This is an optimization exercise on Yosys and OpenROAD, whose aim is small area, not a production implementation.
At most, simulation tests tie the RTL to the original design; equivalence was not proved.
The series may have gaps, and a smaller design here may also do less where the tests do not look.
The RTL of run 8 was laid out without a check of its function.
Power figures rest on the tool's default switching activity, not on a simulated workload.

==> flow/design.v <==
`default_nettype none
module Project10_Pong_Top
  (input  i_Clk,
   input  i_Rst,
   input  i_Switch_1,
   input  i_Switch_2,
   input  i_Switch_3,
   input  i_Switch_4,
   output o_VGA_HSync,
   output o_VGA_VSync,
   output o_VGA_Red_0,
   output o_VGA_Red_1,
   output o_VGA_Red_2,
   output o_VGA_Grn_0,
   output o_VGA_Grn_1,
   output o_VGA_Grn_2,
   output o_VGA_Blu_0,
   output o_VGA_Blu_1,
   output o_VGA_Blu_2);
  reg r_Rst_D;
  always @(posedge i_Clk) r_Rst_D <= i_Rst;
  reg [9:0] r_Col, r_Row;
  always @(posedge i_Clk)
    if (i_Rst || r_Rst_D) begin
      r_Col <= 0;
      r_Row <= 0;
    end else if (r_Col == 799) begin
      r_Col <= 0;
      r_Row <= (r_Row == 524) ? 10'd0 : r_Row + 1'b1;
    end else
      r_Col <= r_Col + 1'b1;
  wire [5:0] w_Col_Div = r_Col[9:4];
  wire [5:0] w_Row_Div = r_Row[9:4];
  assign o_VGA_HSync = ~r_Rst_D & ~(r_Col >= 661 && r_Col <= 752);
  assign o_VGA_VSync = ~r_Rst_D &
    ~((r_Col >= 3 && (r_Row == 490 || r_Row == 491)) ||
      (r_Col <  3 && (r_Row == 491 || r_Row == 492)));
  wire [3:0] w_Sw_In = {i_Switch_4, i_Switch_3, i_Switch_2, i_Switch_1};
  reg  [3:0] r_Sw;
  reg  [8:0] r_Db_Count [0:3];
  genvar gi;
  generate for (gi = 0; gi < 4; gi = gi + 1) begin : g_db
    always @(posedge i_Clk)
      if (i_Rst) begin
        r_Sw[gi] <= 1'b0;
        r_Db_Count[gi] <= 0;
      end else if (w_Sw_In[gi] != r_Sw[gi] && r_Db_Count[gi] != 500)
        r_Db_Count[gi] <= r_Db_Count[gi] + 1'b1;
      else if (r_Db_Count[gi] == 500) begin
        r_Sw[gi] <= w_Sw_In[gi];
        r_Db_Count[gi] <= 0;
      end else
        r_Db_Count[gi] <= 0;
  end endgenerate
  reg [11:0] r_P1_Count, r_P2_Count;
  reg [4:0]  r_P1_Y, r_P2_Y;
  wire w_P1_At = (r_P1_Count == 2500);
  wire w_P2_At = (r_P2_Count == 2500);
  always @(posedge i_Clk)
    if (i_Rst) begin
      r_P1_Count <= 0;
      r_P1_Y <= 0;
    end else begin
      if (r_Sw[0] ^ r_Sw[1])
        r_P1_Count <= w_P1_At ? 12'd0 : r_P1_Count + 1'b1;
      if (r_Sw[0] && w_P1_At && r_P1_Y != 0)
        r_P1_Y <= r_P1_Y - 1'b1;
      else if (r_Sw[1] && w_P1_At && r_P1_Y != 23)
        r_P1_Y <= r_P1_Y + 1'b1;
    end
  always @(posedge i_Clk)
    if (i_Rst) begin
      r_P2_Count <= 0;
      r_P2_Y <= 0;
    end else begin
      if (r_Sw[2] ^ r_Sw[3])
        r_P2_Count <= w_P2_At ? 12'd0 : r_P2_Count + 1'b1;
      if (r_Sw[2] && w_P2_At && r_P2_Y != 0)
        r_P2_Y <= r_P2_Y - 1'b1;
      else if (r_Sw[3] && w_P2_At && r_P2_Y != 23)
        r_P2_Y <= r_P2_Y + 1'b1;
    end
  localparam IDLE = 3'd0, RUNNING = 3'd1, P1_WINS = 3'd2, P2_WINS = 3'd3, CLEANUP = 3'd4;
  reg [2:0] r_SM;
  reg [3:0] r_P1_Score, r_P2_Score;
  wire w_Active = (r_SM == RUNNING);
  reg [11:0] r_Ball_Count;
  reg [5:0]  r_Ball_X;
  reg [4:0]  r_Ball_Y;
  reg        r_Ball_R;    
  reg        r_Ball_D;    
  wire w_Ball_At = (r_Ball_Count == 2500);
  always @(posedge i_Clk)
    if (i_Rst)
      r_Ball_Count <= 0;
    else if (w_Active)
      r_Ball_Count <= w_Ball_At ? 12'd0 : r_Ball_Count + 1'b1;
  always @(posedge i_Clk)
    if (!w_Active) begin
      r_Ball_X <= 20;
      r_Ball_Y <= 15;
      r_Ball_R <= 1'b0;
      r_Ball_D <= 1'b1;
    end else if (w_Ball_At) begin
      if (r_Ball_R ? (r_Ball_X == 39) : (r_Ball_X != 0)) begin
        r_Ball_X <= r_Ball_X - 1'b1;
        r_Ball_R <= 1'b0;
      end else begin
        r_Ball_X <= r_Ball_X + 1'b1;
        r_Ball_R <= 1'b1;
      end
      if (r_Ball_D ? (r_Ball_Y == 29) : (r_Ball_Y != 0)) begin
        r_Ball_Y <= r_Ball_Y - 1'b1;
        r_Ball_D <= 1'b0;
      end else begin
        r_Ball_Y <= r_Ball_Y + 1'b1;
        r_Ball_D <= 1'b1;
      end
    end
  wire [5:0] w_B1 = {1'b0, r_Ball_Y} - {1'b0, r_P1_Y};
  wire [5:0] w_B2 = {1'b0, r_Ball_Y} - {1'b0, r_P2_Y};
  wire w_Miss1 = (r_Ball_X == 0)  && !(w_B1 < 7);
  wire w_Miss2 = (r_Ball_X == 39) && !(w_B2 < 7);
  always @(posedge i_Clk)
    if (i_Rst) begin
      r_SM <= IDLE;
      r_P1_Score <= 0;
      r_P2_Score <= 0;
    end else
      case (r_SM)
        IDLE: r_SM <= RUNNING;
        RUNNING:
          if (w_Miss1) r_SM <= P2_WINS;
          else if (w_Miss2) r_SM <= P1_WINS;
        P1_WINS:
          if (r_P1_Score == 8) r_P1_Score <= 0;
          else begin
            r_P1_Score <= r_P1_Score + 1'b1;
            r_SM <= CLEANUP;
          end
        P2_WINS:
          if (r_P2_Score == 8) r_P2_Score <= 0;
          else begin
            r_P2_Score <= r_P2_Score + 1'b1;
            r_SM <= CLEANUP;
          end
        default: r_SM <= IDLE;
      endcase
  wire [5:0] w_D1 = w_Row_Div - {1'b0, r_P1_Y};
  wire [5:0] w_D2 = w_Row_Div - {1'b0, r_P2_Y};
  wire w_Draw =
    (w_Col_Div == r_Ball_X && w_Row_Div == {1'b0, r_Ball_Y}) ||
    (w_Col_Div == 0  && w_D1 < 7) ||
    (w_Col_Div == 39 && w_D2 < 7);
  reg [2:0] r_Video;
  always @(posedge i_Clk)
    if (i_Rst)
      r_Video <= 3'b000;
    else
      r_Video <= {r_Video[1:0], w_Draw};
  assign o_VGA_Red_0 = r_Video[2];
  assign o_VGA_Red_1 = r_Video[2];
  assign o_VGA_Red_2 = r_Video[2];
  assign o_VGA_Grn_0 = r_Video[2];
  assign o_VGA_Grn_1 = r_Video[2];
  assign o_VGA_Grn_2 = r_Video[2];
  assign o_VGA_Blu_0 = r_Video[2];
  assign o_VGA_Blu_1 = r_Video[2];
  assign o_VGA_Blu_2 = r_Video[2];
endmodule
==> flow/run.sh <==
#!/bin/bash
# synth_recipe.tcl (not shown) runs the flow's synth.tcl, then flattens the netlist and writes it again
# the make line also repeats each setting of config.mk as NAME=value (left out here)
make -C /OpenROAD-flow-scripts/flow DESIGN_CONFIG=/design/flow/config.mk WORK_HOME=/design/flow/orfs CLKGATE_MAP_FILE= SYNTH_SCRIPT=/design/flow/synth_recipe.tcl finish
==> flow/config.mk <==
export PLATFORM = sky130hd
export DESIGN_NAME = Project10_Pong_Top
export DESIGN_NICKNAME = Project10_Pong_Top
export VERILOG_FILES = /design/flow/design.v
export SDC_FILE = /design/flow/constraint.sdc
export NUM_CORES = 4
export LEC_CHECK = 0
export CAP_MARGIN = 20
export CORE_MARGIN = 2
export CORE_UTILIZATION = 40
export SLEW_MARGIN = 20
==> flow/constraint.sdc <==
create_clock -name core_clock -period 10.0 [get_ports {i_Clk}]
set_input_delay 2.0000 -clock core_clock [delete_from_list [all_inputs] [get_ports {i_Clk}]]
set_output_delay 2.0000 -clock core_clock [all_outputs]
set_load 0.01 [all_outputs]
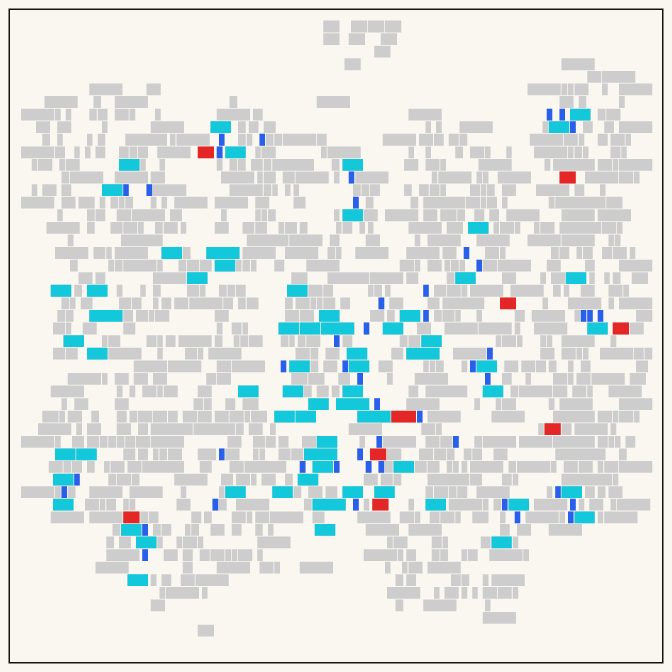
Fig. 1. Selected gate families (run 1).
| family | colour | cells | most used |
|---|---|---|---|
| fa/ha/maj cells | cyan | 66 | ha_1 |
| mux cells | red | 9 | mux2i_1 |
| inv cells | blue | 47 | inv_1 |

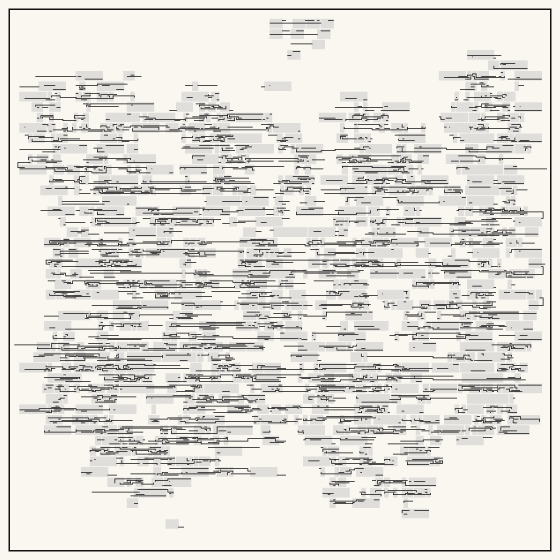
Fig. 2. The metal 1 layer (run 1).
wire length on this layer: 7150 um
nets with wire on the layer: 904
share of all routed wire: 50%

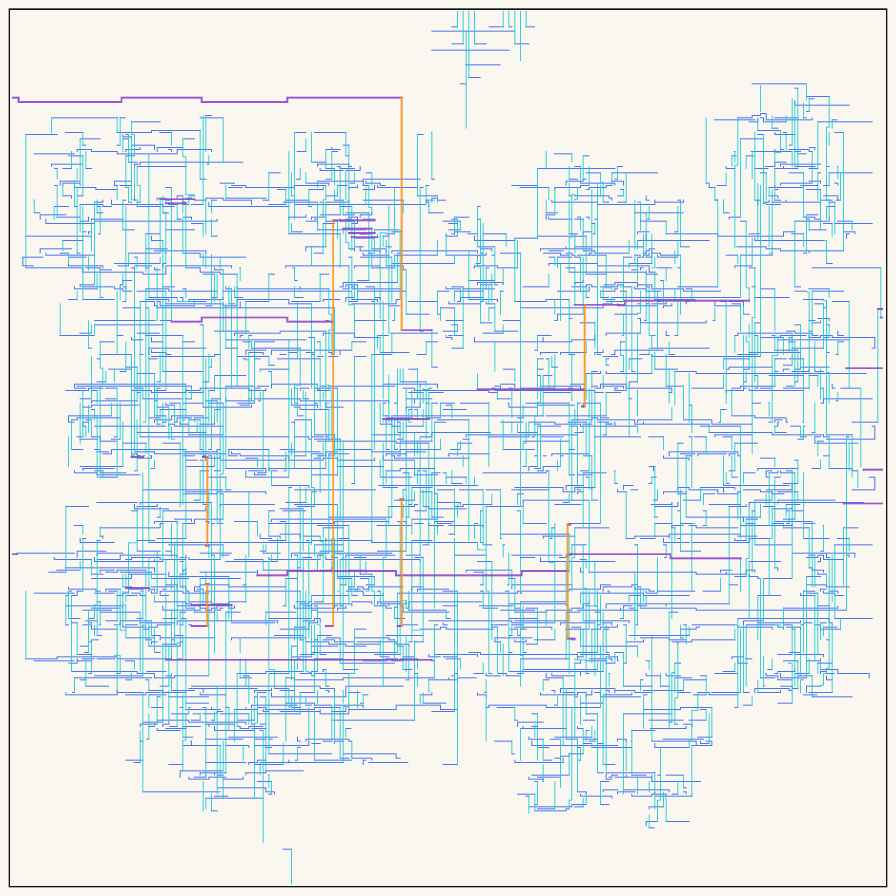
Fig. 3. Metal layers overlaid (run 1).
| layer | colour | wire length |
|---|---|---|
| M1 | blue | 7150 um |
| M2 | cyan | 6510 um |
| M3 | purple | 338 um |
| M4 | orange | 179 um |

run 1: cell usage after synthesis, types with 5 or more instances:
cell type	n
nor2_1	145
dfxtp_1	134
xor2_1	67
nand2_1	66
ha_1	58
inv_1	47
a21oi_1	42
xnor2_1	42
nand3_1	37
clkbuf_1	23
nand4_1	21
and3_1	18
nor3_1	14
o21ai_0	14
or3_1	14
a21o_1	12
o211ai_1	9
buf_4	8
fa_1	8
mux2i_1	8
nor4_1	8
a211oi_1	7
nor2b_1	7
and2_1	6
nand4b_1	6
and4_1	5
run 1: power by group through the flow:
| stage | logic [mW] | clock network [mW] | registers [mW] |
|---|---|---|---|
| CTS | 0.0359 | 0.672 | 0.545 |
| global placement | 0.0352 | 0 | 0.557 |
| global route | 0.0398 | 0.699 | 0.546 |
| finish | 0.0353 | 0.657 | 0.545 |
| detailed placement | 0.0355 | 0 | 0.557 |
| floorplan | 0.0259 | 0 | 0.554 |
run 1: sequential cells by signal, indices dropped and copies added (netlist names), 5 cells and up:
signal and cells:
r_Db_Count 36, r_Ball_Count 12, r_P1_Count 12, r_P2_Count 12
r_Col 10, r_Row 10, r_Ball_X 6, r_Ball_Y 5
r_P1_Y 5, r_P2_Y 5
run 1: per-layer routing:
metal / wire length, um / track usage
met5: 0 / 0
met4: 178 / 0.0542
met3: 338 / 0.0326
met2: 6510 / 0.249
met1: 7150 / 0.192
run 1: cell families after synthesis:
logic type                 after synthesis  share of synthesized area
DFF                                    134                      0.358
and+or+nand+nor                        371                      0.239
adders and majority gates               66                      0.118
AOI/OAI and AO/OA                      115                     0.0991
buffers and inverters                   82                     0.0464
muxes                                    9                     0.0127
xor gates and xnor gates               109                      0.127
run 1: through the flow:
| stage | cells | total power [mW] | cell area (um2) |
|---|---|---|---|
| final | 1135 | 1.24 | 8410 |
| after global routing | 1135 | 1.28 | 8410 |
| after CTS | 1135 | 1.25 | 8410 |
| after detailed placement | 1103 | 0.592 | 7790 |
| after global placement | 1103 | 0.592 | 7790 |
| after floorplan | 886 | 0.580 | 7500 |
run 1: layout make-up:
type                       instances  area [um2]
clock inverter                    15         191
fill                            1841       10200
clock buffer                      17         425
sequential                       134        2680
tap                              234         293
multi-input combinational        670        4470
timing repair buffer              18         170
inverter                          47         176
run 1: worst max-delay path by stage:
stage | endpoint | cells after the start
5_1_grt | o_VGA_VSync | 6
3_5_place_dp | o_VGA_VSync | 6
2_1_floorplan | o_VGA_VSync | 6
3_3_place_gp | o_VGA_VSync | 6
4_1_cts | o_VGA_VSync | 6
6_report | o_VGA_VSync | 6
run 1: worst max-delay path: cells and delay by family, from the launching register on:
family                 cells  cell delay [ps]
flip-flops                 1              370
AO/OA/AOI/OAI              3              520
AND/OR/NAND/NOR            2              630
buffers and inverters      1              570
==> reports/metrics.yaml, run 1 <==
synth:
  synthArstFlopShare: 0
  synth_ff_type: "dfxtp_1"
  synth-seq-area-share: 0.358
  yosys.area.top_type: "dfxtp_1"
  synth.avg_cell_area_um2: 8.46
  yosys.area.top_type_share: 0.358
  ys_ff_latch: 134
die:
  die_w_um: 141
  rows: 50
  initial_core_util: 0.404
  coreArea_um2: 18600
clock_tree:
  cts_setup_buffers: 0
  htree_levels: 4
  holdBufCountCts: 0
  path_clk_slew_ps: 60
  cts-root-buf: "clkbuf_16"
  cts_buffers: 17
  clock-sinks: 134
pwr:
  clockPowerShare: 0.531
  seqPwrFrac: 0.441
  ir_worst_vdd_v: 0.000112
  combPwrFrac: 0.029
  power_leakage_nw: 3.24
  power.density_nw_per_um2: 147
place:
  gp_congestion: 0.789
  port_buffers: 16
  hpwl_um: 9790
  pre_cts_slack_ps: 5930
setup_path:
  cp-end-kind: "output pin"
  cp.required_ps: 8000
  crit_path_max_incr_delay_ps: 570
  critPathArrivalTime_ps: 2500
  setup.worst_path.start_class: "register"
  worst-path-max-fanout: 6
  timing.rr.start: "r_Ball_X[0]"
  reg2reg_to: "r_Ball_X[5]"
  worst-setup-path-type: "reg -> out"
  crit_chain: "nor3_1 -> nand4b_1 -> a21oi_1 -> o22ai_1 -> a41oi_1 -> clkdlybuf4s50_1"
  crit_slowest_cell: "clkdlybuf4s50_1"
run_status:
  status: "complete, no violations"
sta:
  layout_setup_ws_ps: 5500
  holdWs_ps: 460
  fin_crit_ps: 4500
  maxSlewViolCount: 0
  slew_headroom: 0.402
  hold_violations: 0
  rsz0062_at_grt: "no"
  fmax_mhz: 222
  fin_skew_ps: 11.3
  fin_setup_tns_ps: 0
  finalCritPeriodShare: 0.450
detailed_routing:
  routed_wl_um: 14200
  drc_errors: 0
  wire_per_inst_um: 12.5
hold_path:
  hold_path_startpoint: "r_Video[0]"
  hold_depth: 1
## Run 2: files that changed since run 1, shown whole
==> flow/design.v <==
`default_nettype none
module Project10_Pong_Top
  (input  i_Clk,
   input  i_Rst,
   input  i_Switch_1,
   input  i_Switch_2,
   input  i_Switch_3,
   input  i_Switch_4,
   output o_VGA_HSync,
   output o_VGA_VSync,
   output o_VGA_Red_0,
   output o_VGA_Red_1,
   output o_VGA_Red_2,
   output o_VGA_Grn_0,
   output o_VGA_Grn_1,
   output o_VGA_Grn_2,
   output o_VGA_Blu_0,
   output o_VGA_Blu_1,
   output o_VGA_Blu_2);
  reg r_Rst_D;
  always @(posedge i_Clk) r_Rst_D <= i_Rst;
  reg [9:0] r_Col, r_Row;
  wire w_Clr_Cnt = i_Rst | r_Rst_D;
  wire w_Col_Wrap = r_Col[9] & r_Col[8] & (&r_Col[4:0]);    
  wire w_Row_Wrap = r_Row[9] & r_Row[3] & r_Row[2];                    
  always @(posedge i_Clk) begin
    if (w_Clr_Cnt || w_Col_Wrap) r_Col <= 0;
    else r_Col <= r_Col + 1'b1;
    if (w_Clr_Cnt || (w_Col_Wrap && w_Row_Wrap)) r_Row <= 0;
    else if (w_Col_Wrap) r_Row <= r_Row + 1'b1;
  end
  wire [5:0] w_Col_Div = r_Col[9:4];
  wire [5:0] w_Row_Div = r_Row[9:4];
  assign o_VGA_HSync = ~r_Rst_D & ~(r_Col >= 661 && r_Col <= 752);
  assign o_VGA_VSync = ~r_Rst_D &
    ~((r_Col >= 3 && (r_Row == 490 || r_Row == 491)) ||
      (r_Col <  3 && (r_Row == 491 || r_Row == 492)));
  localparam [8:0] DB_SEED = 9'd68;
  localparam [8:0] DB_MASK = 9'd443;
  localparam [8:0] DB_VAL  = 9'd273;
  wire [3:0] w_Sw_In = {i_Switch_4, i_Switch_3, i_Switch_2, i_Switch_1};
  reg  [3:0] r_Sw;
  genvar gi;
  generate for (gi = 0; gi < 4; gi = gi + 1) begin : g_db
    reg  [8:0] r_Cnt;
    wire w_At  = ((r_Cnt & DB_MASK) == DB_VAL);
    wire w_Adv = (w_Sw_In[gi] ^ r_Sw[gi]) & ~w_At & ~i_Rst;
    always @(posedge i_Clk) begin
      r_Cnt <= w_Adv ? {~r_Cnt[7:0], r_Cnt[3] ^ r_Cnt[8]} : DB_SEED;
      if (i_Rst)
        r_Sw[gi] <= 1'b0;
      else if (w_At)
        r_Sw[gi] <= w_Sw_In[gi];
    end
  end endgenerate
  localparam [11:0] CT_MASK = 12'd4023;
  localparam [11:0] CT_VAL  = 12'd1204;
  reg [11:0] r_P1_Count, r_P2_Count;
  reg [4:0]  r_P1_Y, r_P2_Y;
  wire w_P1_At = ((r_P1_Count & CT_MASK) == CT_VAL);
  wire w_P2_At = ((r_P2_Count & CT_MASK) == CT_VAL);
  wire w_P1_En = r_Sw[0] ^ r_Sw[1];
  wire w_P2_En = r_Sw[2] ^ r_Sw[3];
  always @(posedge i_Clk)
    if (i_Rst || (w_P1_En && w_P1_At))
      r_P1_Count <= 0;
    else if (w_P1_En)
      r_P1_Count <= {r_P1_Count[10:0], ~(r_P1_Count[0] ^ r_P1_Count[11])};
  always @(posedge i_Clk)
    if (i_Rst || (w_P2_En && w_P2_At))
      r_P2_Count <= 0;
    else if (w_P2_En)
      r_P2_Count <= {r_P2_Count[10:0], ~(r_P2_Count[0] ^ r_P2_Count[11])};
  always @(posedge i_Clk)
    if (i_Rst)
      r_P1_Y <= 0;
    else if (r_Sw[0] && w_P1_At && r_P1_Y != 0)
      r_P1_Y <= r_P1_Y - 1'b1;
    else if (r_Sw[1] && w_P1_At && r_P1_Y != 23)
      r_P1_Y <= r_P1_Y + 1'b1;
  always @(posedge i_Clk)
    if (i_Rst)
      r_P2_Y <= 0;
    else if (r_Sw[2] && w_P2_At && r_P2_Y != 0)
      r_P2_Y <= r_P2_Y - 1'b1;
    else if (r_Sw[3] && w_P2_At && r_P2_Y != 23)
      r_P2_Y <= r_P2_Y + 1'b1;
  localparam IDLE = 3'd0, RUNNING = 3'd1, P1_WINS = 3'd2, P2_WINS = 3'd3, CLEANUP = 3'd4;
  reg [2:0] r_SM;
  reg [3:0] r_P1_Score, r_P2_Score;
  wire w_Active = (r_SM == RUNNING);
  reg [11:0] r_Ball_Count;
  reg [5:0]  r_Ball_Z;
  reg [4:0]  r_Ball_Y;
  reg        r_Ball_R;
  reg        r_Ball_D;    
  wire w_Ball_At = ((r_Ball_Count & CT_MASK) == CT_VAL);
  wire w_At_Right = r_Ball_R & (r_Ball_Z == 39);     
  wire w_At_Left  = ~r_Ball_R & (&r_Ball_Z);         
  always @(posedge i_Clk)
    if (i_Rst || (w_Active && w_Ball_At))
      r_Ball_Count <= 0;
    else if (w_Active)
      r_Ball_Count <= {r_Ball_Count[10:0], ~(r_Ball_Count[0] ^ r_Ball_Count[11])};
  always @(posedge i_Clk)
    if (!w_Active) begin
      r_Ball_Z <= ~6'd20;
      r_Ball_R <= 1'b0;
      r_Ball_Y <= 15;
      r_Ball_D <= 1'b1;
    end else if (w_Ball_At) begin
      if (w_At_Right) begin
        r_Ball_Z <= ~6'd38;
        r_Ball_R <= 1'b0;
      end else if (w_At_Left) begin
        r_Ball_Z <= 6'd1;
        r_Ball_R <= 1'b1;
      end else
        r_Ball_Z <= r_Ball_Z + 1'b1;
      if (r_Ball_D ? (r_Ball_Y == 29) : (r_Ball_Y != 0)) begin
        r_Ball_Y <= r_Ball_Y - 1'b1;
        r_Ball_D <= 1'b0;
      end else begin
        r_Ball_Y <= r_Ball_Y + 1'b1;
        r_Ball_D <= 1'b1;
      end
    end
  wire [4:0] w_Miss_Pad = r_Ball_R ? r_P2_Y : r_P1_Y;
  wire [5:0] w_Miss_Off = {1'b0, r_Ball_Y} - {1'b0, w_Miss_Pad};
  wire w_Miss = (w_At_Right | w_At_Left) & ~(w_Miss_Off < 7);
  always @(posedge i_Clk)
    if (i_Rst) begin
      r_SM <= IDLE;
      r_P1_Score <= 0;
      r_P2_Score <= 0;
    end else
      case (r_SM)
        IDLE: r_SM <= RUNNING;
        RUNNING:
          if (w_Miss) r_SM <= r_Ball_R ? P1_WINS : P2_WINS;
        P1_WINS:
          if (r_P1_Score == 8) r_P1_Score <= 0;
          else begin
            r_P1_Score <= r_P1_Score + 1'b1;
            r_SM <= CLEANUP;
          end
        P2_WINS:
          if (r_P2_Score == 8) r_P2_Score <= 0;
          else begin
            r_P2_Score <= r_P2_Score + 1'b1;
            r_SM <= CLEANUP;
          end
        default: r_SM <= IDLE;
      endcase
  wire [4:0] w_Draw_Pad = w_Col_Div[0] ? r_P2_Y : r_P1_Y;
  wire [5:0] w_Draw_Off = w_Row_Div - {1'b0, w_Draw_Pad};
  wire w_Ball_Col = ((w_Col_Div ^ r_Ball_Z) == {6{~r_Ball_R}});
  wire w_Draw =
    (w_Ball_Col && w_Row_Div == {1'b0, r_Ball_Y}) ||
    ((w_Col_Div == 0 || w_Col_Div == 39) && w_Draw_Off < 7);
  reg [2:0] r_Video;
  always @(posedge i_Clk)
    if (i_Rst)
      r_Video <= 3'b000;
    else
      r_Video <= {r_Video[1:0], w_Draw};
  assign o_VGA_Red_0 = r_Video[2];
  assign o_VGA_Red_1 = r_Video[2];
  assign o_VGA_Red_2 = r_Video[2];
  assign o_VGA_Grn_0 = r_Video[2];
  assign o_VGA_Grn_1 = r_Video[2];
  assign o_VGA_Grn_2 = r_Video[2];
  assign o_VGA_Blu_0 = r_Video[2];
  assign o_VGA_Blu_1 = r_Video[2];
  assign o_VGA_Blu_2 = r_Video[2];
endmodule
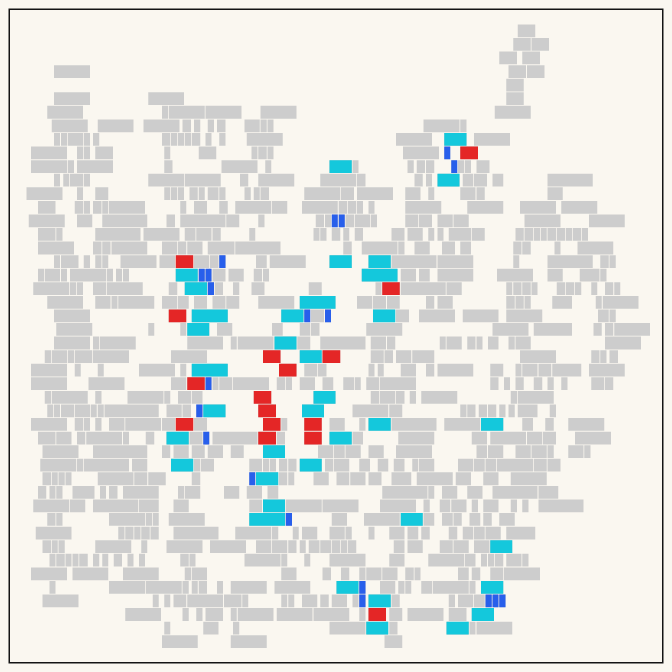
Fig. 4. Selected gate families (run 2).
commonest non-fill, non-tap cell in the layout: dfxtp_1
fraction of area in multi-input gates: 0.477
Final Instance Count excl. Fillers: 965

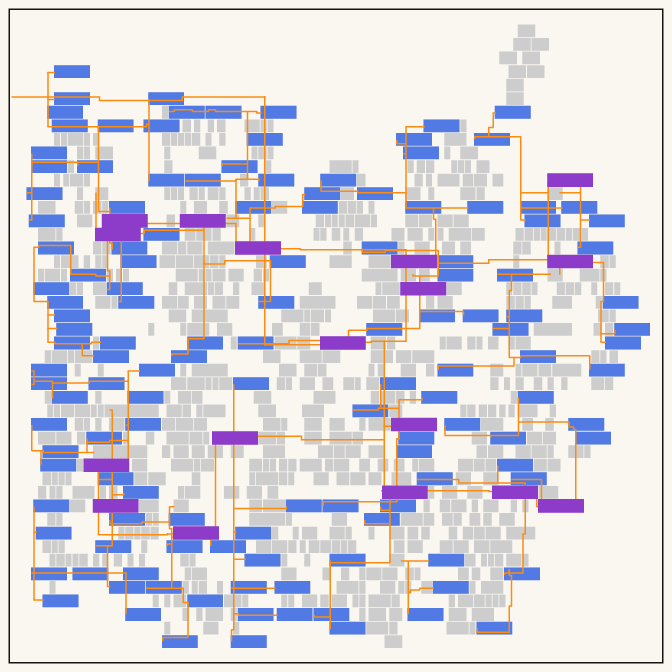
Fig. 5. Routed clock nets over the placement (run 2).
[flip-flops] blue | count: 134
[clock wires] orange | length: 1740 um
[clock-net drivers] purple | count: 17
flops lie: widely spread

==> run 2 against run 1 <==
Net effect: non-clock buffer count did not move; final area fell by 13%; sequential power barely moved; via count fell by 16%; still clean on timing, DRC and antenna; sequential share of layout area rose by 4.9 points; worst hold slack got worse by 79 ps; critical endpoint unchanged; clock skew fell by 3.9 ps; worst setup slack got worse by 130 ps; clock power fell by 3.0%; cell count fell by 15%; area after synthesis fell by 14%.
==> reports/metrics.yaml, run 2 <==
final_layout:
  regMostFlops: "g_db.r_Cnt"
  fill_cells: 1521  # -17%
  multi_input_area_um2: 3480  # -22%
  largest_reg_flops: 36  # unchanged
  stdcell_area_um2: 7280  # -13%
  seq_area_um2: 2680  # unchanged
sta:
  fmax_mhz: 216  # -2.7%
  finalCritPeriodShare: 0.463  # +0.0127
  slew_headroom: 0.351  # -0.0509
  fin_skew_ps: 7.37  # -3.92 ps
  fin_setup_tns_ps: 0  # unchanged
  rsz0062_at_grt: "no"
  fin_crit_ps: 4630  # +127 ps
  hold_violations: 0  # unchanged
place:
  gp_congestion: 0.829  # +5.0%
  hpwl_um: 8380  # -14%
  placed_area_um2: 6670  # -14%
synth:
  synth_common_cells: "dfxtp_1, nand2_1, nor2_1"
  yosys.area.top_type_share: 0.418  # +0.0604
  synth-seq-area-share: 0.418  # +0.0604
  ys_ff_latch: 134  # unchanged
  synthMostInstantiatedCell: "dfxtp_1"
detailed_routing:
  wire_per_inst_um: 12.6  # +0.74%
  drc_errors: 0  # unchanged
setup_path:
  reg2reg_to: "r_P1_Y[4]"
  worst-path-max-fanout: 14  # +8
  worst-setup-path-type: "reg -> out"
  cp-end-kind: "output pin"
  cp.required_ps: 8000  # about the same
pwr:
  power_leakage_nw: 2.66  # -18%
die:
  rows: 46  # -8.0%
  coreArea_um2: 15800  # -15%
  die_w_um: 131  # -7.3%
clock_tree:
  htree_levels: 4  # unchanged
  cts_buffers: 17  # unchanged
  cts_setup_buffers: 0  # unchanged
  cts-root-buf: "clkbuf_16"
  holdBufCountCts: 0  # unchanged
  clock-sinks: 134  # unchanged
hold_path:
  hold_depth: 1  # unchanged
  hold_path_startpoint: "g_db[1].r_Cnt[5]"
run_status:
  status: "complete, no violations"
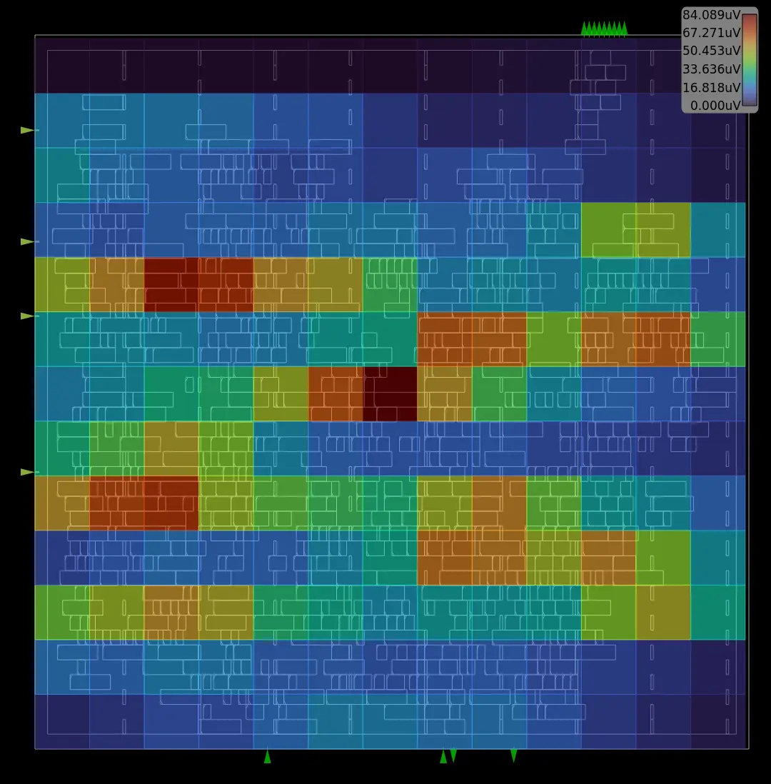
Fig. 6. Supply voltage drop heat map (run 2).
Internal Pwr Total: 0.931 mW
pwr/cell area: 167 nW/um2
Overall Power: 1.21 mW
NetSw: 0.282 mW

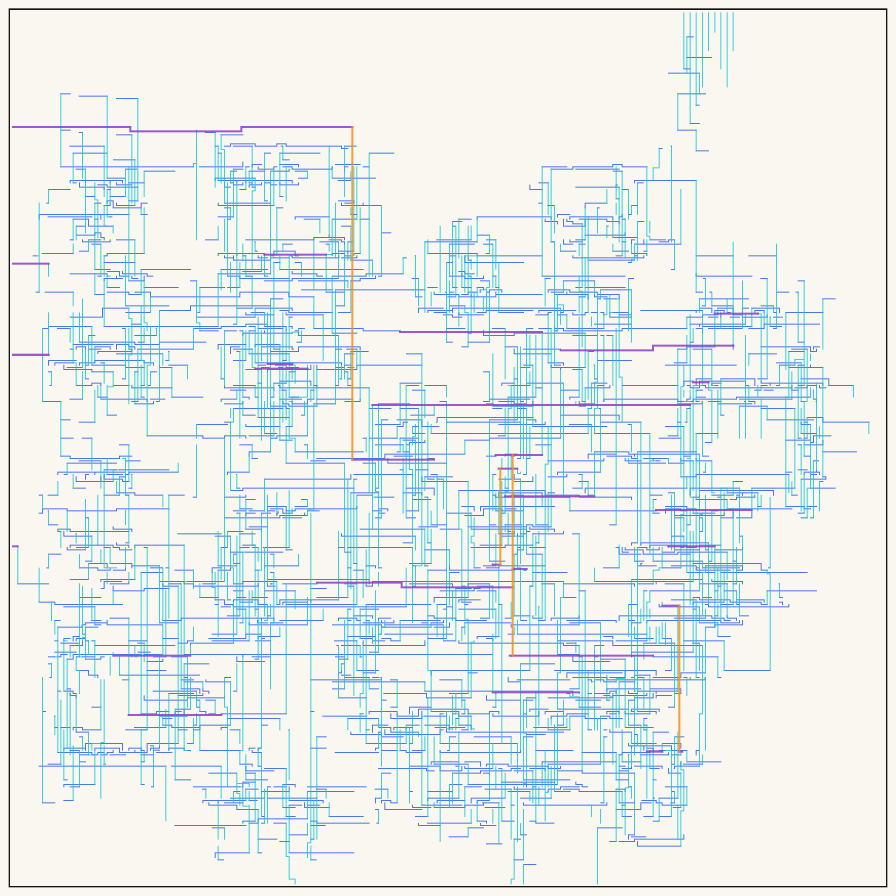
Fig. 7. Metal layers overlaid (run 2).
| layer | colour | wire length |
|---|---|---|
| M3 | purple | 341 um |
| M2 | cyan | 6000 um |
| M1 | blue | 5690 um |
| M4 | orange | 116 um |

## run 2: cell types whose count changed after synthesis, moves of 7 or more
cell     delta
nand4_1    -15
nand3_1     -7
xor2_1     -46
ha_1       -26
or3_1      -13
nor2_1     -61
mux2i_1     +8
and3_1      -8
xnor2_1     -7
nor3_1     -13
inv_1      -27
nand2_1    +47
a21oi_1    +17
## run 2: how the worst max path moves through the flow
stage	from	endpoint	slack (ps)
global placement	r_Col[4]	o_VGA_VSync	5820
CTS	r_Col[4]	o_VGA_VSync	5330
detailed placement	r_Col[4]	o_VGA_VSync	5790
finish	r_Col[4]	o_VGA_VSync	5370
global route	r_Col[4]	o_VGA_VSync	5100
floorplan	r_Col[8]	o_VGA_VSync	6400
## run 2: where the power goes
| part | leakage, nW | switching (mW) | internal, mW |
|---|---|---|---|
| Combinational | 1.28 | 0.0176 | 0.0122 |
| Clock | 0.292 | 0.259 | 0.378 |
| Sequential | 1.09 | 0.00470 | 0.541 |
## run 2: critical path, stage by stage (launching register included)
cell	delay, ps
dfxtp_1	480
nor4_1	550
nand3_1	130
a2111oi_0	450
a21oi_1	130
clkdlybuf4s50_1	490
## run 2: cell families after synthesis
family	share of synthesized area
and+or+nand+nor	0.239
buffers and inverters	0.0410
muxes	0.0250
adders and majority gates	0.0780
DFF	0.418
AOI/OAI and AO/OA	0.123
xor gates and xnor gates	0.0764
## run 2: cell type report
cell class              count  area share
flip-flops and latches    134       0.368
repair buffers             18      0.0234
well taps                 216      0.0371
clock inverters            15      0.0253
multi-input cells         545       0.477
inverters                  20      0.0103
clock buffers              17      0.0584
## run 2: layer usage
| metal | vias up | global-route usage | share of wire |
|---|---|---|---|
| li1 | 2530 | - | - |
| met2 | 49 | 0.271 | 0.49 |
| met4 | 0 | 0.0544 | 0.0095 |
| met3 | 10 | 0.0407 | 0.028 |
| met1 | 2254 | 0.187 | 0.47 |
| met5 | - | 0 | 0 |
## run 2: through the flow
step           power [mW]  worst slack [ps]  hold WS, ps  std cells
2_1_floorplan       0.578              6400          358        738
3_3_place_gp        0.587              5820          361        933
3_5_place_dp        0.588              5790          369        933
4_1_cts              1.23              5330          384        965
5_1_grt              1.26              5100          389        965
6_report             1.21              5370          381        965
==> inputs of run 3 (changes only) <==
==> flow/flow/run.sh (new file) <==
#!/bin/bash
# Own layout flow: the standard ORFS flow (standard.sh) with three changes
# that only affect how the layout is built:
#  - synthesis maps logic with an area-oriented ABC script (flow/abc_area.script)
#    instead of ORFS's speed script; everything else in synthesis is unchanged
#    (same synth_recipe.tcl, same registers);
#  - clock tree synthesis uses small clock buffers and no dummy loads;
#  - port buffers are minimum-size buffers.
# Each tool's output goes to the ORFS logs under orfs/logs and to flow_make.log.
set -euo pipefail
W=$(pwd)
F=$W/flow

# Synthesis script: ORFS synth.tcl with the ABC call pointed at our script.
sed "s#log_cmd abc {\*}\$abc_args#log_cmd abc {*}[lreplace \$abc_args 1 1 $F/abc_area.script]#" \
  "$FLOW_HOME/scripts/synth.tcl" > "$W/own_synth.tcl"
grep -q "abc_area.script" "$W/own_synth.tcl"
sed "s#source \$::env(SCRIPTS_DIR)/synth.tcl#source $W/own_synth.tcl#" \
  "$W/synth_recipe.tcl" > "$W/own_synth_recipe.tcl"
grep -q "own_synth.tcl" "$W/own_synth_recipe.tcl"

cat >> "$W/config.mk" <<'EOT'
export CTS_ARGS = -sink_clustering_enable -repair_clock_nets -dont_use_dummy_load -buf_list sky130_fd_sc_hd__clkbuf_4 -root_buf sky130_fd_sc_hd__clkbuf_8
export BUFFER_PORTS_ARGS = -buffer_cell sky130_fd_sc_hd__buf_1
EOT

sed "s#$W/synth_recipe.tcl#$W/own_synth_recipe.tcl#g" "$W/standard.sh" > "$W/own_standard.sh"
grep -q "own_synth_recipe.tcl" "$W/own_standard.sh"
bash "$W/own_standard.sh" > "$W/flow_make.log" 2>&1
==> flow/flow/abc_area.script (new file) <==
strash
balance
rewrite
refactor
balance
rewrite
rewrite -z
balance
refactor -z
rewrite -z
balance
dch -f
amap
==> flow/standard.sh (new file) <==
#!/bin/bash
# synth_recipe.tcl (not shown) runs the flow's synth.tcl, then flattens the netlist and writes it again
# the make line also repeats each setting of config.mk as NAME=value (left out here)
make -C /OpenROAD-flow-scripts/flow DESIGN_CONFIG=/design/flow/config.mk WORK_HOME=/design/flow/orfs CLKGATE_MAP_FILE= SYNTH_SCRIPT=/design/flow/synth_recipe.tcl "${@:-finish}"
--- a/flow/config.mk
+++ b/flow/config.mk
@@ -10,2 +10,4 @@
 export CORE_UTILIZATION = 40
 export SLEW_MARGIN = 20
+export CTS_ARGS = -sink_clustering_enable -repair_clock_nets -dont_use_dummy_load -buf_list sky130_fd_sc_hd__clkbuf_4 -root_buf sky130_fd_sc_hd__clkbuf_8
+export BUFFER_PORTS_ARGS = -buffer_cell sky130_fd_sc_hd__buf_1
removed: flow/run.sh
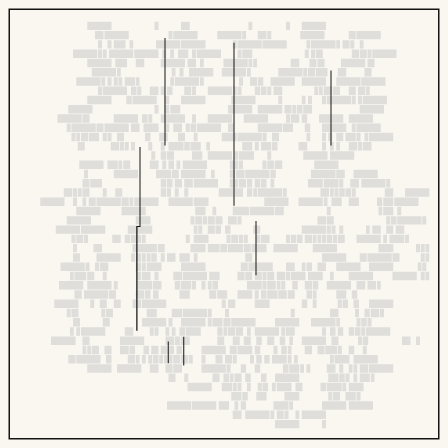
Fig. 8. Met4 routing (run 3).
main direction: vertical
wire length on this layer: 185 um
nets with wire on the layer: 5
longest straight run: 47.6 um

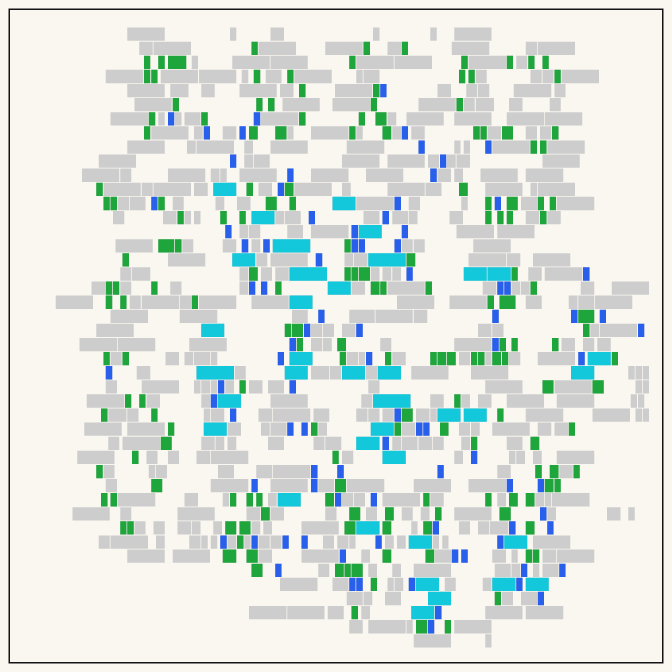
Fig. 9. Selected gate families (run 3).
| family | colour | cells | most used |
|---|---|---|---|
| fa/ha/maj cells | cyan | 37 | ha_1 |
| nor cells | green | 172 | nor2_1 |
| inv cells | blue | 89 | clkinv_1 |

==> run 3 against run 2 <==
Net effect: die area decreased by 7.4%; critical endpoint unchanged; critical path type unchanged; sequential share of layout area increased by 5.6 points; worst setup slack improved by 210 ps; via count increased by 3.1%; clock power decreased by 61%; final area decreased by 13%; maximum frequency increased by 4.9%.
==> reports/metrics.yaml, run 3 <==
setup_path:
  crit_path_max_incr_delay_ps: 550  # about the same
  path_delay_family: "simple AND/OR/NAND/NOR gates"
  critPathArrivalTime_ps: 2410
  crit_slowest_cell: "dfxtp_1"
  crit_chain: "clkinv_1 -> nand3_1 -> or3_1 -> a21oi_1 -> or4_1 -> o41ai_1 -> a21oi_1 -> buf_1"
  cp.required_ps: 8000  # about the same
  worst-path-max-fanout: 11  # -3
  worst-setup-path-type: "reg -> out"
  cp_common_cell: "a21oi_1"
  cp_num_buf_inv: 2  # +1
pwr:
  clockPowerShare: 0.293  # -0.232
  ir_worst_vdd_v: 0.0000642
  power_switching_mw: 0.201  # -29%
  internal-power_mw: 0.644  # -31%
  combPwrFrac: 0.049  # +0.024
  seqPwrFrac: 0.658  # +0.208
  power.density_nw_per_um2: 134  # -20%
  switching_share: 0.238  # +0.00586
  power_leakage_nw: 2.24  # -16%
synth:
  synthMuxAreaShare: 0  # -0.0250
  synth-seq-area-share: 0.453  # +0.0347
  ys_ff_latch: 134  # unchanged
  synth-xor-area-share: 0.00148  # -0.0750
  synthMostInstantiatedCell: "dfxtp_1"
  synth_simple_gate_area_frac: 0.189  # -0.0497
  synth-compound-area-share: 0.205  # +0.0828
  yosys.area.top_type_share: 0.453  # +0.0347
  synth_common_cells: "dfxtp_1, nor2_1, clkinv_1"
  synth_top_family_by_area: "compound AO/OA/AOI/OAI gates"
sta:
  fmax_mhz: 227  # +4.9%
  finalCritPeriodShare: 0.441  # -0.0214
  holdWs_ps: 380  # -1.07 ps
  rsz0062_at_grt: "no"
  hold_violations: 0  # unchanged
  fin_setup_tns_ps: 0  # unchanged
  slew_headroom: 0.441  # +0.0906
final_layout:
  layout-drive-gt1-share: 0.0303
  regMostFlops: "g_db.r_Cnt"
  seq_area_um2: 2680  # unchanged
  multi_input_area_um2: 2850  # -18%
  fill_cells: 1410  # -7.3%
  largest_reg_flops: 36  # unchanged
  layout_commonest_cell: "dfxtp_1"
global_routing:
  grt_pass1_wl_um: 21700
detailed_routing:
  drc_errors: 0  # unchanged
  wire_per_inst_um: 13.3  # +6.1%
clock_tree:
  cts_buffers: 17  # unchanged
  holdBufCountCts: 0  # unchanged
  htree_levels: 4  # unchanged
  cts_setup_buffers: 0  # unchanged
  clock-sinks: 134  # unchanged
place:
  port_buffers: 16
  gp_congestion: 0.952  # +15%
die:
  rows: 44  # -4.3%
  die_w_um: 126  # -3.8%
  coreArea_um2: 14500  # -8.2%
run_status:
  status: "complete, no violations"
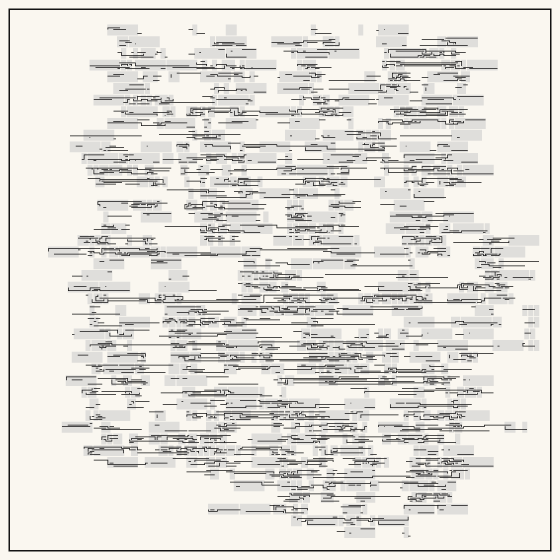
Fig. 10. The metal 1 layer (run 3).
share of all routed wire: 48%
nets with wire on the layer: 727
main direction: horizontal
longest straight run: 35.4 um

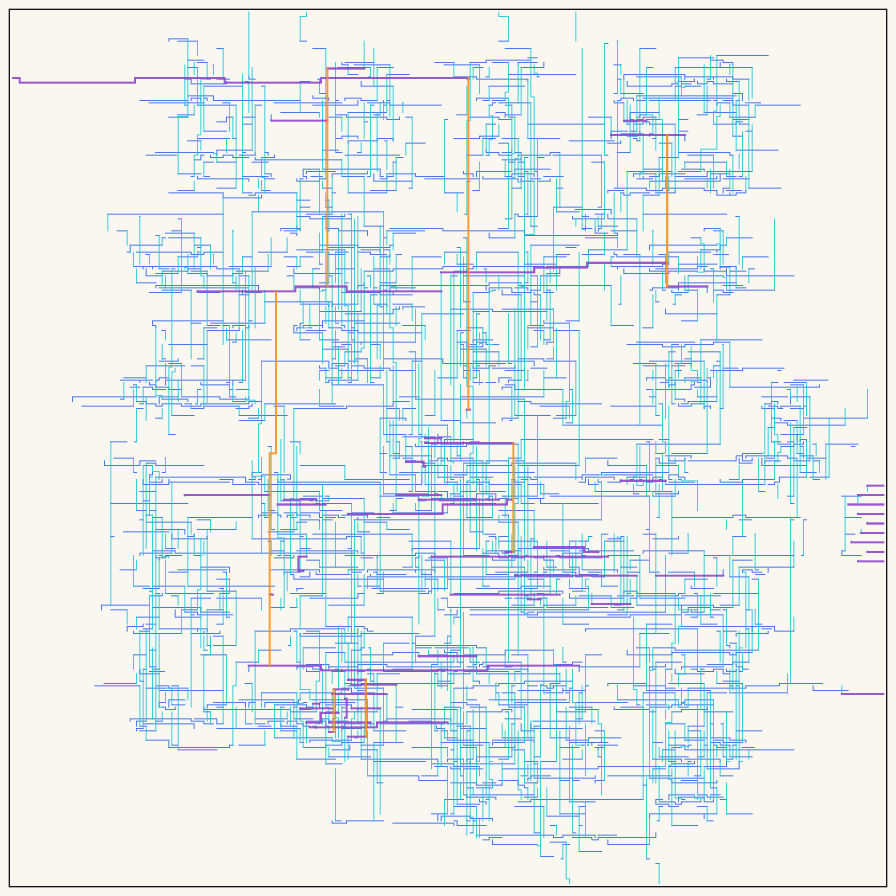
Fig. 11. Metal layers overlaid (run 3).
| layer | colour | wire length |
|---|---|---|
| M4 | orange | 185 um |
| M2 | cyan | 5570 um |
| M3 | purple | 515 um |
| M1 | blue | 5860 um |

==> run 3: cell count changes in the layout (fill, tap and decap cells not counted), sizes merged, moves of 25 or more <==
cell    before  now
a21oi       60   30
clkinv       3   89
inv         28    0
nand2      113   34
nor2        85  119
nor3         1   26
o22ai        2   57
xnor2       35    0
==> run 3: path summary, 6_finish.rpt <==
kind / from / to / slack [ps] / cells past startpoint
hold / removal: g_db[0].r_Cnt[2] / g_db[0].r_Cnt[3] / 380 / 1
setup / recovery: r_Col[4] / o_VGA_VSync / 5590 / 8
setup reg to reg: r_Ball_R / r_SM[0] / 6490 / 14
hold reg to reg: g_db[0].r_Cnt[2] / g_db[0].r_Cnt[3] / 380 / 1
==> run 3: final cells by class <==
class                   instances  area share
multi-input cells             464       0.450
flip-flops and latches        134       0.424
repair buffers                 21      0.0154
well taps                     184      0.0364
inverters                      89      0.0528
clock buffers                  17      0.0212
==> run 3: logic make-up (layout without fill, tap and decap cells) <==
family                     after synthesis  count (layout)
AOI/OAI and AO/OA                      184             184
DFF                                    134             134
buffers and inverters                   97             127
and+or+nand+nor                        242             242
adders and majority gates               37              37
xor gates and xnor gates                 1               1
==> run 3: per-layer routing <==
metal | share of wire | track usage
met1 | 0.48 | 0.209
met2 | 0.46 | 0.264
met3 | 0.042 | 0.0480
met4 | 0.015 | 0.0712
met5 | 0 | 0
==> run 3: power groups by stage <==
stage / registers [mW] / clock network [mW] / logic (mW)
floorplan: 0.567 / 0 / 0.0310
global placement: 0.568 / 0 / 0.0402
detailed placement: 0.569 / 0 / 0.0416
CTS: 0.557 / 0.259 / 0.0415
global route: 0.559 / 0.282 / 0.0472
finish: 0.557 / 0.248 / 0.0411
==> run 3: stage by stage <==
stage	utilization	power [mW]	setup slack (ps)	area [um2]
after floorplan	-	0.598	6410	5920
after global placement	0.428	0.608	6130	6190
after detailed placement	0.428	0.611	6050	6190
after CTS	0.437	0.857	5580	6330
after global routing	0.437	0.888	5380	6330
final	0.437	0.846	5590	6330
==> inputs of run 4 (changes only) <==
==> flow/flow/abc_area.script (replaced) <==
strash
&get -n
&dc2
&syn2
&dch
&put
balance
rewrite
refactor
balance
rewrite
rewrite -z
balance
refactor -z
rewrite -z
balance
dch -f
amap
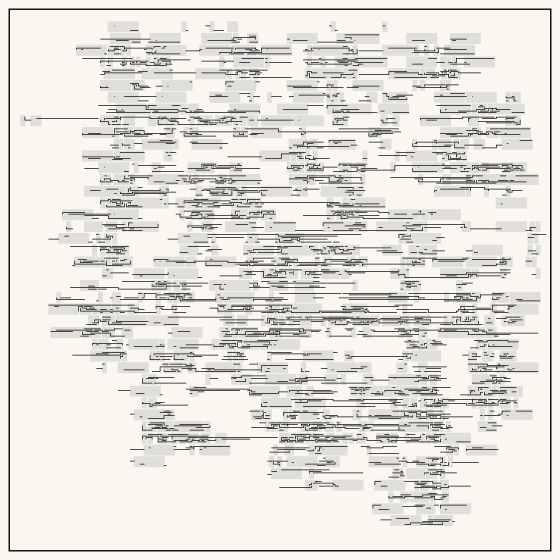
Fig. 12. The metal 1 layer (run 4).
final WL: 11900 um
Via Count: 4832
grt met1 use: 0.197

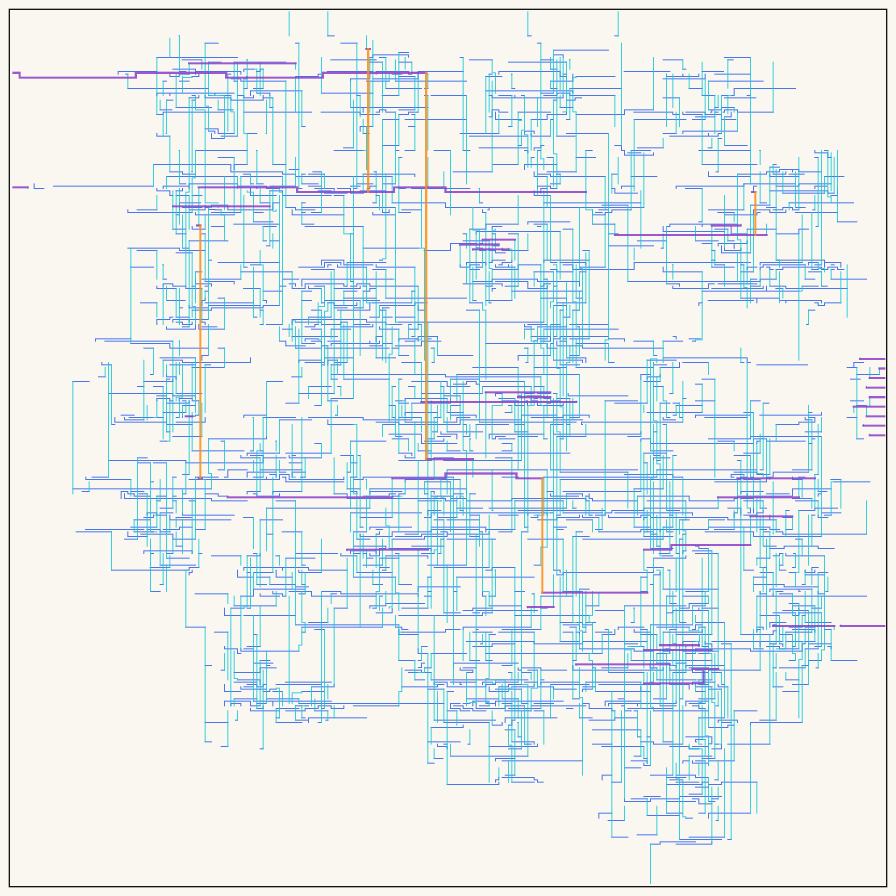
Fig. 13. Metal layers overlaid (run 4).
| layer | colour | wire length |
|---|---|---|
| M2 | cyan | 5540 um |
| M4 | orange | 134 um |
| M3 | purple | 436 um |
| M1 | blue | 5750 um |

==> run 4 against run 3 <==
Net effect: critical endpoint unchanged; still clean; combinational power down 29%; sequential power down 1%; critical path depth down 3; worst setup slack better by 300 ps; sequential share of layout area up 0.68 points; final area down 1.6%.
==> reports/metrics.yaml, run 4 <==
run_status:
  status: "complete, no violations"
clock_tree:
  cts_setup_buffers: 0  # unchanged
  cts_buffers: 17  # unchanged
  holdBufCountCts: 0  # unchanged
  clock-sinks: 134  # unchanged
setup_path:
  reg2reg_to: "r_P1_Y[4]"
  r2r_cells: 13  # -1
  cp_num_buf_inv: 1  # -1
  rrSetupSlack_ps: 6670  # +180 ps
  critPathArrivalTime_ps: 2120  # -290 ps
  worst-path-max-fanout: 8  # -3
  path_delay_family: "simple AND/OR/NAND/NOR gates"
  crit_path_max_incr_delay_ps: 580  # +30 ps
  timing.rr.start: "r_P1_Count[9]"
  crit_chain: "or4_1 -> nor4_1 -> o21ai_0 -> a31oi_1 -> buf_1"
place:
  gp_congestion: 0.814  # -14%
  pre_cts_slack_ps: 6240  # +191 ps
  placed_area_um2: 6090  # -1.6%
synth:
  yosys.area.top_type_share: 0.459  # +0.00601
  ys_ff_latch: 134  # unchanged
  synth-compound-area-share: 0.202  # -0.00305
  synthMuxAreaShare: 0  # unchanged
  synth_common_cells: "dfxtp_1, nor2_1, clkinv_1"
  synth_simple_gate_area_frac: 0.194  # +0.00508
  synthMostInstantiatedCell: "dfxtp_1"
  synth-seq-area-share: 0.459  # +0.00601
  synth_top_family_by_area: "compound AO/OA/AOI/OAI gates"
  synth-xor-area-share: 0.00300  # +0.00152
final_layout:
  regMostFlops: "g_db.r_Cnt"
  stdcell_area_um2: 6230  # -1.6%
  layout-drive-gt1-share: 0.0270  # -0.00332
  largest_reg_flops: 36  # unchanged
  multi_input_area_um2: 2840  # -0.35%
  fill_cells: 1431  # +1.5%
  seq_area_um2: 2680  # unchanged
sta:
  finalCritPeriodShare: 0.412  # -0.0295
  fin_setup_tns_ps: 0  # unchanged
  rsz0062_at_grt: "no"
  hold_violations: 0  # unchanged
  slew_headroom: 0.356  # -0.0849
pwr:
  combPwrFrac: 0.035  # -0.014
  seqPwrFrac: 0.667  # +0.009
  switching_share: 0.229  # -0.00935
  power_switching_mw: 0.189  # -6.2%
  ir_worst_vdd_v: 0.0000583  # -9.3%
  power.density_nw_per_um2: 133  # -0.77%
  total_power_mw: 0.826  # -2.3%
die:
  coreArea_um2: 14400  # -0.38%
  rows: 44  # unchanged
  die_w_um: 125  # -0.64%
hold_path:
  hold_path_startpoint: "g_db[0].r_Cnt[5]"
detailed_routing:
  drc_errors: 0  # unchanged
  wire_per_inst_um: 13.4  # +0.20%
global_routing:
  grt_pass1_wl_um: 20700  # -4.5%
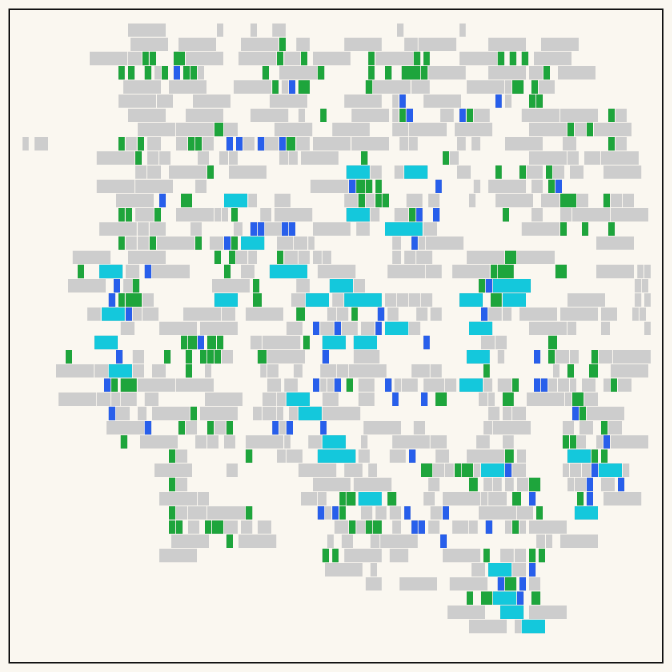
Fig. 14. Selected gate families (run 4).
fraction of area in multi-input gates: 0.456
Final Instance Count excl. Fillers: 887

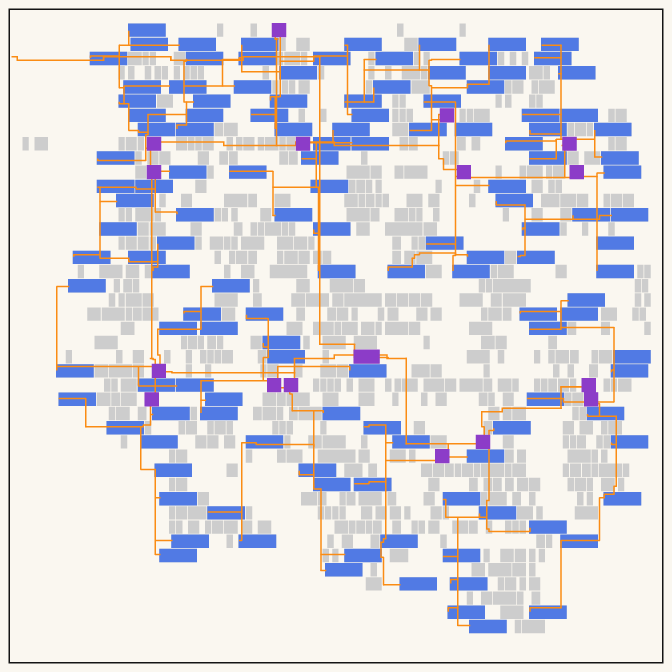
Fig. 15. Routed clock nets over the placement (run 4).
clock skew: 38.3 ps
Clock power frac: 0.298
clock latency (worst-skew pair): 430 ps
clk pwr: 0.246 mW

==> run 4: cell type report <==
type | instances | area share
Timing Repair Buffer | 18 | 0.0121
Inverter | 71 | 0.0428
Sequential cell | 134 | 0.431
Multi-Input combinational cell | 463 | 0.456
Clock buffer | 17 | 0.0215
Tap cell | 184 | 0.0370
==> run 4: metal layers <==
metal	vias to the layer above	GRT usage	share of wire
met2	78	0.263	0.47
met5	-	0	0
met4	0	0.0569	0.011
met1	2239	0.197	0.48
li1	2505	-	-
met3	10	0.0473	0.037
==> run 4: power groups by stage <==
| stage | registers [mW] | logic [mW] | clock network (mW) |
|---|---|---|---|
| 2_1_floorplan | 0.561 | 0.0219 | 0 |
| 3_3_place_gp | 0.563 | 0.0287 | 0 |
| 3_5_place_dp | 0.563 | 0.0298 | 0 |
| 4_1_cts | 0.551 | 0.0297 | 0.257 |
| 5_1_grt | 0.553 | 0.0333 | 0.279 |
| 6_report | 0.551 | 0.0292 | 0.246 |
==> run 4: cell families after synthesis <==
family	after synthesis
and+or+nand+nor	247
adders and majority gates	37
buffers and inverters	79
xor gates and xnor gates	2
AOI/OAI and AO/OA	177
DFF	134
==> run 4: how the worst max path moves through the flow <==
stage	startpoint	end	cells past startpoint
finish	r_Col[5]	o_VGA_VSync	5
CTS	r_Col[5]	o_VGA_VSync	5
global route	r_Col[5]	o_VGA_VSync	5
global placement	i_Rst	g_db[1].r_Cnt[0]	5
detailed placement	i_Rst	g_db[0].r_Cnt[0]	5
floorplan	r_Col[5]	o_VGA_VSync	4
==> run 4: stage by stage <==
stage                     hold WS (ps)  utilization
after floorplan                    353            -
after global placement             361        0.422
after detailed placement           372        0.422
after CTS                          373        0.432
after global routing               390        0.432
final                              375        0.432
==> inputs of run 5 (changes only) <==
--- a/flow/design.v
+++ b/flow/design.v
@@ -86,8 +86,9 @@
     else if (r_Sw[3] && w_P2_At && r_P2_Y != 23)
       r_P2_Y <= r_P2_Y + 1'b1;
-  localparam IDLE = 3'd0, RUNNING = 3'd1, P1_WINS = 3'd2, P2_WINS = 3'd3, CLEANUP = 3'd4;
-  reg [2:0] r_SM;
-  reg [3:0] r_P1_Score, r_P2_Score;
-  wire w_Active = (r_SM == RUNNING);
+  reg r_SM_Run, r_SM_Win, r_SM_Sel;
+  reg [3:0] r_P1_Score, r_P2_Score;    
+  wire w_Active = r_SM_Run;
+  wire w_P1_Wins = r_SM_Win & ~r_SM_Sel;
+  wire w_P2_Wins = r_SM_Win & r_SM_Sel;
   reg [11:0] r_Ball_Count;
   reg [5:0]  r_Ball_Z;
@@ -131,26 +132,20 @@
   always @(posedge i_Clk)
     if (i_Rst) begin
-      r_SM <= IDLE;
+      r_SM_Run <= 1'b0;
+      r_SM_Win <= 1'b0;
+      r_SM_Sel <= 1'b0;
       r_P1_Score <= 0;
       r_P2_Score <= 0;
-    end else
-      case (r_SM)
-        IDLE: r_SM <= RUNNING;
-        RUNNING:
-          if (w_Miss) r_SM <= r_Ball_R ? P1_WINS : P2_WINS;
-        P1_WINS:
-          if (r_P1_Score == 8) r_P1_Score <= 0;
-          else begin
-            r_P1_Score <= r_P1_Score + 1'b1;
-            r_SM <= CLEANUP;
-          end
-        P2_WINS:
-          if (r_P2_Score == 8) r_P2_Score <= 0;
-          else begin
-            r_P2_Score <= r_P2_Score + 1'b1;
-            r_SM <= CLEANUP;
-          end
-        default: r_SM <= IDLE;
-      endcase
+    end else begin
+      r_SM_Run <= r_SM_Run ? ~w_Miss : (~r_SM_Win & ~r_SM_Sel);
+      r_SM_Win <= (r_SM_Run & w_Miss) | (w_P1_Wins & r_P1_Score[3]) |
+                  (w_P2_Wins & r_P2_Score[3]);
+      r_SM_Sel <= (r_SM_Run & w_Miss & r_Ball_R) |
+                  (r_SM_Win & (r_SM_Sel | ~r_P1_Score[3]));
+      if (w_P1_Wins)
+        r_P1_Score <= r_P1_Score[3] ? 4'd0 : r_P1_Score + 1'b1;
+      if (w_P2_Wins)
+        r_P2_Score <= r_P2_Score[3] ? 4'd0 : r_P2_Score + 1'b1;
+    end
   wire [4:0] w_Draw_Pad = w_Col_Div[0] ? r_P2_Y : r_P1_Y;
   wire [5:0] w_Draw_Off = w_Row_Div - {1'b0, w_Draw_Pad};
--- a/flow/flow/run.sh
+++ b/flow/flow/run.sh
@@ -1,8 +1,9 @@
 #!/bin/bash
-# Own layout flow: the standard ORFS flow (standard.sh) with three changes
-# that only affect how the layout is built:
+# Own layout flow: the standard ORFS flow (standard.sh) with these changes,
+# which only affect how the layout is built:
 #  - synthesis maps logic with an area-oriented ABC script (flow/abc_area.script)
-#    instead of ORFS's speed script; everything else in synthesis is unchanged
-#    (same synth_recipe.tcl, same registers);
+#    instead of ORFS's speed script, and leaves adders to ABC (no full/half-adder
+#    cell extraction, no Kogge-Stone carry lookahead); everything else in
+#    synthesis is unchanged (same synth_recipe.tcl, same registers);
 #  - clock tree synthesis uses small clock buffers and no dummy loads;
 #  - port buffers are minimum-size buffers.
@@ -25,5 +26,8 @@
 EOT
 
-sed "s#$W/synth_recipe.tcl#$W/own_synth_recipe.tcl#g" "$W/standard.sh" > "$W/own_standard.sh"
+sed -e "s#$W/synth_recipe.tcl#$W/own_synth_recipe.tcl#g" \
+    -e "s#CLKGATE_MAP_FILE= #CLKGATE_MAP_FILE= ADDER_MAP_FILE= SYNTH_OPERATIONS_ARGS=-noshare #" \
+    "$W/standard.sh" > "$W/own_standard.sh"
 grep -q "own_synth_recipe.tcl" "$W/own_standard.sh"
+grep -q "ADDER_MAP_FILE= " "$W/own_standard.sh"
 bash "$W/own_standard.sh" > "$W/flow_make.log" 2>&1
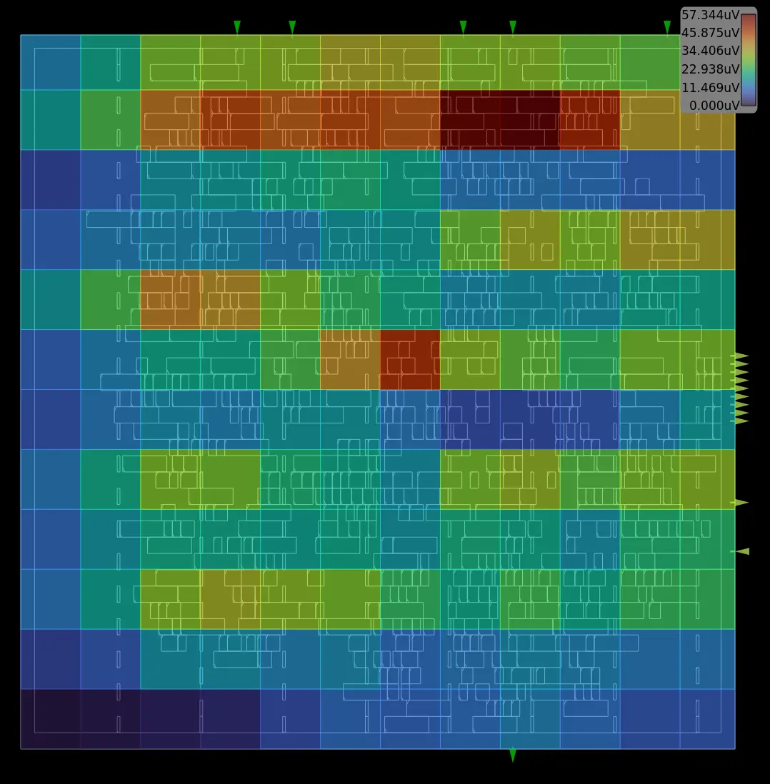
Fig. 16. Supply voltage drop heat map (run 5).
Internal Pwr Total: 0.636 mW
Overall Power: 0.821 mW
NetSw: 0.184 mW

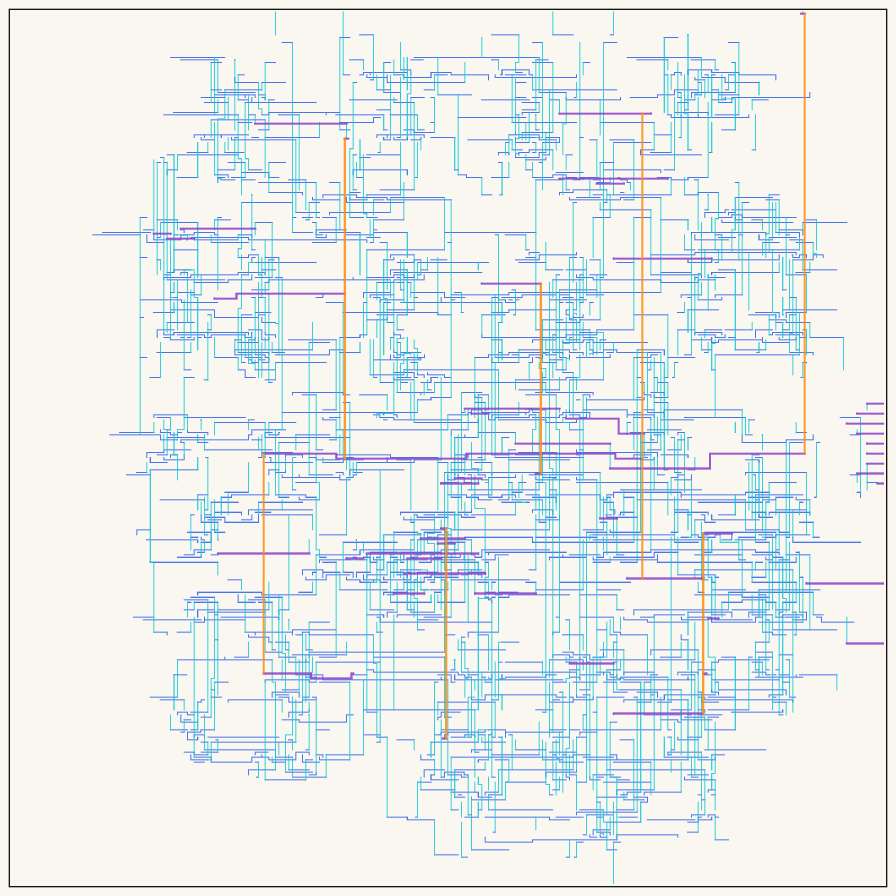
Fig. 17. Metal layers overlaid (run 5).
final WL: 10600 um
GRT Overall Usage: 0.161
Routed wire per std cell: 12.4 um
Via Count: 4619

==> run 5 against run 4 <==
Net effect: die area decreased by 9.0%; first-iteration DRC count decreased by 19%; via count decreased by 4.4%; largest power group unchanged; sequential power about the same.
==> reports/metrics.yaml, run 5 <==
final_layout:
  largest_reg_flops: 36  # unchanged
  utilization: 0.434  # +0.00199
  fill_cells: 1290  # -9.9%
  stdcell_area_um2: 5670  # -8.9%
  seq_area_um2: 2680  # unchanged
  regMostFlops: "g_db.r_Cnt"
  multi_input_area_um2: 2310  # -19%
die:
  dieArea_um2: 14200
  rows: 42  # -4.5%
  coreArea_um2: 13100  # -9.3%
  die_w_um: 119  # -4.6%
sta:
  worst_slew_pin_slew_ps: 1050
  fin_setup_tns_ps: 0  # unchanged
  finalCritPeriodShare: 0.422  # +0.00980
  slew_headroom: 0.302  # -0.0543
  rsz0062_at_grt: "no"
  holdWs_ps: 386  # +11.8 ps
  hold_violations: 0  # unchanged
pwr:
  power.density_nw_per_um2: 145  # +9.0%
  ir_worst_vdd_v: 0.0000567  # -2.6%
clock_tree:
  cts_buffers: 17  # unchanged
  cts_setup_buffers: 0  # unchanged
  holdBufCountCts: 0  # unchanged
  clock-sinks: 134  # unchanged
  insertion_delay_ps: 430  # about the same
global_routing:
  grt_pass1_wl_um: 18600  # -10%
synth:
  synth_common_cells: "nor2_1, dfxtp_1, clkinv_1"
  yosys.area.top_type_share: 0.506  # +0.0469
  ys_ff_latch: 134  # unchanged
  synth_ff_type: "dfxtp_1"
  synthMostInstantiatedCell: "nor2_1"
  synth-seq-area-share: 0.506  # +0.0469
setup_path:
  crit_path_max_incr_delay_ps: 510  # -70 ps
  crit_chain: "or4_1 -> nor4_1 -> nor3_1 -> a31oi_1 -> nor4_1 -> a31oi_1 -> buf_1"
  worst-path-max-fanout: 4  # -4
  critPathArrivalTime_ps: 2220  # +100 ps
  path_delay_family: "simple AND/OR/NAND/NOR gates"
detailed_routing:
  drc_errors: 0  # unchanged
  dr.pass1.iters: 5
place:
  gp_congestion: 0.854  # +4.9%
  placed_area_um2: 5540  # -9.1%
  hpwl_um: 7620
run_status:
  status: "complete, no violations"
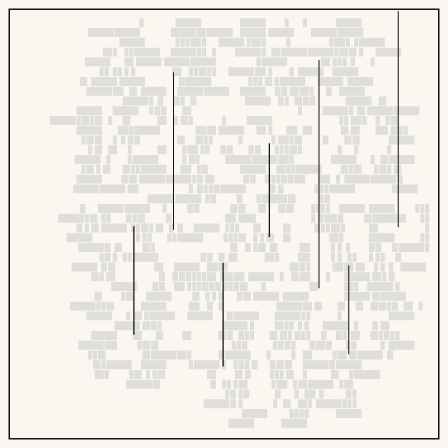
Fig. 18. Met4 routing (run 5).
nets with wire on the layer: 4
share of all routed wire: 2.6%
wire length on this layer: 275 um
longest straight run: 63.2 um

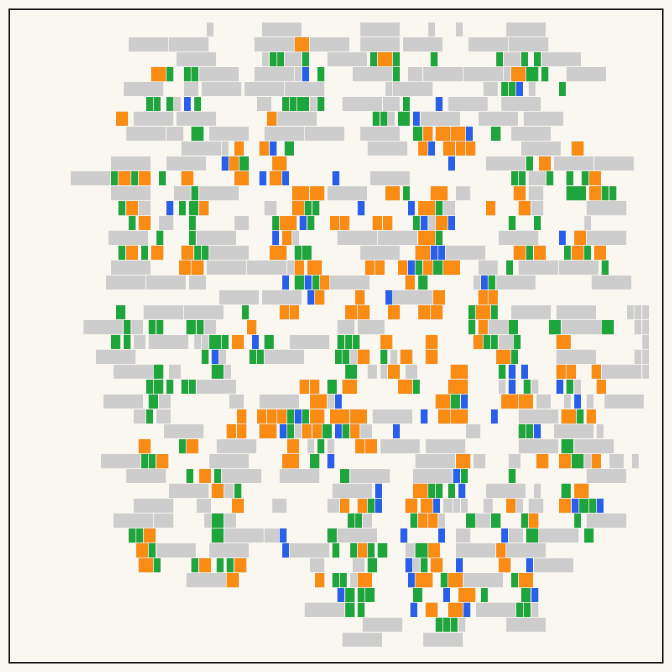
Fig. 19. Selected gate families (run 5).
| family | colour | cells | most used |
|---|---|---|---|
| nor cells | green | 201 | nor2_1 |
| aoi and oai cells | orange | 167 | o22ai_1 |
| inv cells | blue | 67 | clkinv_1 |

[run 5: final cells by class]
class | instances | share of cell area
Sequential cell | 134 | 0.473
Multi-Input combinational cell | 445 | 0.407
Inverter | 67 | 0.0443
Tap cell | 176 | 0.0388
Clock buffer | 17 | 0.0236
Timing Repair Buffer | 18 | 0.0132
[run 5: final timing paths]
path / cells after the start / slack (ps) / start / end
min: 1 / 390 / g_db[3].r_Cnt[2] / g_db[3].r_Cnt[3]
max reg2reg: 14 / 6970 / r_Col[4] / r_Row[9]
max: 7 / 5780 / r_Col[7] / o_VGA_VSync
min reg2reg: 1 / 390 / g_db[3].r_Cnt[2] / g_db[3].r_Cnt[3]
[run 5: kinds of logic (layout without fill, tap and decap cells)]
| kind of cell | count (synthesis) | count (layout) | share of synthesized area |
|---|---|---|---|
| buf+inv | 75 | 102 | 0.0587 |
| xor+xnor | 2 | 2 | 0.00330 |
| compound gates | 173 | 173 | 0.209 |
| flops | 134 | 134 | 0.506 |
| simple gates | 270 | 270 | 0.224 |
[run 5: where the power goes]
part           switching, mW  internal [mW]
sequential           0.00802          0.544
clock                  0.159         0.0832
combinational         0.0171        0.00916
total                  0.184          0.636
[run 5: routing by layer]
| layer | share of wire | wire, um | up-vias | GRT usage |
|---|---|---|---|---|
| met5 | 0 | 0 | - | 0 |
| met4 | 0.026 | 275 | 0 | 0.0781 |
| met3 | 0.037 | 389 | 20 | 0.0436 |
| met2 | 0.46 | 4850 | 82 | 0.258 |
| met1 | 0.48 | 5110 | 2116 | 0.200 |
| li1 | - | - | 2401 | - |
[run 5: through the flow]
| step | worst slack, ps | std cells |
|---|---|---|
| detailed placement | 6210 | 840 |
| floorplan | 6440 | 654 |
| finish | 5780 | 857 |
| global route | 5620 | 857 |
| global placement | 6260 | 840 |
| CTS | 5770 | 857 |
==> inputs of run 6 (changes only) <==
--- a/flow/design.v
+++ b/flow/design.v
@@ -18,20 +18,19 @@
    output o_VGA_Blu_1,
    output o_VGA_Blu_2);
-  reg r_Rst_D;
-  always @(posedge i_Clk) r_Rst_D <= i_Rst;
   reg [9:0] r_Col, r_Row;
-  wire w_Clr_Cnt = i_Rst | r_Rst_D;
-  wire w_Col_Wrap = r_Col[9] & r_Col[8] & (&r_Col[4:0]);    
+  wire w_Start    = r_Col[9] & r_Col[8] & r_Col[7];                    
+  wire w_Col_Wrap = r_Col[9] & r_Col[8] & ~r_Col[7] & (&r_Col[4:0]);   
   wire w_Row_Wrap = r_Row[9] & r_Row[3] & r_Row[2];                    
   always @(posedge i_Clk) begin
-    if (w_Clr_Cnt || w_Col_Wrap) r_Col <= 0;
+    if (i_Rst) r_Col <= 10'd1023;
+    else if (w_Col_Wrap) r_Col <= 0;
     else r_Col <= r_Col + 1'b1;
-    if (w_Clr_Cnt || (w_Col_Wrap && w_Row_Wrap)) r_Row <= 0;
+    if (i_Rst || (w_Col_Wrap && w_Row_Wrap)) r_Row <= 0;
     else if (w_Col_Wrap) r_Row <= r_Row + 1'b1;
   end
   wire [5:0] w_Col_Div = r_Col[9:4];
   wire [5:0] w_Row_Div = r_Row[9:4];
-  assign o_VGA_HSync = ~r_Rst_D & ~(r_Col >= 661 && r_Col <= 752);
-  assign o_VGA_VSync = ~r_Rst_D &
+  assign o_VGA_HSync = ~w_Start & ~(r_Col >= 661 && r_Col <= 752);
+  assign o_VGA_VSync = ~w_Start &
     ~((r_Col >= 3 && (r_Row == 490 || r_Row == 491)) ||
       (r_Col <  3 && (r_Row == 491 || r_Row == 492)));
@@ -72,18 +71,25 @@
     else if (w_P2_En)
       r_P2_Count <= {r_P2_Count[10:0], ~(r_P2_Count[0] ^ r_P2_Count[11])};
-  always @(posedge i_Clk)
-    if (i_Rst)
-      r_P1_Y <= 0;
-    else if (r_Sw[0] && w_P1_At && r_P1_Y != 0)
-      r_P1_Y <= r_P1_Y - 1'b1;
-    else if (r_Sw[1] && w_P1_At && r_P1_Y != 23)
-      r_P1_Y <= r_P1_Y + 1'b1;
-  always @(posedge i_Clk)
-    if (i_Rst)
-      r_P2_Y <= 0;
-    else if (r_Sw[2] && w_P2_At && r_P2_Y != 0)
-      r_P2_Y <= r_P2_Y - 1'b1;
-    else if (r_Sw[3] && w_P2_At && r_P2_Y != 23)
-      r_P2_Y <= r_P2_Y + 1'b1;
+  wire w_P1_Mu = r_Sw[0] & w_P1_At & (|r_P1_Y);
+  wire w_P1_Md = r_Sw[1] & w_P1_At & ~w_P1_Mu &
+                 ~(r_P1_Y[4] & r_P1_Y[2] & r_P1_Y[1] & r_P1_Y[0]);
+  wire w_P2_Mu = r_Sw[2] & w_P2_At & (|r_P2_Y);
+  wire w_P2_Md = r_Sw[3] & w_P2_At & ~w_P2_Mu &
+                 ~(r_P2_Y[4] & r_P2_Y[2] & r_P2_Y[1] & r_P2_Y[0]);
+  wire [4:0] w_P1_T, w_P2_T;
+  genvar gp;
+  generate for (gp = 0; gp < 5; gp = gp + 1) begin : g_pt
+    if (gp == 0) begin : g0
+      assign w_P1_T[0] = w_P1_Mu | w_P1_Md;
+      assign w_P2_T[0] = w_P2_Mu | w_P2_Md;
+    end else begin : gn
+      assign w_P1_T[gp] = (w_P1_Md & (&r_P1_Y[gp-1:0])) | (w_P1_Mu & ~(|r_P1_Y[gp-1:0]));
+      assign w_P2_T[gp] = (w_P2_Md & (&r_P2_Y[gp-1:0])) | (w_P2_Mu & ~(|r_P2_Y[gp-1:0]));
+    end
+  end endgenerate
+  always @(posedge i_Clk) begin
+    r_P1_Y <= i_Rst ? 5'd0 : (r_P1_Y ^ w_P1_T);
+    r_P2_Y <= i_Rst ? 5'd0 : (r_P2_Y ^ w_P2_T);
+  end
   reg r_SM_Run, r_SM_Win, r_SM_Sel;
   reg [3:0] r_P1_Score, r_P2_Score;    
@@ -104,4 +110,16 @@
     else if (w_Active)
       r_Ball_Count <= {r_Ball_Count[10:0], ~(r_Ball_Count[0] ^ r_Ball_Count[11])};
+  wire w_Bot = r_Ball_D & r_Ball_Y[4] & r_Ball_Y[3] & r_Ball_Y[2] & r_Ball_Y[0];   
+  wire w_Top = ~r_Ball_D & ~(|r_Ball_Y);                                            
+  wire w_Down = r_Ball_D ^ w_Bot ^ w_Top;     
+  wire [4:0] w_Y_T;
+  genvar gb;
+  generate for (gb = 0; gb < 5; gb = gb + 1) begin : g_yt
+    if (gb == 0) begin : g0
+      assign w_Y_T[0] = 1'b1;
+    end else begin : gn
+      assign w_Y_T[gb] = w_Down ? (&r_Ball_Y[gb-1:0]) : ~(|r_Ball_Y[gb-1:0]);
+    end
+  end endgenerate
   always @(posedge i_Clk)
     if (!w_Active) begin
@@ -119,11 +137,6 @@
       end else
         r_Ball_Z <= r_Ball_Z + 1'b1;
-      if (r_Ball_D ? (r_Ball_Y == 29) : (r_Ball_Y != 0)) begin
-        r_Ball_Y <= r_Ball_Y - 1'b1;
-        r_Ball_D <= 1'b0;
-      end else begin
-        r_Ball_Y <= r_Ball_Y + 1'b1;
-        r_Ball_D <= 1'b1;
-      end
+      r_Ball_Y <= r_Ball_Y ^ w_Y_T;
+      r_Ball_D <= w_Down;
     end
   wire [4:0] w_Miss_Pad = r_Ball_R ? r_P2_Y : r_P1_Y;
@@ -159,5 +172,5 @@
       r_Video <= 3'b000;
     else
-      r_Video <= {r_Video[1:0], w_Draw};
+      r_Video <= {r_Video[1:0], w_Draw | w_Start};
   assign o_VGA_Red_0 = r_Video[2];
   assign o_VGA_Red_1 = r_Video[2];
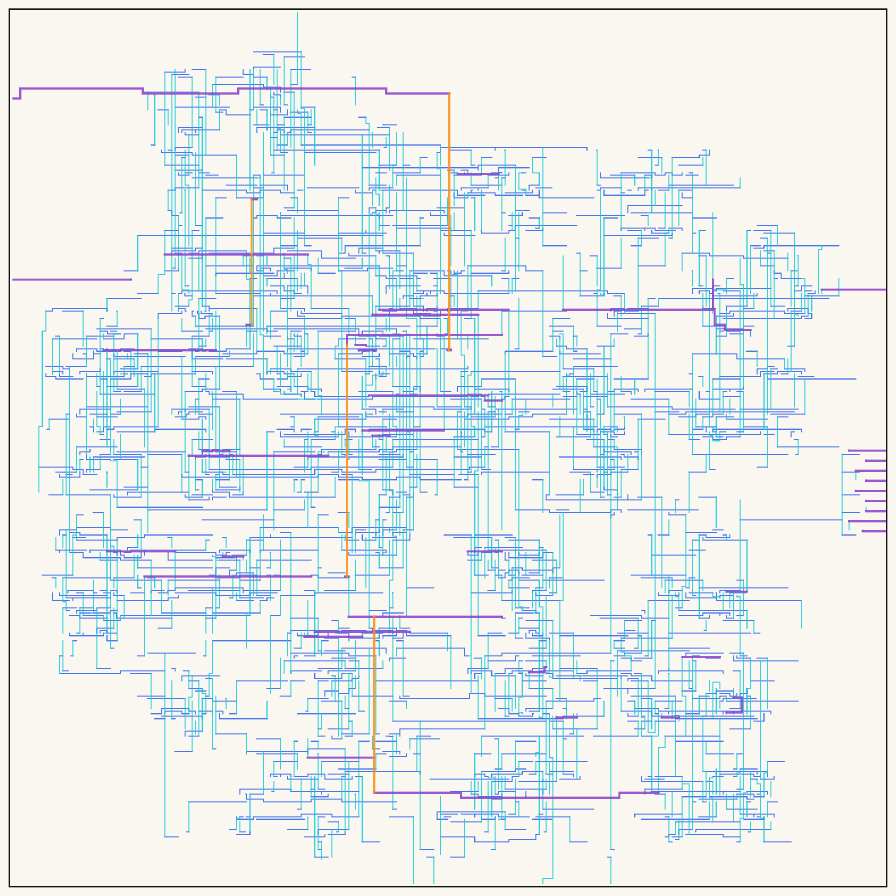
Fig. 20. Metal layers overlaid (run 6).
| layer | colour | wire length |
|---|---|---|
| M4 | orange | 107 um |
| M3 | purple | 454 um |
| M1 | blue | 5220 um |
| M2 | cyan | 4970 um |

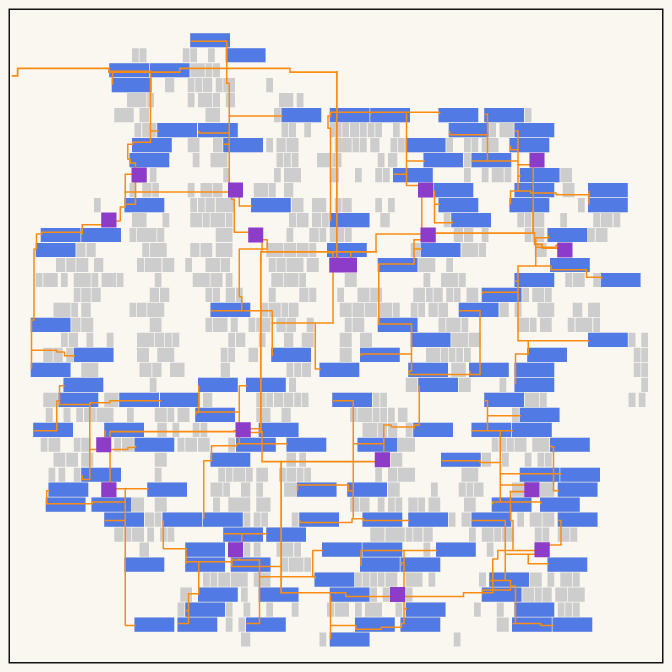
Fig. 21. Routed clock nets over the placement (run 6).
[flip-flops] blue | count: 133
[clock-net drivers] purple | count: 17
[clock wires] orange | length: 1490 um
routed clock nets: 18

==> run 6 against run 5 <==
Net effect: die area down 1.3%; wire length up 1.2%; synthesized cell count down 2.8%; combinational power rose to 2.9 times the previous value; utilization up 0.75 points; count of clock-buffer cells in the layout unchanged; via count down 2.3%; cell count down 2.7%; register-to-register slack worse by 110 ps; clock skew up 2.5 ps.
==> reports/metrics.yaml, run 6 <==
sta:
  slew_headroom: 0.265  # -0.0371
  rsz0062_at_grt: "no"
  worst_slew_pin_slew_ps: 1090  # +46.3 ps
  fin_setup_tns_ps: 0  # unchanged
  hold_violations: 0  # unchanged
  finalCritPeriodShare: 0.428  # +0.00632
  maxSlewViolCount: 0
detailed_routing:
  dr.pass1.iters: 5  # unchanged
  wire_per_inst_um: 12.9  # +4.0%
  drc_errors: 0  # unchanged
synth:
  yosys.area.top_type_share: 0.509  # +0.00319
  synth_ff_type: "dfxtp_1"
  synth-seq-area-share: 0.509  # +0.00319
  synth_common_cells: "nor2_1, dfxtp_1, clkinv_1"
  synthMostInstantiatedCell: "nor2_1"
die:
  coreArea_um2: 12700  # -3.2%
  rows: 41  # -2.4%
  dieArea_um2: 14000  # -1.3%
  die_w_um: 118  # -0.66%
global_routing:
  gr-usage-met3: 0.0526  # +0.00902
  grt.met2_usage: 0.263  # +0.00546
  gr-max-usage-layer: "met2"
  use_met1: 0.200  # -0.000361
  grt_pass1_wl_um: 18500  # -0.60%
  grtUsageTotal: 0.162  # +0.000695
clock_tree:
  cts_buffers: 17  # unchanged
  cts_resized: 0
  cts_setup_buffers: 0  # unchanged
  clock-sinks: 133  # -0.75%
  holdBufCountCts: 0  # unchanged
  insertion_delay_ps: 430  # about the same
run_status:
  status: "complete, no violations"
final_layout:
  multi_input_area_um2: 2270  # -1.8%
  layout.cells.non_filler: 834  # -2.7%
  seq_area_um2: 2660  # -0.75%
  regMostFlops: "g_db.r_Cnt"
  layout-drive-gt1-share: 0.0272
  largest_reg_flops: 36  # unchanged
  fill_cells: 1266  # -1.9%
place:
  gp_congestion: 0.793  # -7.1%
  hpwl_um: 7790  # +2.2%
  dp_cells: 817  # -2.7%
pwr:
  ir_worst_vdd_v: 0.0000635  # +12%
setup_path:
  worst-path-max-fanout: 9  # +5
  crit_path_max_incr_delay_ps: 430  # -80 ps
  crit_chain: "clkinv_1 -> nand3_1 -> nor4_1 -> nor3_1 -> a31oi_1 -> nor3_1 -> a32oi_1 -> buf_1"
  critPathArrivalTime_ps: 2280  # +60 ps
hold_path:
  hold_depth: 1  # unchanged
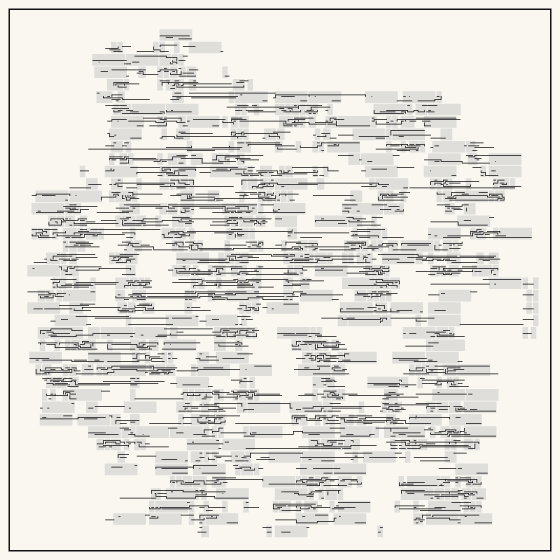
Fig. 22. The metal 1 layer (run 6).
final WL: 10700 um
Via Count: 4515

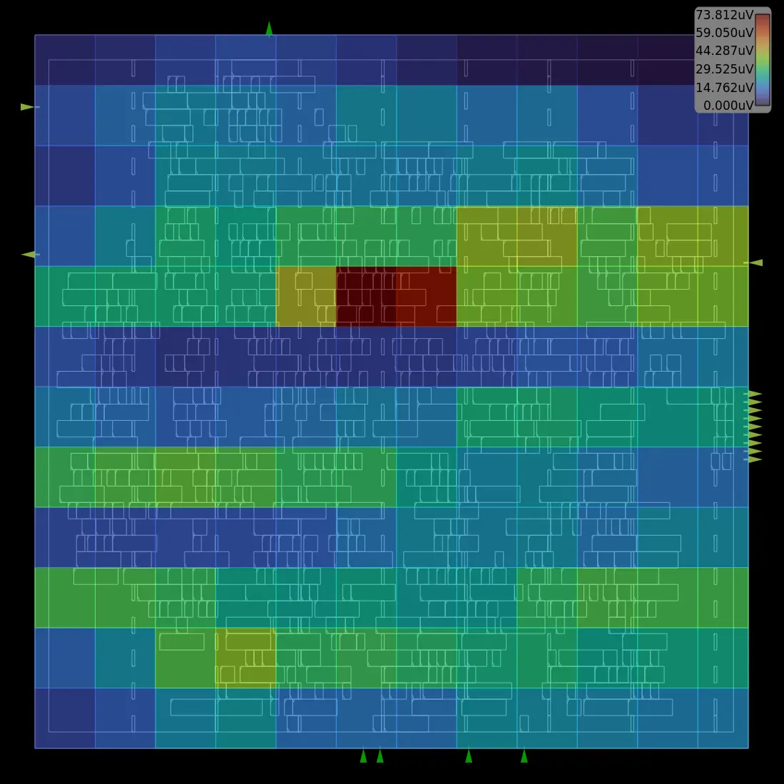
Fig. 23. Supply voltage drop heat map (run 6).
Internal Pwr Total: 0.660 mW
Overall Power: 0.881 mW
pwr/cell area: 158 nW/um2

-- run 6: report_power, final --
| part | switching, mW | internal, mW | total [mW] |
|---|---|---|---|
| clock | 0.156 | 0.0833 | 0.239 |
| combinational | 0.0480 | 0.0282 | 0.0762 |
| sequential | 0.0176 | 0.548 | 0.566 |
| total | 0.221 | 0.660 | 0.881 |
-- run 6: final cells by class --
class,instances,area share
inverter,64,0.0430
tap,172,0.0385
multi-input combinational,431,0.406
timing repair buffer,17,0.0121
clock buffer,17,0.0240
sequential,133,0.476
-- run 6: critical path: cells and delay by family (launching register included) --
family,cells,cell delay [ps]
and+or+nand+nor,4,690
DFF,1,410
buffers and inverters,2,380
AOI/OAI and AO/OA,2,400
-- run 6: final timing paths --
path                         start               end  slack, ps
setup / recovery          r_Col[4]       o_VGA_VSync       5720
hold / removal    g_db[3].r_Cnt[2]  g_db[3].r_Cnt[3]        340
setup reg to reg          r_Col[4]          r_Row[8]       6860
hold reg to reg   g_db[3].r_Cnt[2]  g_db[3].r_Cnt[3]        340
-- run 6: kinds of logic after synthesis --
kind of cell,count (synthesis),synth area share
DFF,133,0.509
AOI/OAI and AO/OA,163,0.205
xor gates and xnor gates,2,0.00335
and+or+nand+nor,266,0.225
buffers and inverters,72,0.0574
-- run 6: through the flow --
stage	instance area, um2	hold WS (ps)	utilization	power, mW	setup slack [ps]
finish	5590	340	0.441	0.881	5720
global route	5590	355	0.441	0.931	5460
CTS	5590	344	0.441	0.897	5650
detailed placement	5460	370	0.431	0.655	5300
global placement	5460	362	0.431	0.654	5430
floorplan	5230	353	-	0.633	6590
-- run 6: metal layers --
layer,share of wire,vias up
met1,0.49,2081
met3,0.042,9
met2,0.46,79
met5,0,-
met4,0.0099,0
li1,-,2346
==> inputs of run 7 (changes only) <==
--- a/flow/design.v
+++ b/flow/design.v
@@ -103,5 +103,5 @@
   reg        r_Ball_D;    
   wire w_Ball_At = ((r_Ball_Count & CT_MASK) == CT_VAL);
-  wire w_At_Right = r_Ball_R & (r_Ball_Z == 39);     
+  wire w_At_Right = r_Ball_R & r_Ball_Z[5] & r_Ball_Z[2] & r_Ball_Z[1] & r_Ball_Z[0];   
   wire w_At_Left  = ~r_Ball_R & (&r_Ball_Z);         
   always @(posedge i_Clk)
@@ -113,4 +113,13 @@
   wire w_Top = ~r_Ball_D & ~(|r_Ball_Y);                                            
   wire w_Down = r_Ball_D ^ w_Bot ^ w_Top;     
+  wire [5:0] w_Z_T;
+  genvar gz;
+  generate for (gz = 0; gz < 6; gz = gz + 1) begin : g_zt
+    if (gz == 0) begin : g0
+      assign w_Z_T[0] = 1'b1;
+    end else begin : gn
+      assign w_Z_T[gz] = &r_Ball_Z[gz-1:0];
+    end
+  end endgenerate
   wire [4:0] w_Y_T;
   genvar gb;
@@ -136,5 +145,5 @@
         r_Ball_R <= 1'b1;
       end else
-        r_Ball_Z <= r_Ball_Z + 1'b1;
+        r_Ball_Z <= r_Ball_Z ^ w_Z_T;
       r_Ball_Y <= r_Ball_Y ^ w_Y_T;
       r_Ball_D <= w_Down;
@@ -166,5 +175,5 @@
   wire w_Draw =
     (w_Ball_Col && w_Row_Div == {1'b0, r_Ball_Y}) ||
-    ((w_Col_Div == 0 || w_Col_Div == 39) && w_Draw_Off < 7);
+    ((w_Col_Div == 0 || (w_Col_Div[5] & ~w_Col_Div[3] & (&w_Col_Div[2:0]))) && w_Draw_Off < 7);
   reg [2:0] r_Video;
   always @(posedge i_Clk)
==> flow/flow/abc_area.script (replaced) <==
strash
&get -n
&syn2
&dch
&put
balance
rewrite
refactor
balance
rewrite
rewrite -z
balance
refactor -z
rewrite -z
balance
&get -n
&deepsyn -T 30
&put
dch -f
amap
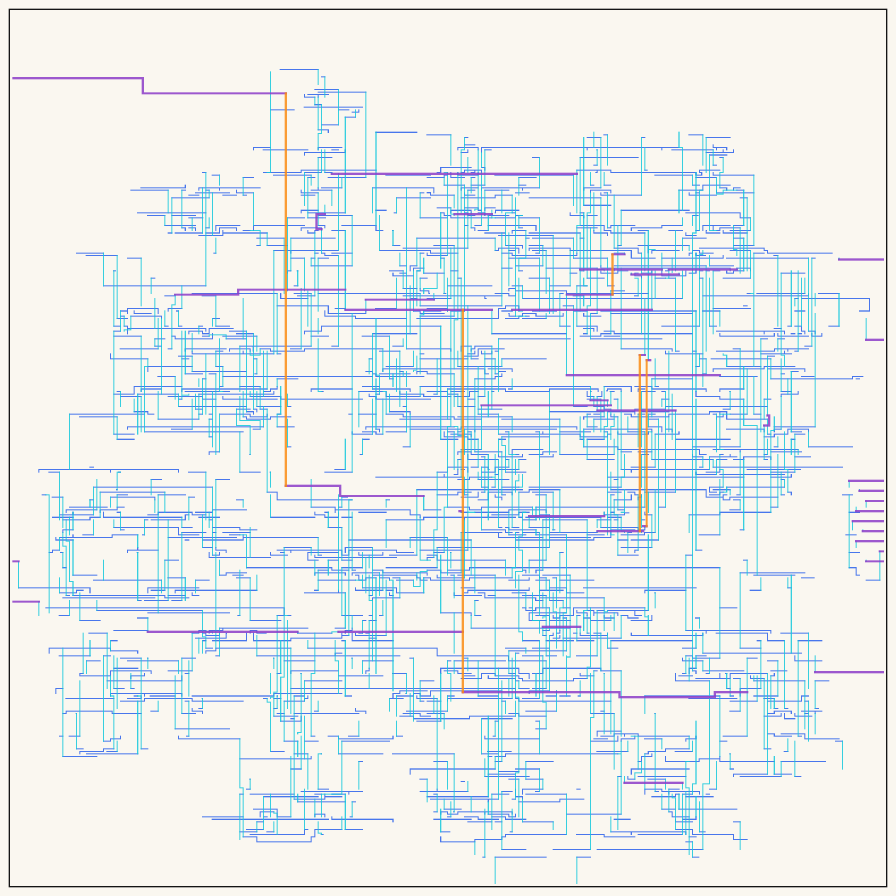
Fig. 24. Metal layers overlaid (run 7).
| layer | colour | wire length |
|---|---|---|
| M3 | purple | 416 um |
| M4 | orange | 156 um |
| M1 | blue | 5280 um |
| M2 | cyan | 4400 um |

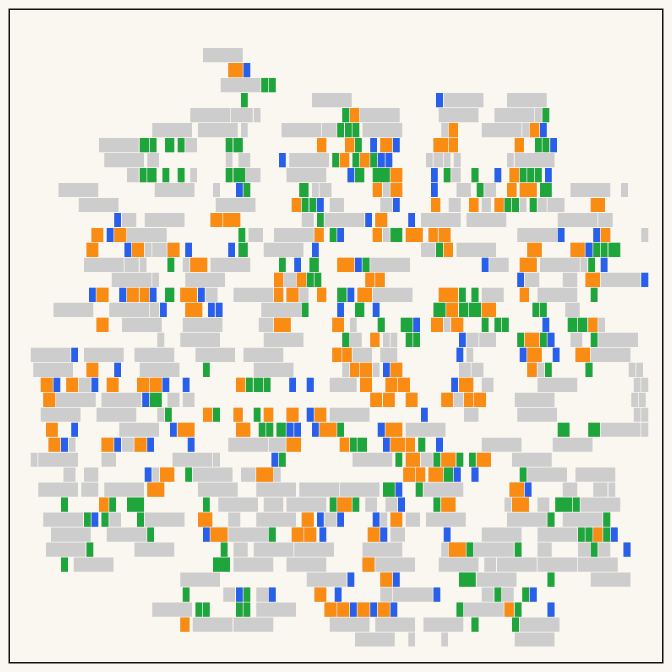
Fig. 25. Selected gate families (run 7).
| family | colour | cells | most used |
|---|---|---|---|
| nor cells | green | 152 | nor2_1 |
| inv cells | blue | 105 | clkinv_1 |
| aoi and oai cells | orange | 144 | o22ai_1 |

==> run 7 against run 6 <==
Net effect: via count is 4.2% lower; clock skew is 1.9 ps lower; register-to-register slack worse by 30 ps; highest routed layer unchanged.
==> reports/metrics.yaml, run 7 <==
setup_path:
  rrSetupSlack_ps: 6830  # -30 ps
  worst-path-max-fanout: 9  # unchanged
  timing.rr.start: "r_Col[4]"
final_layout:
  largest_reg_flops: 36  # unchanged
  layout-drive-gt1-share: 0.0285  # +0.00130
  multi_input_area_um2: 2110  # -6.8%
die:
  coreArea_um2: 12700  # unchanged
  rows: 41  # unchanged
  dieArea_um2: 14000  # about the same
clock_tree:
  holdBufCountCts: 0  # unchanged
  cts_resized: 0  # unchanged
  cts_buffers: 17  # unchanged
place:
  hpwl_um: 7500  # -3.8%
  pre_cts_slack_ps: 5970  # +675 ps
hold_path:
  hold_depth: 1  # unchanged
  hold_path_startpoint: "g_db[3].r_Cnt[2]"
detailed_routing:
  met1Wirelength_um: 5280  # +1.1%
  top_layer: "met4"
  routed-wl-met2_um: 4400  # -11%
pwr:
  ir_worst_vdd_v: 0.0000756  # +19%
sta:
  worst_slew_pin_slew_ps: 769  # -324 ps
  holdWs_ps: 354  # +14.1 ps
  slew_headroom: 0.484  # +0.219
  fin_setup_tns_ps: 0  # unchanged
  layout_setup_ws_ps: 5940  # +221 ps
  finalCritPeriodShare: 0.406  # -0.0221
run_status:
  status: "complete, no violations"
synth:
  synthMostInstantiatedCell: "dfxtp_1"
  yosys.area.top_type_share: 0.509  # about the same
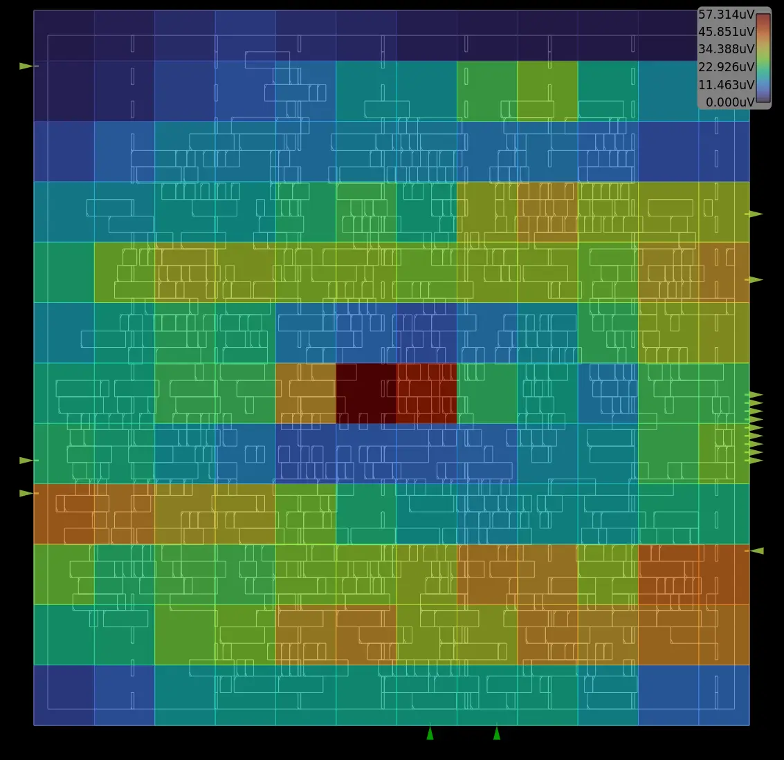
Fig. 26. Supply voltage drop heat map (run 7).
Internal Pwr Total: 0.653 mW
pwr/cell area: 155 nW/um2

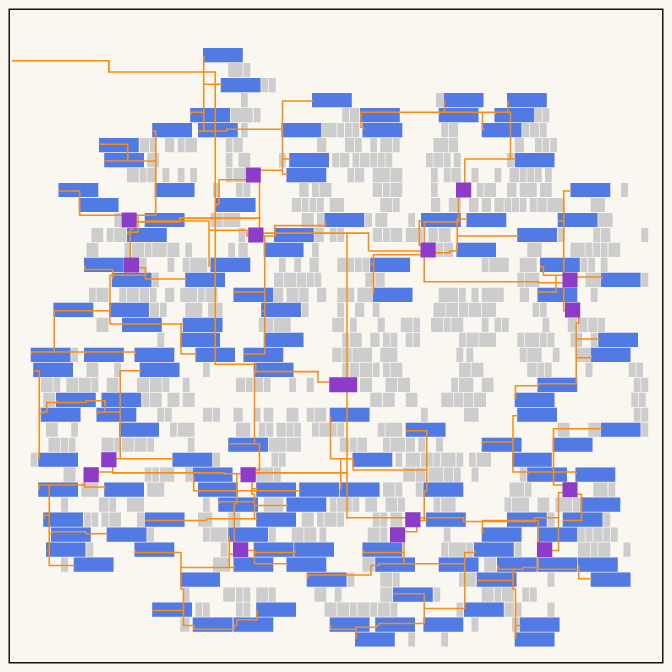
Fig. 27. Routed clock nets over the placement (run 7).
[clock-net drivers] purple | count: 17
[flip-flops] blue | count: 133
[clock wires] orange | length: 1480 um
flops lie: widely spread
routed clock nets: 18

-- run 7: final cells by class --
type / instances / share of cell area
timing repair buffer: 18 / 0.0134
clock buffer: 17 / 0.0239
sequential: 133 / 0.476
multi-input combinational: 394 / 0.378
tap: 172 / 0.0385
inverter: 105 / 0.0704
-- run 7: how the worst max path moves through the flow --
| stage | startpoint | to | slack [ps] | cells after the start |
|---|---|---|---|---|
| global placement | i_Rst | g_db[2].r_Cnt[0] | 6020 | 5 |
| floorplan | r_Col[4] | o_VGA_VSync | 6840 | 5 |
| finish | r_Col[4] | o_VGA_VSync | 5940 | 6 |
| detailed placement | i_Rst | g_db[2].r_Cnt[6] | 5970 | 5 |
| CTS | r_Col[4] | o_VGA_VSync | 5960 | 6 |
| global route | r_Col[4] | o_VGA_VSync | 5780 | 6 |
-- run 7: stage by stage --
stage | util | cells | power (mW) | area [um2]
after floorplan | - | 640 | 0.621 | 5230
after global placement | 0.431 | 822 | 0.640 | 5460
after detailed placement | 0.431 | 822 | 0.642 | 5460
after CTS | 0.442 | 839 | 0.881 | 5600
after global routing | 0.442 | 839 | 0.914 | 5600
final | 0.442 | 839 | 0.867 | 5600
-- run 7: cells by family after synthesis --
family,Yosys count,share of synthesized area
and+or+nand+nor,237,0.206
DFF,133,0.509
buffers and inverters,113,0.0868
AOI/OAI and AO/OA,156,0.196
xor gates and xnor gates,1,0.00167
-- run 7: critical path: stages, from the launching register on --
cell and delay (ps):
dfxtp_1 560, clkinv_1 370, nand4_1 230, nor4_1 80, nor2b_1 130, o21a_1 180, buf_1 120
-- run 7: where the power goes --
part | internal, mW | switching, mW | total [mW] | leakage, nW
combinational | 0.0244 | 0.0459 | 0.0702 | 0.698
sequential | 0.546 | 0.0138 | 0.559 | 1.08
clock | 0.0833 | 0.154 | 0.238 | 0.0808
total | 0.653 | 0.214 | 0.867 | 1.86
-- run 7: metal layers --
metal,GRT usage,up-vias
li1,-,2286
met1,0.207,1962
met2,0.234,65
met3,0.0458,12
met4,0.0663,0
met5,0,-
==> run 8: too many edits to list; what changed since run 7 <==
flow/design.v: 193 -> 575 lines; modules unchanged: 0
  Debounce_Switch: new, 23 lines
  Sync_To_Count: new, 54 lines
  VGA_Sync_Pulses: new, 33 lines
  VGA_Sync_Porch: new, 83 lines
  Pong_Paddle_Ctrl: new, 52 lines
  Pong_Ball_Ctrl: new, 64 lines
  Pong_Top: new, 151 lines
  Project10_Pong_Top: edited, 192 -> 109 lines
==> module Debounce_Switch as of run 8 <==
module Debounce_Switch (input i_Clk, input i_Rst, input i_Switch, output o_Switch);
  parameter c_DEBOUNCE_LIMIT = 500;
  reg [17:0] r_Count;
  reg r_State;
  always @(posedge i_Clk)
  begin
    if (i_Rst)
    begin
      r_State <= 1'b0;
      r_Count <= 0;
    end
    else if (i_Switch !== r_State && r_Count < c_DEBOUNCE_LIMIT)
      r_Count <= r_Count + 1;
    else if (r_Count == c_DEBOUNCE_LIMIT)
    begin
      r_State <= i_Switch;
      r_Count <= 0;
    end 
    else
      r_Count <= 0;
  end
  assign o_Switch = r_State;
endmodule
==> module Pong_Paddle_Ctrl as of run 8 <==
module Pong_Paddle_Ctrl
  #(parameter c_PLAYER_PADDLE_X=0,
    parameter c_PADDLE_HEIGHT=6,
    parameter c_GAME_HEIGHT=30)
  (input            i_Clk,
   input            i_Rst,
   input [5:0]      i_Col_Count_Div,
   input [5:0]      i_Row_Count_Div,
   input            i_Paddle_Up,
   input            i_Paddle_Dn,
   output reg       o_Draw_Paddle,
   output reg [5:0] o_Paddle_Y);
  parameter c_PADDLE_SPEED = 2500;
  reg [31:0] r_Paddle_Count;
  wire w_Paddle_Count_En;
  assign w_Paddle_Count_En = i_Paddle_Up ^ i_Paddle_Dn;
  always @(posedge i_Clk)
  begin
    if (i_Rst)
    begin
      r_Paddle_Count <= 0;
      o_Paddle_Y     <= 0;
    end
    else
    begin
    if (w_Paddle_Count_En == 1'b1)
    begin
      if (r_Paddle_Count == c_PADDLE_SPEED)
        r_Paddle_Count <= 0;
      else
        r_Paddle_Count <= r_Paddle_Count + 1;
    end
    if (i_Paddle_Up == 1'b1 && r_Paddle_Count == c_PADDLE_SPEED &&
        o_Paddle_Y !== 0)
      o_Paddle_Y <= o_Paddle_Y - 1;
    else if (i_Paddle_Dn == 1'b1 && r_Paddle_Count == c_PADDLE_SPEED &&
             o_Paddle_Y !== c_GAME_HEIGHT-c_PADDLE_HEIGHT-1)
      o_Paddle_Y <= o_Paddle_Y + 1;
    end
  end
  always @(posedge i_Clk)
  begin
    if (i_Rst)
      o_Draw_Paddle <= 1'b0;
    else if (i_Col_Count_Div == c_PLAYER_PADDLE_X &&
        i_Row_Count_Div >= o_Paddle_Y &&
        i_Row_Count_Div <= o_Paddle_Y + c_PADDLE_HEIGHT)
      o_Draw_Paddle <= 1'b1;
    else
      o_Draw_Paddle <= 1'b0;
  end
endmodule  
==> module VGA_Sync_Porch as of run 8 <==
module VGA_Sync_Porch #(parameter VIDEO_WIDTH = 3,   
                        parameter TOTAL_COLS  = 3,   
                        parameter TOTAL_ROWS  = 3,   
                        parameter ACTIVE_COLS = 2,
                        parameter ACTIVE_ROWS = 2)
  (input i_Clk,
   input i_Rst,
   input i_HSync,
   input i_VSync,
   input [VIDEO_WIDTH-1:0] i_Red_Video,
   input [VIDEO_WIDTH-1:0] i_Grn_Video,
   input [VIDEO_WIDTH-1:0] i_Blu_Video,
   output reg o_HSync,
   output reg o_VSync,
   output reg [VIDEO_WIDTH-1:0] o_Red_Video,
   output reg [VIDEO_WIDTH-1:0] o_Grn_Video,
   output reg [VIDEO_WIDTH-1:0] o_Blu_Video
   );
  parameter c_FRONT_PORCH_HORZ = 18;
  parameter c_BACK_PORCH_HORZ  = 50;
  parameter c_FRONT_PORCH_VERT = 10;
  parameter c_BACK_PORCH_VERT  = 33;
  wire w_HSync;
  wire w_VSync;
  wire [9:0] w_Col_Count;
  wire [9:0] w_Row_Count;
  reg [VIDEO_WIDTH-1:0] r_Red_Video;
  reg [VIDEO_WIDTH-1:0] r_Grn_Video;
  reg [VIDEO_WIDTH-1:0] r_Blu_Video;
  Sync_To_Count #(.TOTAL_COLS(TOTAL_COLS),
                  .TOTAL_ROWS(TOTAL_ROWS)) UUT 
  (.i_Clk      (i_Clk),
   .i_Rst      (i_Rst),
   .i_HSync    (i_HSync),
   .i_VSync    (i_VSync),
   .o_HSync    (w_HSync),
   .o_VSync    (w_VSync),
   .o_Col_Count(w_Col_Count),
   .o_Row_Count(w_Row_Count)
  );
  always @(posedge i_Clk)
  begin
    if (i_Rst)
    begin
      o_HSync <= 1'b0;
      o_VSync <= 1'b0;
    end
    else
    begin
    if ((w_Col_Count < c_FRONT_PORCH_HORZ + ACTIVE_COLS) || 
        (w_Col_Count > TOTAL_COLS - c_BACK_PORCH_HORZ - 1))
      o_HSync <= 1'b1;
    else
      o_HSync <= w_HSync;
    if ((w_Row_Count < c_FRONT_PORCH_VERT + ACTIVE_ROWS) ||
        (w_Row_Count > TOTAL_ROWS - c_BACK_PORCH_VERT - 1))
      o_VSync <= 1'b1;
    else
      o_VSync <= w_VSync;
    end
  end
  always @(posedge i_Clk)
  begin
    if (i_Rst)
    begin
      r_Red_Video <= 0;
      r_Grn_Video <= 0;
      r_Blu_Video <= 0;
      o_Red_Video <= 0;
      o_Grn_Video <= 0;
      o_Blu_Video <= 0;
    end
    else
    begin
    r_Red_Video <= i_Red_Video;
    r_Grn_Video <= i_Grn_Video;
    r_Blu_Video <= i_Blu_Video;
    o_Red_Video <= r_Red_Video;
    o_Grn_Video <= r_Grn_Video;
    o_Blu_Video <= r_Blu_Video;
    end
  end
endmodule
==> module Sync_To_Count as of run 8 <==
module Sync_To_Count 
 #(parameter TOTAL_COLS = 800,
   parameter TOTAL_ROWS = 525)
  (input            i_Clk,
   input            i_Rst,
   input            i_HSync,
   input            i_VSync, 
   output reg       o_HSync,
   output reg       o_VSync,
   output reg [9:0] o_Col_Count,
   output reg [9:0] o_Row_Count);
   wire w_Frame_Start;
  always @(posedge i_Clk)
  begin
    if (i_Rst)
    begin
      o_VSync <= 1'b0;
      o_HSync <= 1'b0;
    end
    else
    begin
      o_VSync <= i_VSync;
      o_HSync <= i_HSync;
    end
  end
  always @(posedge i_Clk)
  begin
    if (i_Rst || w_Frame_Start == 1'b1)
    begin
      o_Col_Count <= 0;
      o_Row_Count <= 0;
    end
    else
    begin
      if (o_Col_Count == TOTAL_COLS-1)
      begin
        if (o_Row_Count == TOTAL_ROWS-1)
        begin
          o_Row_Count <= 0;
        end
        else
        begin
          o_Row_Count <= o_Row_Count + 1;
        end
        o_Col_Count <= 0;
      end
      else
      begin
        o_Col_Count <= o_Col_Count + 1;
      end
    end
  end
  assign w_Frame_Start = (~o_VSync & i_VSync);
endmodule
==> flow/run.sh (new file) <==
#!/bin/bash
# synth_recipe.tcl (not shown) runs the flow's synth.tcl, then flattens the netlist and writes it again
# the make line also repeats each setting of config.mk as NAME=value (left out here)
make -C /OpenROAD-flow-scripts/flow DESIGN_CONFIG=/design/flow/config.mk WORK_HOME=/design/flow/orfs CLKGATE_MAP_FILE= SYNTH_SCRIPT=/design/flow/synth_recipe.tcl finish
--- a/flow/config.mk
+++ b/flow/config.mk
@@ -10,4 +10,2 @@
 export CORE_UTILIZATION = 40
 export SLEW_MARGIN = 20
-export CTS_ARGS = -sink_clustering_enable -repair_clock_nets -dont_use_dummy_load -buf_list sky130_fd_sc_hd__clkbuf_4 -root_buf sky130_fd_sc_hd__clkbuf_8
-export BUFFER_PORTS_ARGS = -buffer_cell sky130_fd_sc_hd__buf_1
removed: flow/flow/run.sh
removed: flow/flow/abc_area.script
removed: flow/standard.sh
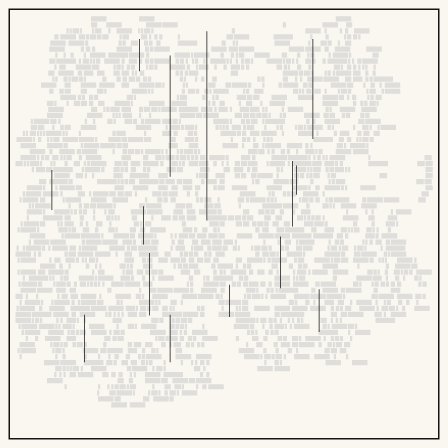
Fig. 28. Met4 routing (run 8).
Via Count: 10886
final WL: 27000 um

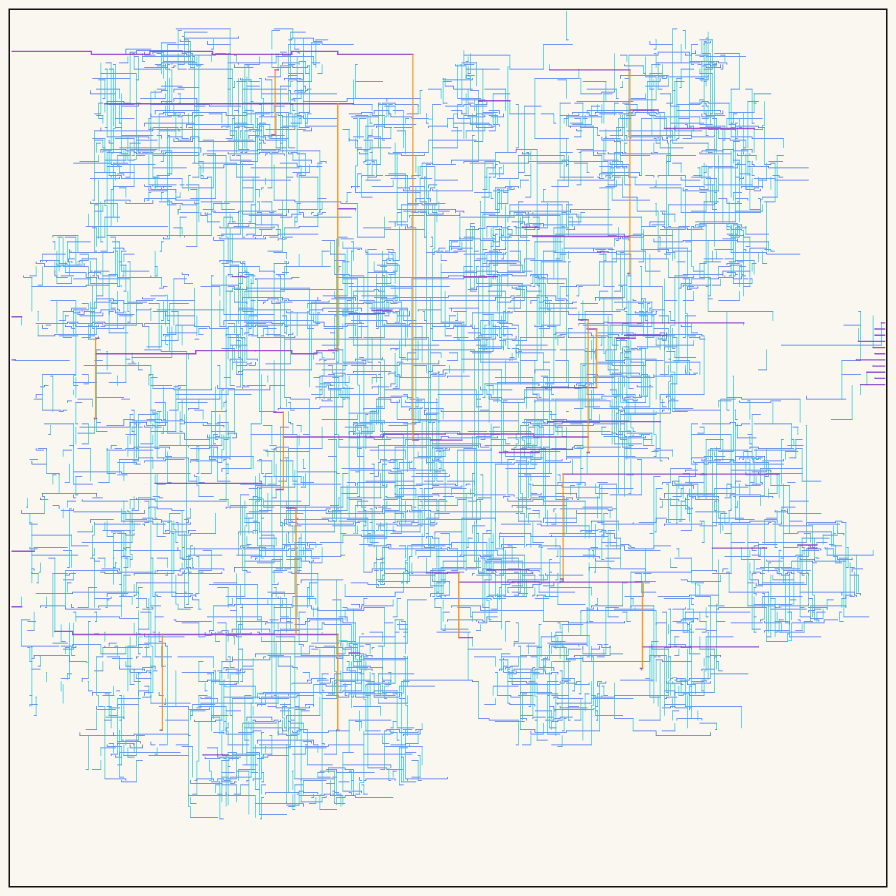
Fig. 29. Metal layers overlaid (run 8).
Routed wire per std cell: 12.6 um
GRT Overall Usage: 0.148

==> run 8 against run 7 <==
Net effect: maximum frequency is 8.7% higher; via count increased to 2.5 times the previous value; sequential share of layout area down 11 points; still clean; sequential cell count rose by 159; die area rose to 2.7 times the previous value.
==> reports/metrics.yaml, run 8 <==
synth:
  synthMostInstantiatedCell: "dfxtp_1"
  yosys.area.top_type_share: 0.409  # -0.100
final_layout:
  syn2layout_area_growth_pct: 12.0
  layout-drive-gt1-share: 0.0551  # +0.0266
  layout.cells.non_filler: 2148  # +160%
  multi_input_area_um2: 8080  # +280%
sta:
  fin_setup_tns_ps: 0  # unchanged
  slew_headroom: 0.313  # -0.171
  finalCritPeriodShare: 0.373  # -0.0325
  worst_slew_pin_slew_ps: 1030  # +261 ps
  layout_setup_ws_ps: 6270  # +325 ps
setup_path:
  worst-path-max-fanout: 41  # +32
die:
  rows: 69  # +68%
  coreArea_um2: 35400  # +180%
  dieArea_um2: 37300  # +170%
run_status:
  status: "complete, no violations"
place:
  port_buffers: 16
  hpwl_um: 18500  # +150%
  dp_cells: 2089  # +150%
  pre_cts_slack_ps: 5670  # -302 ps
run:
  maxCapViolCount: 0
detailed_routing:
  met1Wirelength_um: 13300  # +150%
  routed-wl-met2_um: 12500  # +180%
  top_layer: "met4"
  drt-initial-drc-count: 501
clock_tree:
  cts_resized: 0  # unchanged
  cts_buffers: 34  # +17
  cts_tree: "yes"
  holdBufCountCts: 0  # unchanged
pwr:
  ir_worst_vdd_v: 0.000141  # +86%
  power.density_nw_per_um2: 157  # +1.6%
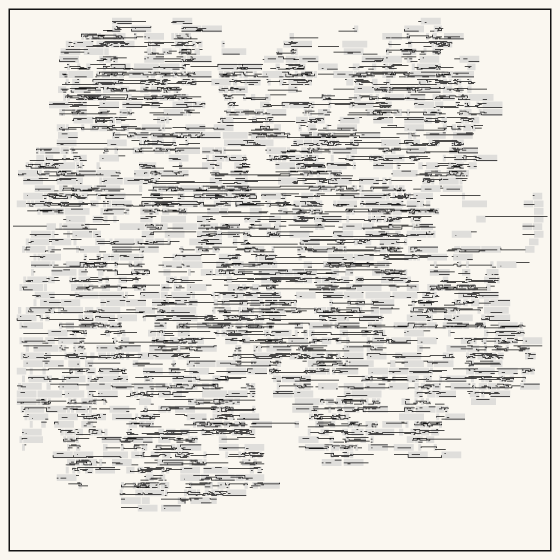
Fig. 30. The metal 1 layer (run 8).
main direction: horizontal
wire length on this layer: 13300 um
share of all routed wire: 49%

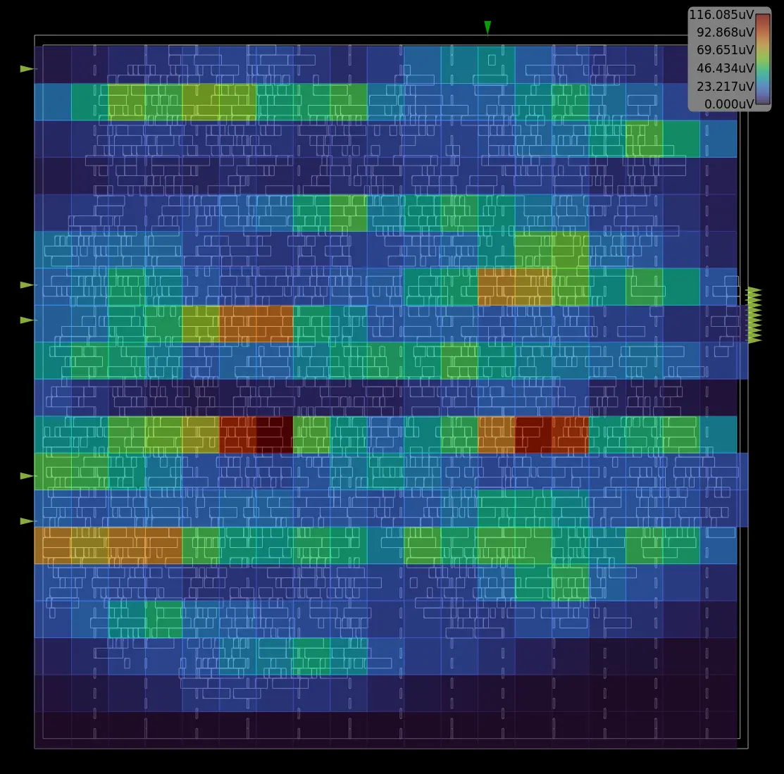
Fig. 31. Supply voltage drop heat map (run 8).
Internal Pwr Total: 1.95 mW
NetSw: 0.572 mW
Overall Power: 2.52 mW

run 8: final cells by class:
type                       count  area share
timing repair buffer          20      0.0114
sequential                   292       0.365
inverter                      74      0.0173
tap                          461      0.0360
clock inverter                12     0.00563
multi-input combinational   1243       0.505
clock buffer                  46      0.0599
run 8: cells by family after synthesis:
logic type,share of synthesized area
other,0.000262
XOR/XNOR,0.107
buffers and inverters,0.0359
AND/OR/NAND/NOR,0.244
AO/OA/AOI/OAI,0.0983
multiplexers,0.0106
adder cells (fa/ha/maj),0.0947
flip-flops,0.409
run 8: path summary, 6_finish.rpt:
check | slack (ps) | endpoint | start | depth (start not counted)
worst max-delay path | 6270 | Pong_Inst.P1_Inst.r_Paddle_Count[0] | i_Rst | 4
worst min register to register | 440 | VGA_Sync_Porch_Inst.UUT.o_HSync | Pong_Inst.o_HSync | 1
worst min-delay path | 440 | VGA_Sync_Porch_Inst.UUT.o_HSync | Pong_Inst.o_HSync | 1
worst max register to register | 6290 | Pong_Inst.Pong_Ball_Ctrl_Inst.o_Ball_Y[5] | Pong_Inst.Pong_Ball_Ctrl_Inst.o_Ball_Y[4] | 14
run 8: critical path, stage by stage:
cell and delay, ps:
buf_2 590, buf_4 500, a21o_1 800, nor3_1 130
run 8: per-layer routing:
metal,up-vias,GRT usage
met5,-,0
met4,0,0.0350
met3,36,0.0235
met2,97,0.253
met1,5062,0.196
li1,5691,-
run 8: stage by stage:
step / instance area (um2) / hold WS [ps] / utilization
2_1_floorplan: 14400 / 413 / -
3_3_place_gp: 14900 / 424 / 0.422
3_5_place_dp: 14900 / 430 / 0.422
4_1_cts: 16000 / 443 / 0.452
5_1_grt: 16000 / 463 / 0.452
6_report: 16000 / 436 / 0.452
run 8: power breakdown:
| group | leakage [nW] | switching (mW) | total, mW | internal [mW] |
|---|---|---|---|---|
| clock | 0.516 | 0.466 | 1.16 | 0.698 |
| combinational | 3.05 | 0.0861 | 0.151 | 0.0650 |
| sequential | 2.37 | 0.0202 | 1.21 | 1.19 |

[re-timing with driven ports]
The flow's constraints put no driver on any port. The routed layouts listed below were extracted and timed again, unchanged, in two steps.
Step 1, drivers: a clkbuf_16 drives i_Clk and a buf_2 each remaining input, both assumed.
Step 2 adds t to the input delays and takes it off the output delays; t is the mean of the earliest and latest rising clock arrival at the registers after step 1. Input paths then give back, and output paths get back, about the clock's delay inside the block.
a / b / c = ideal / step 1 / step 2; a / b = the first two.
run	t, ns	setup WS [ns]	worst data-port slew with drivers (ns)
run 1	0.460	5.499 / 5.461 / 5.921	0.04
run 2	0.451	5.372 / 5.331 / 5.782	0.03
run 3	0.455	5.586 / 5.549 / 6.004	0.03
run 4	0.448	5.881 / 5.842 / 6.261	0.03
run 5	0.447	5.783 / 5.748 / 6.195	0.03
run 6	0.440	5.720 / 5.687 / 5.369	0.04
run 7	0.429	5.942 / 5.907 / 5.996	0.03
run 8	0.548	6.266 / 6.294 / 5.747	0.03
After both steps every run listed still meets setup and hold. For run 8, which loses most, drivers alone change the setup slack by +0.028 ns; drivers and shift together by -0.519 ns.
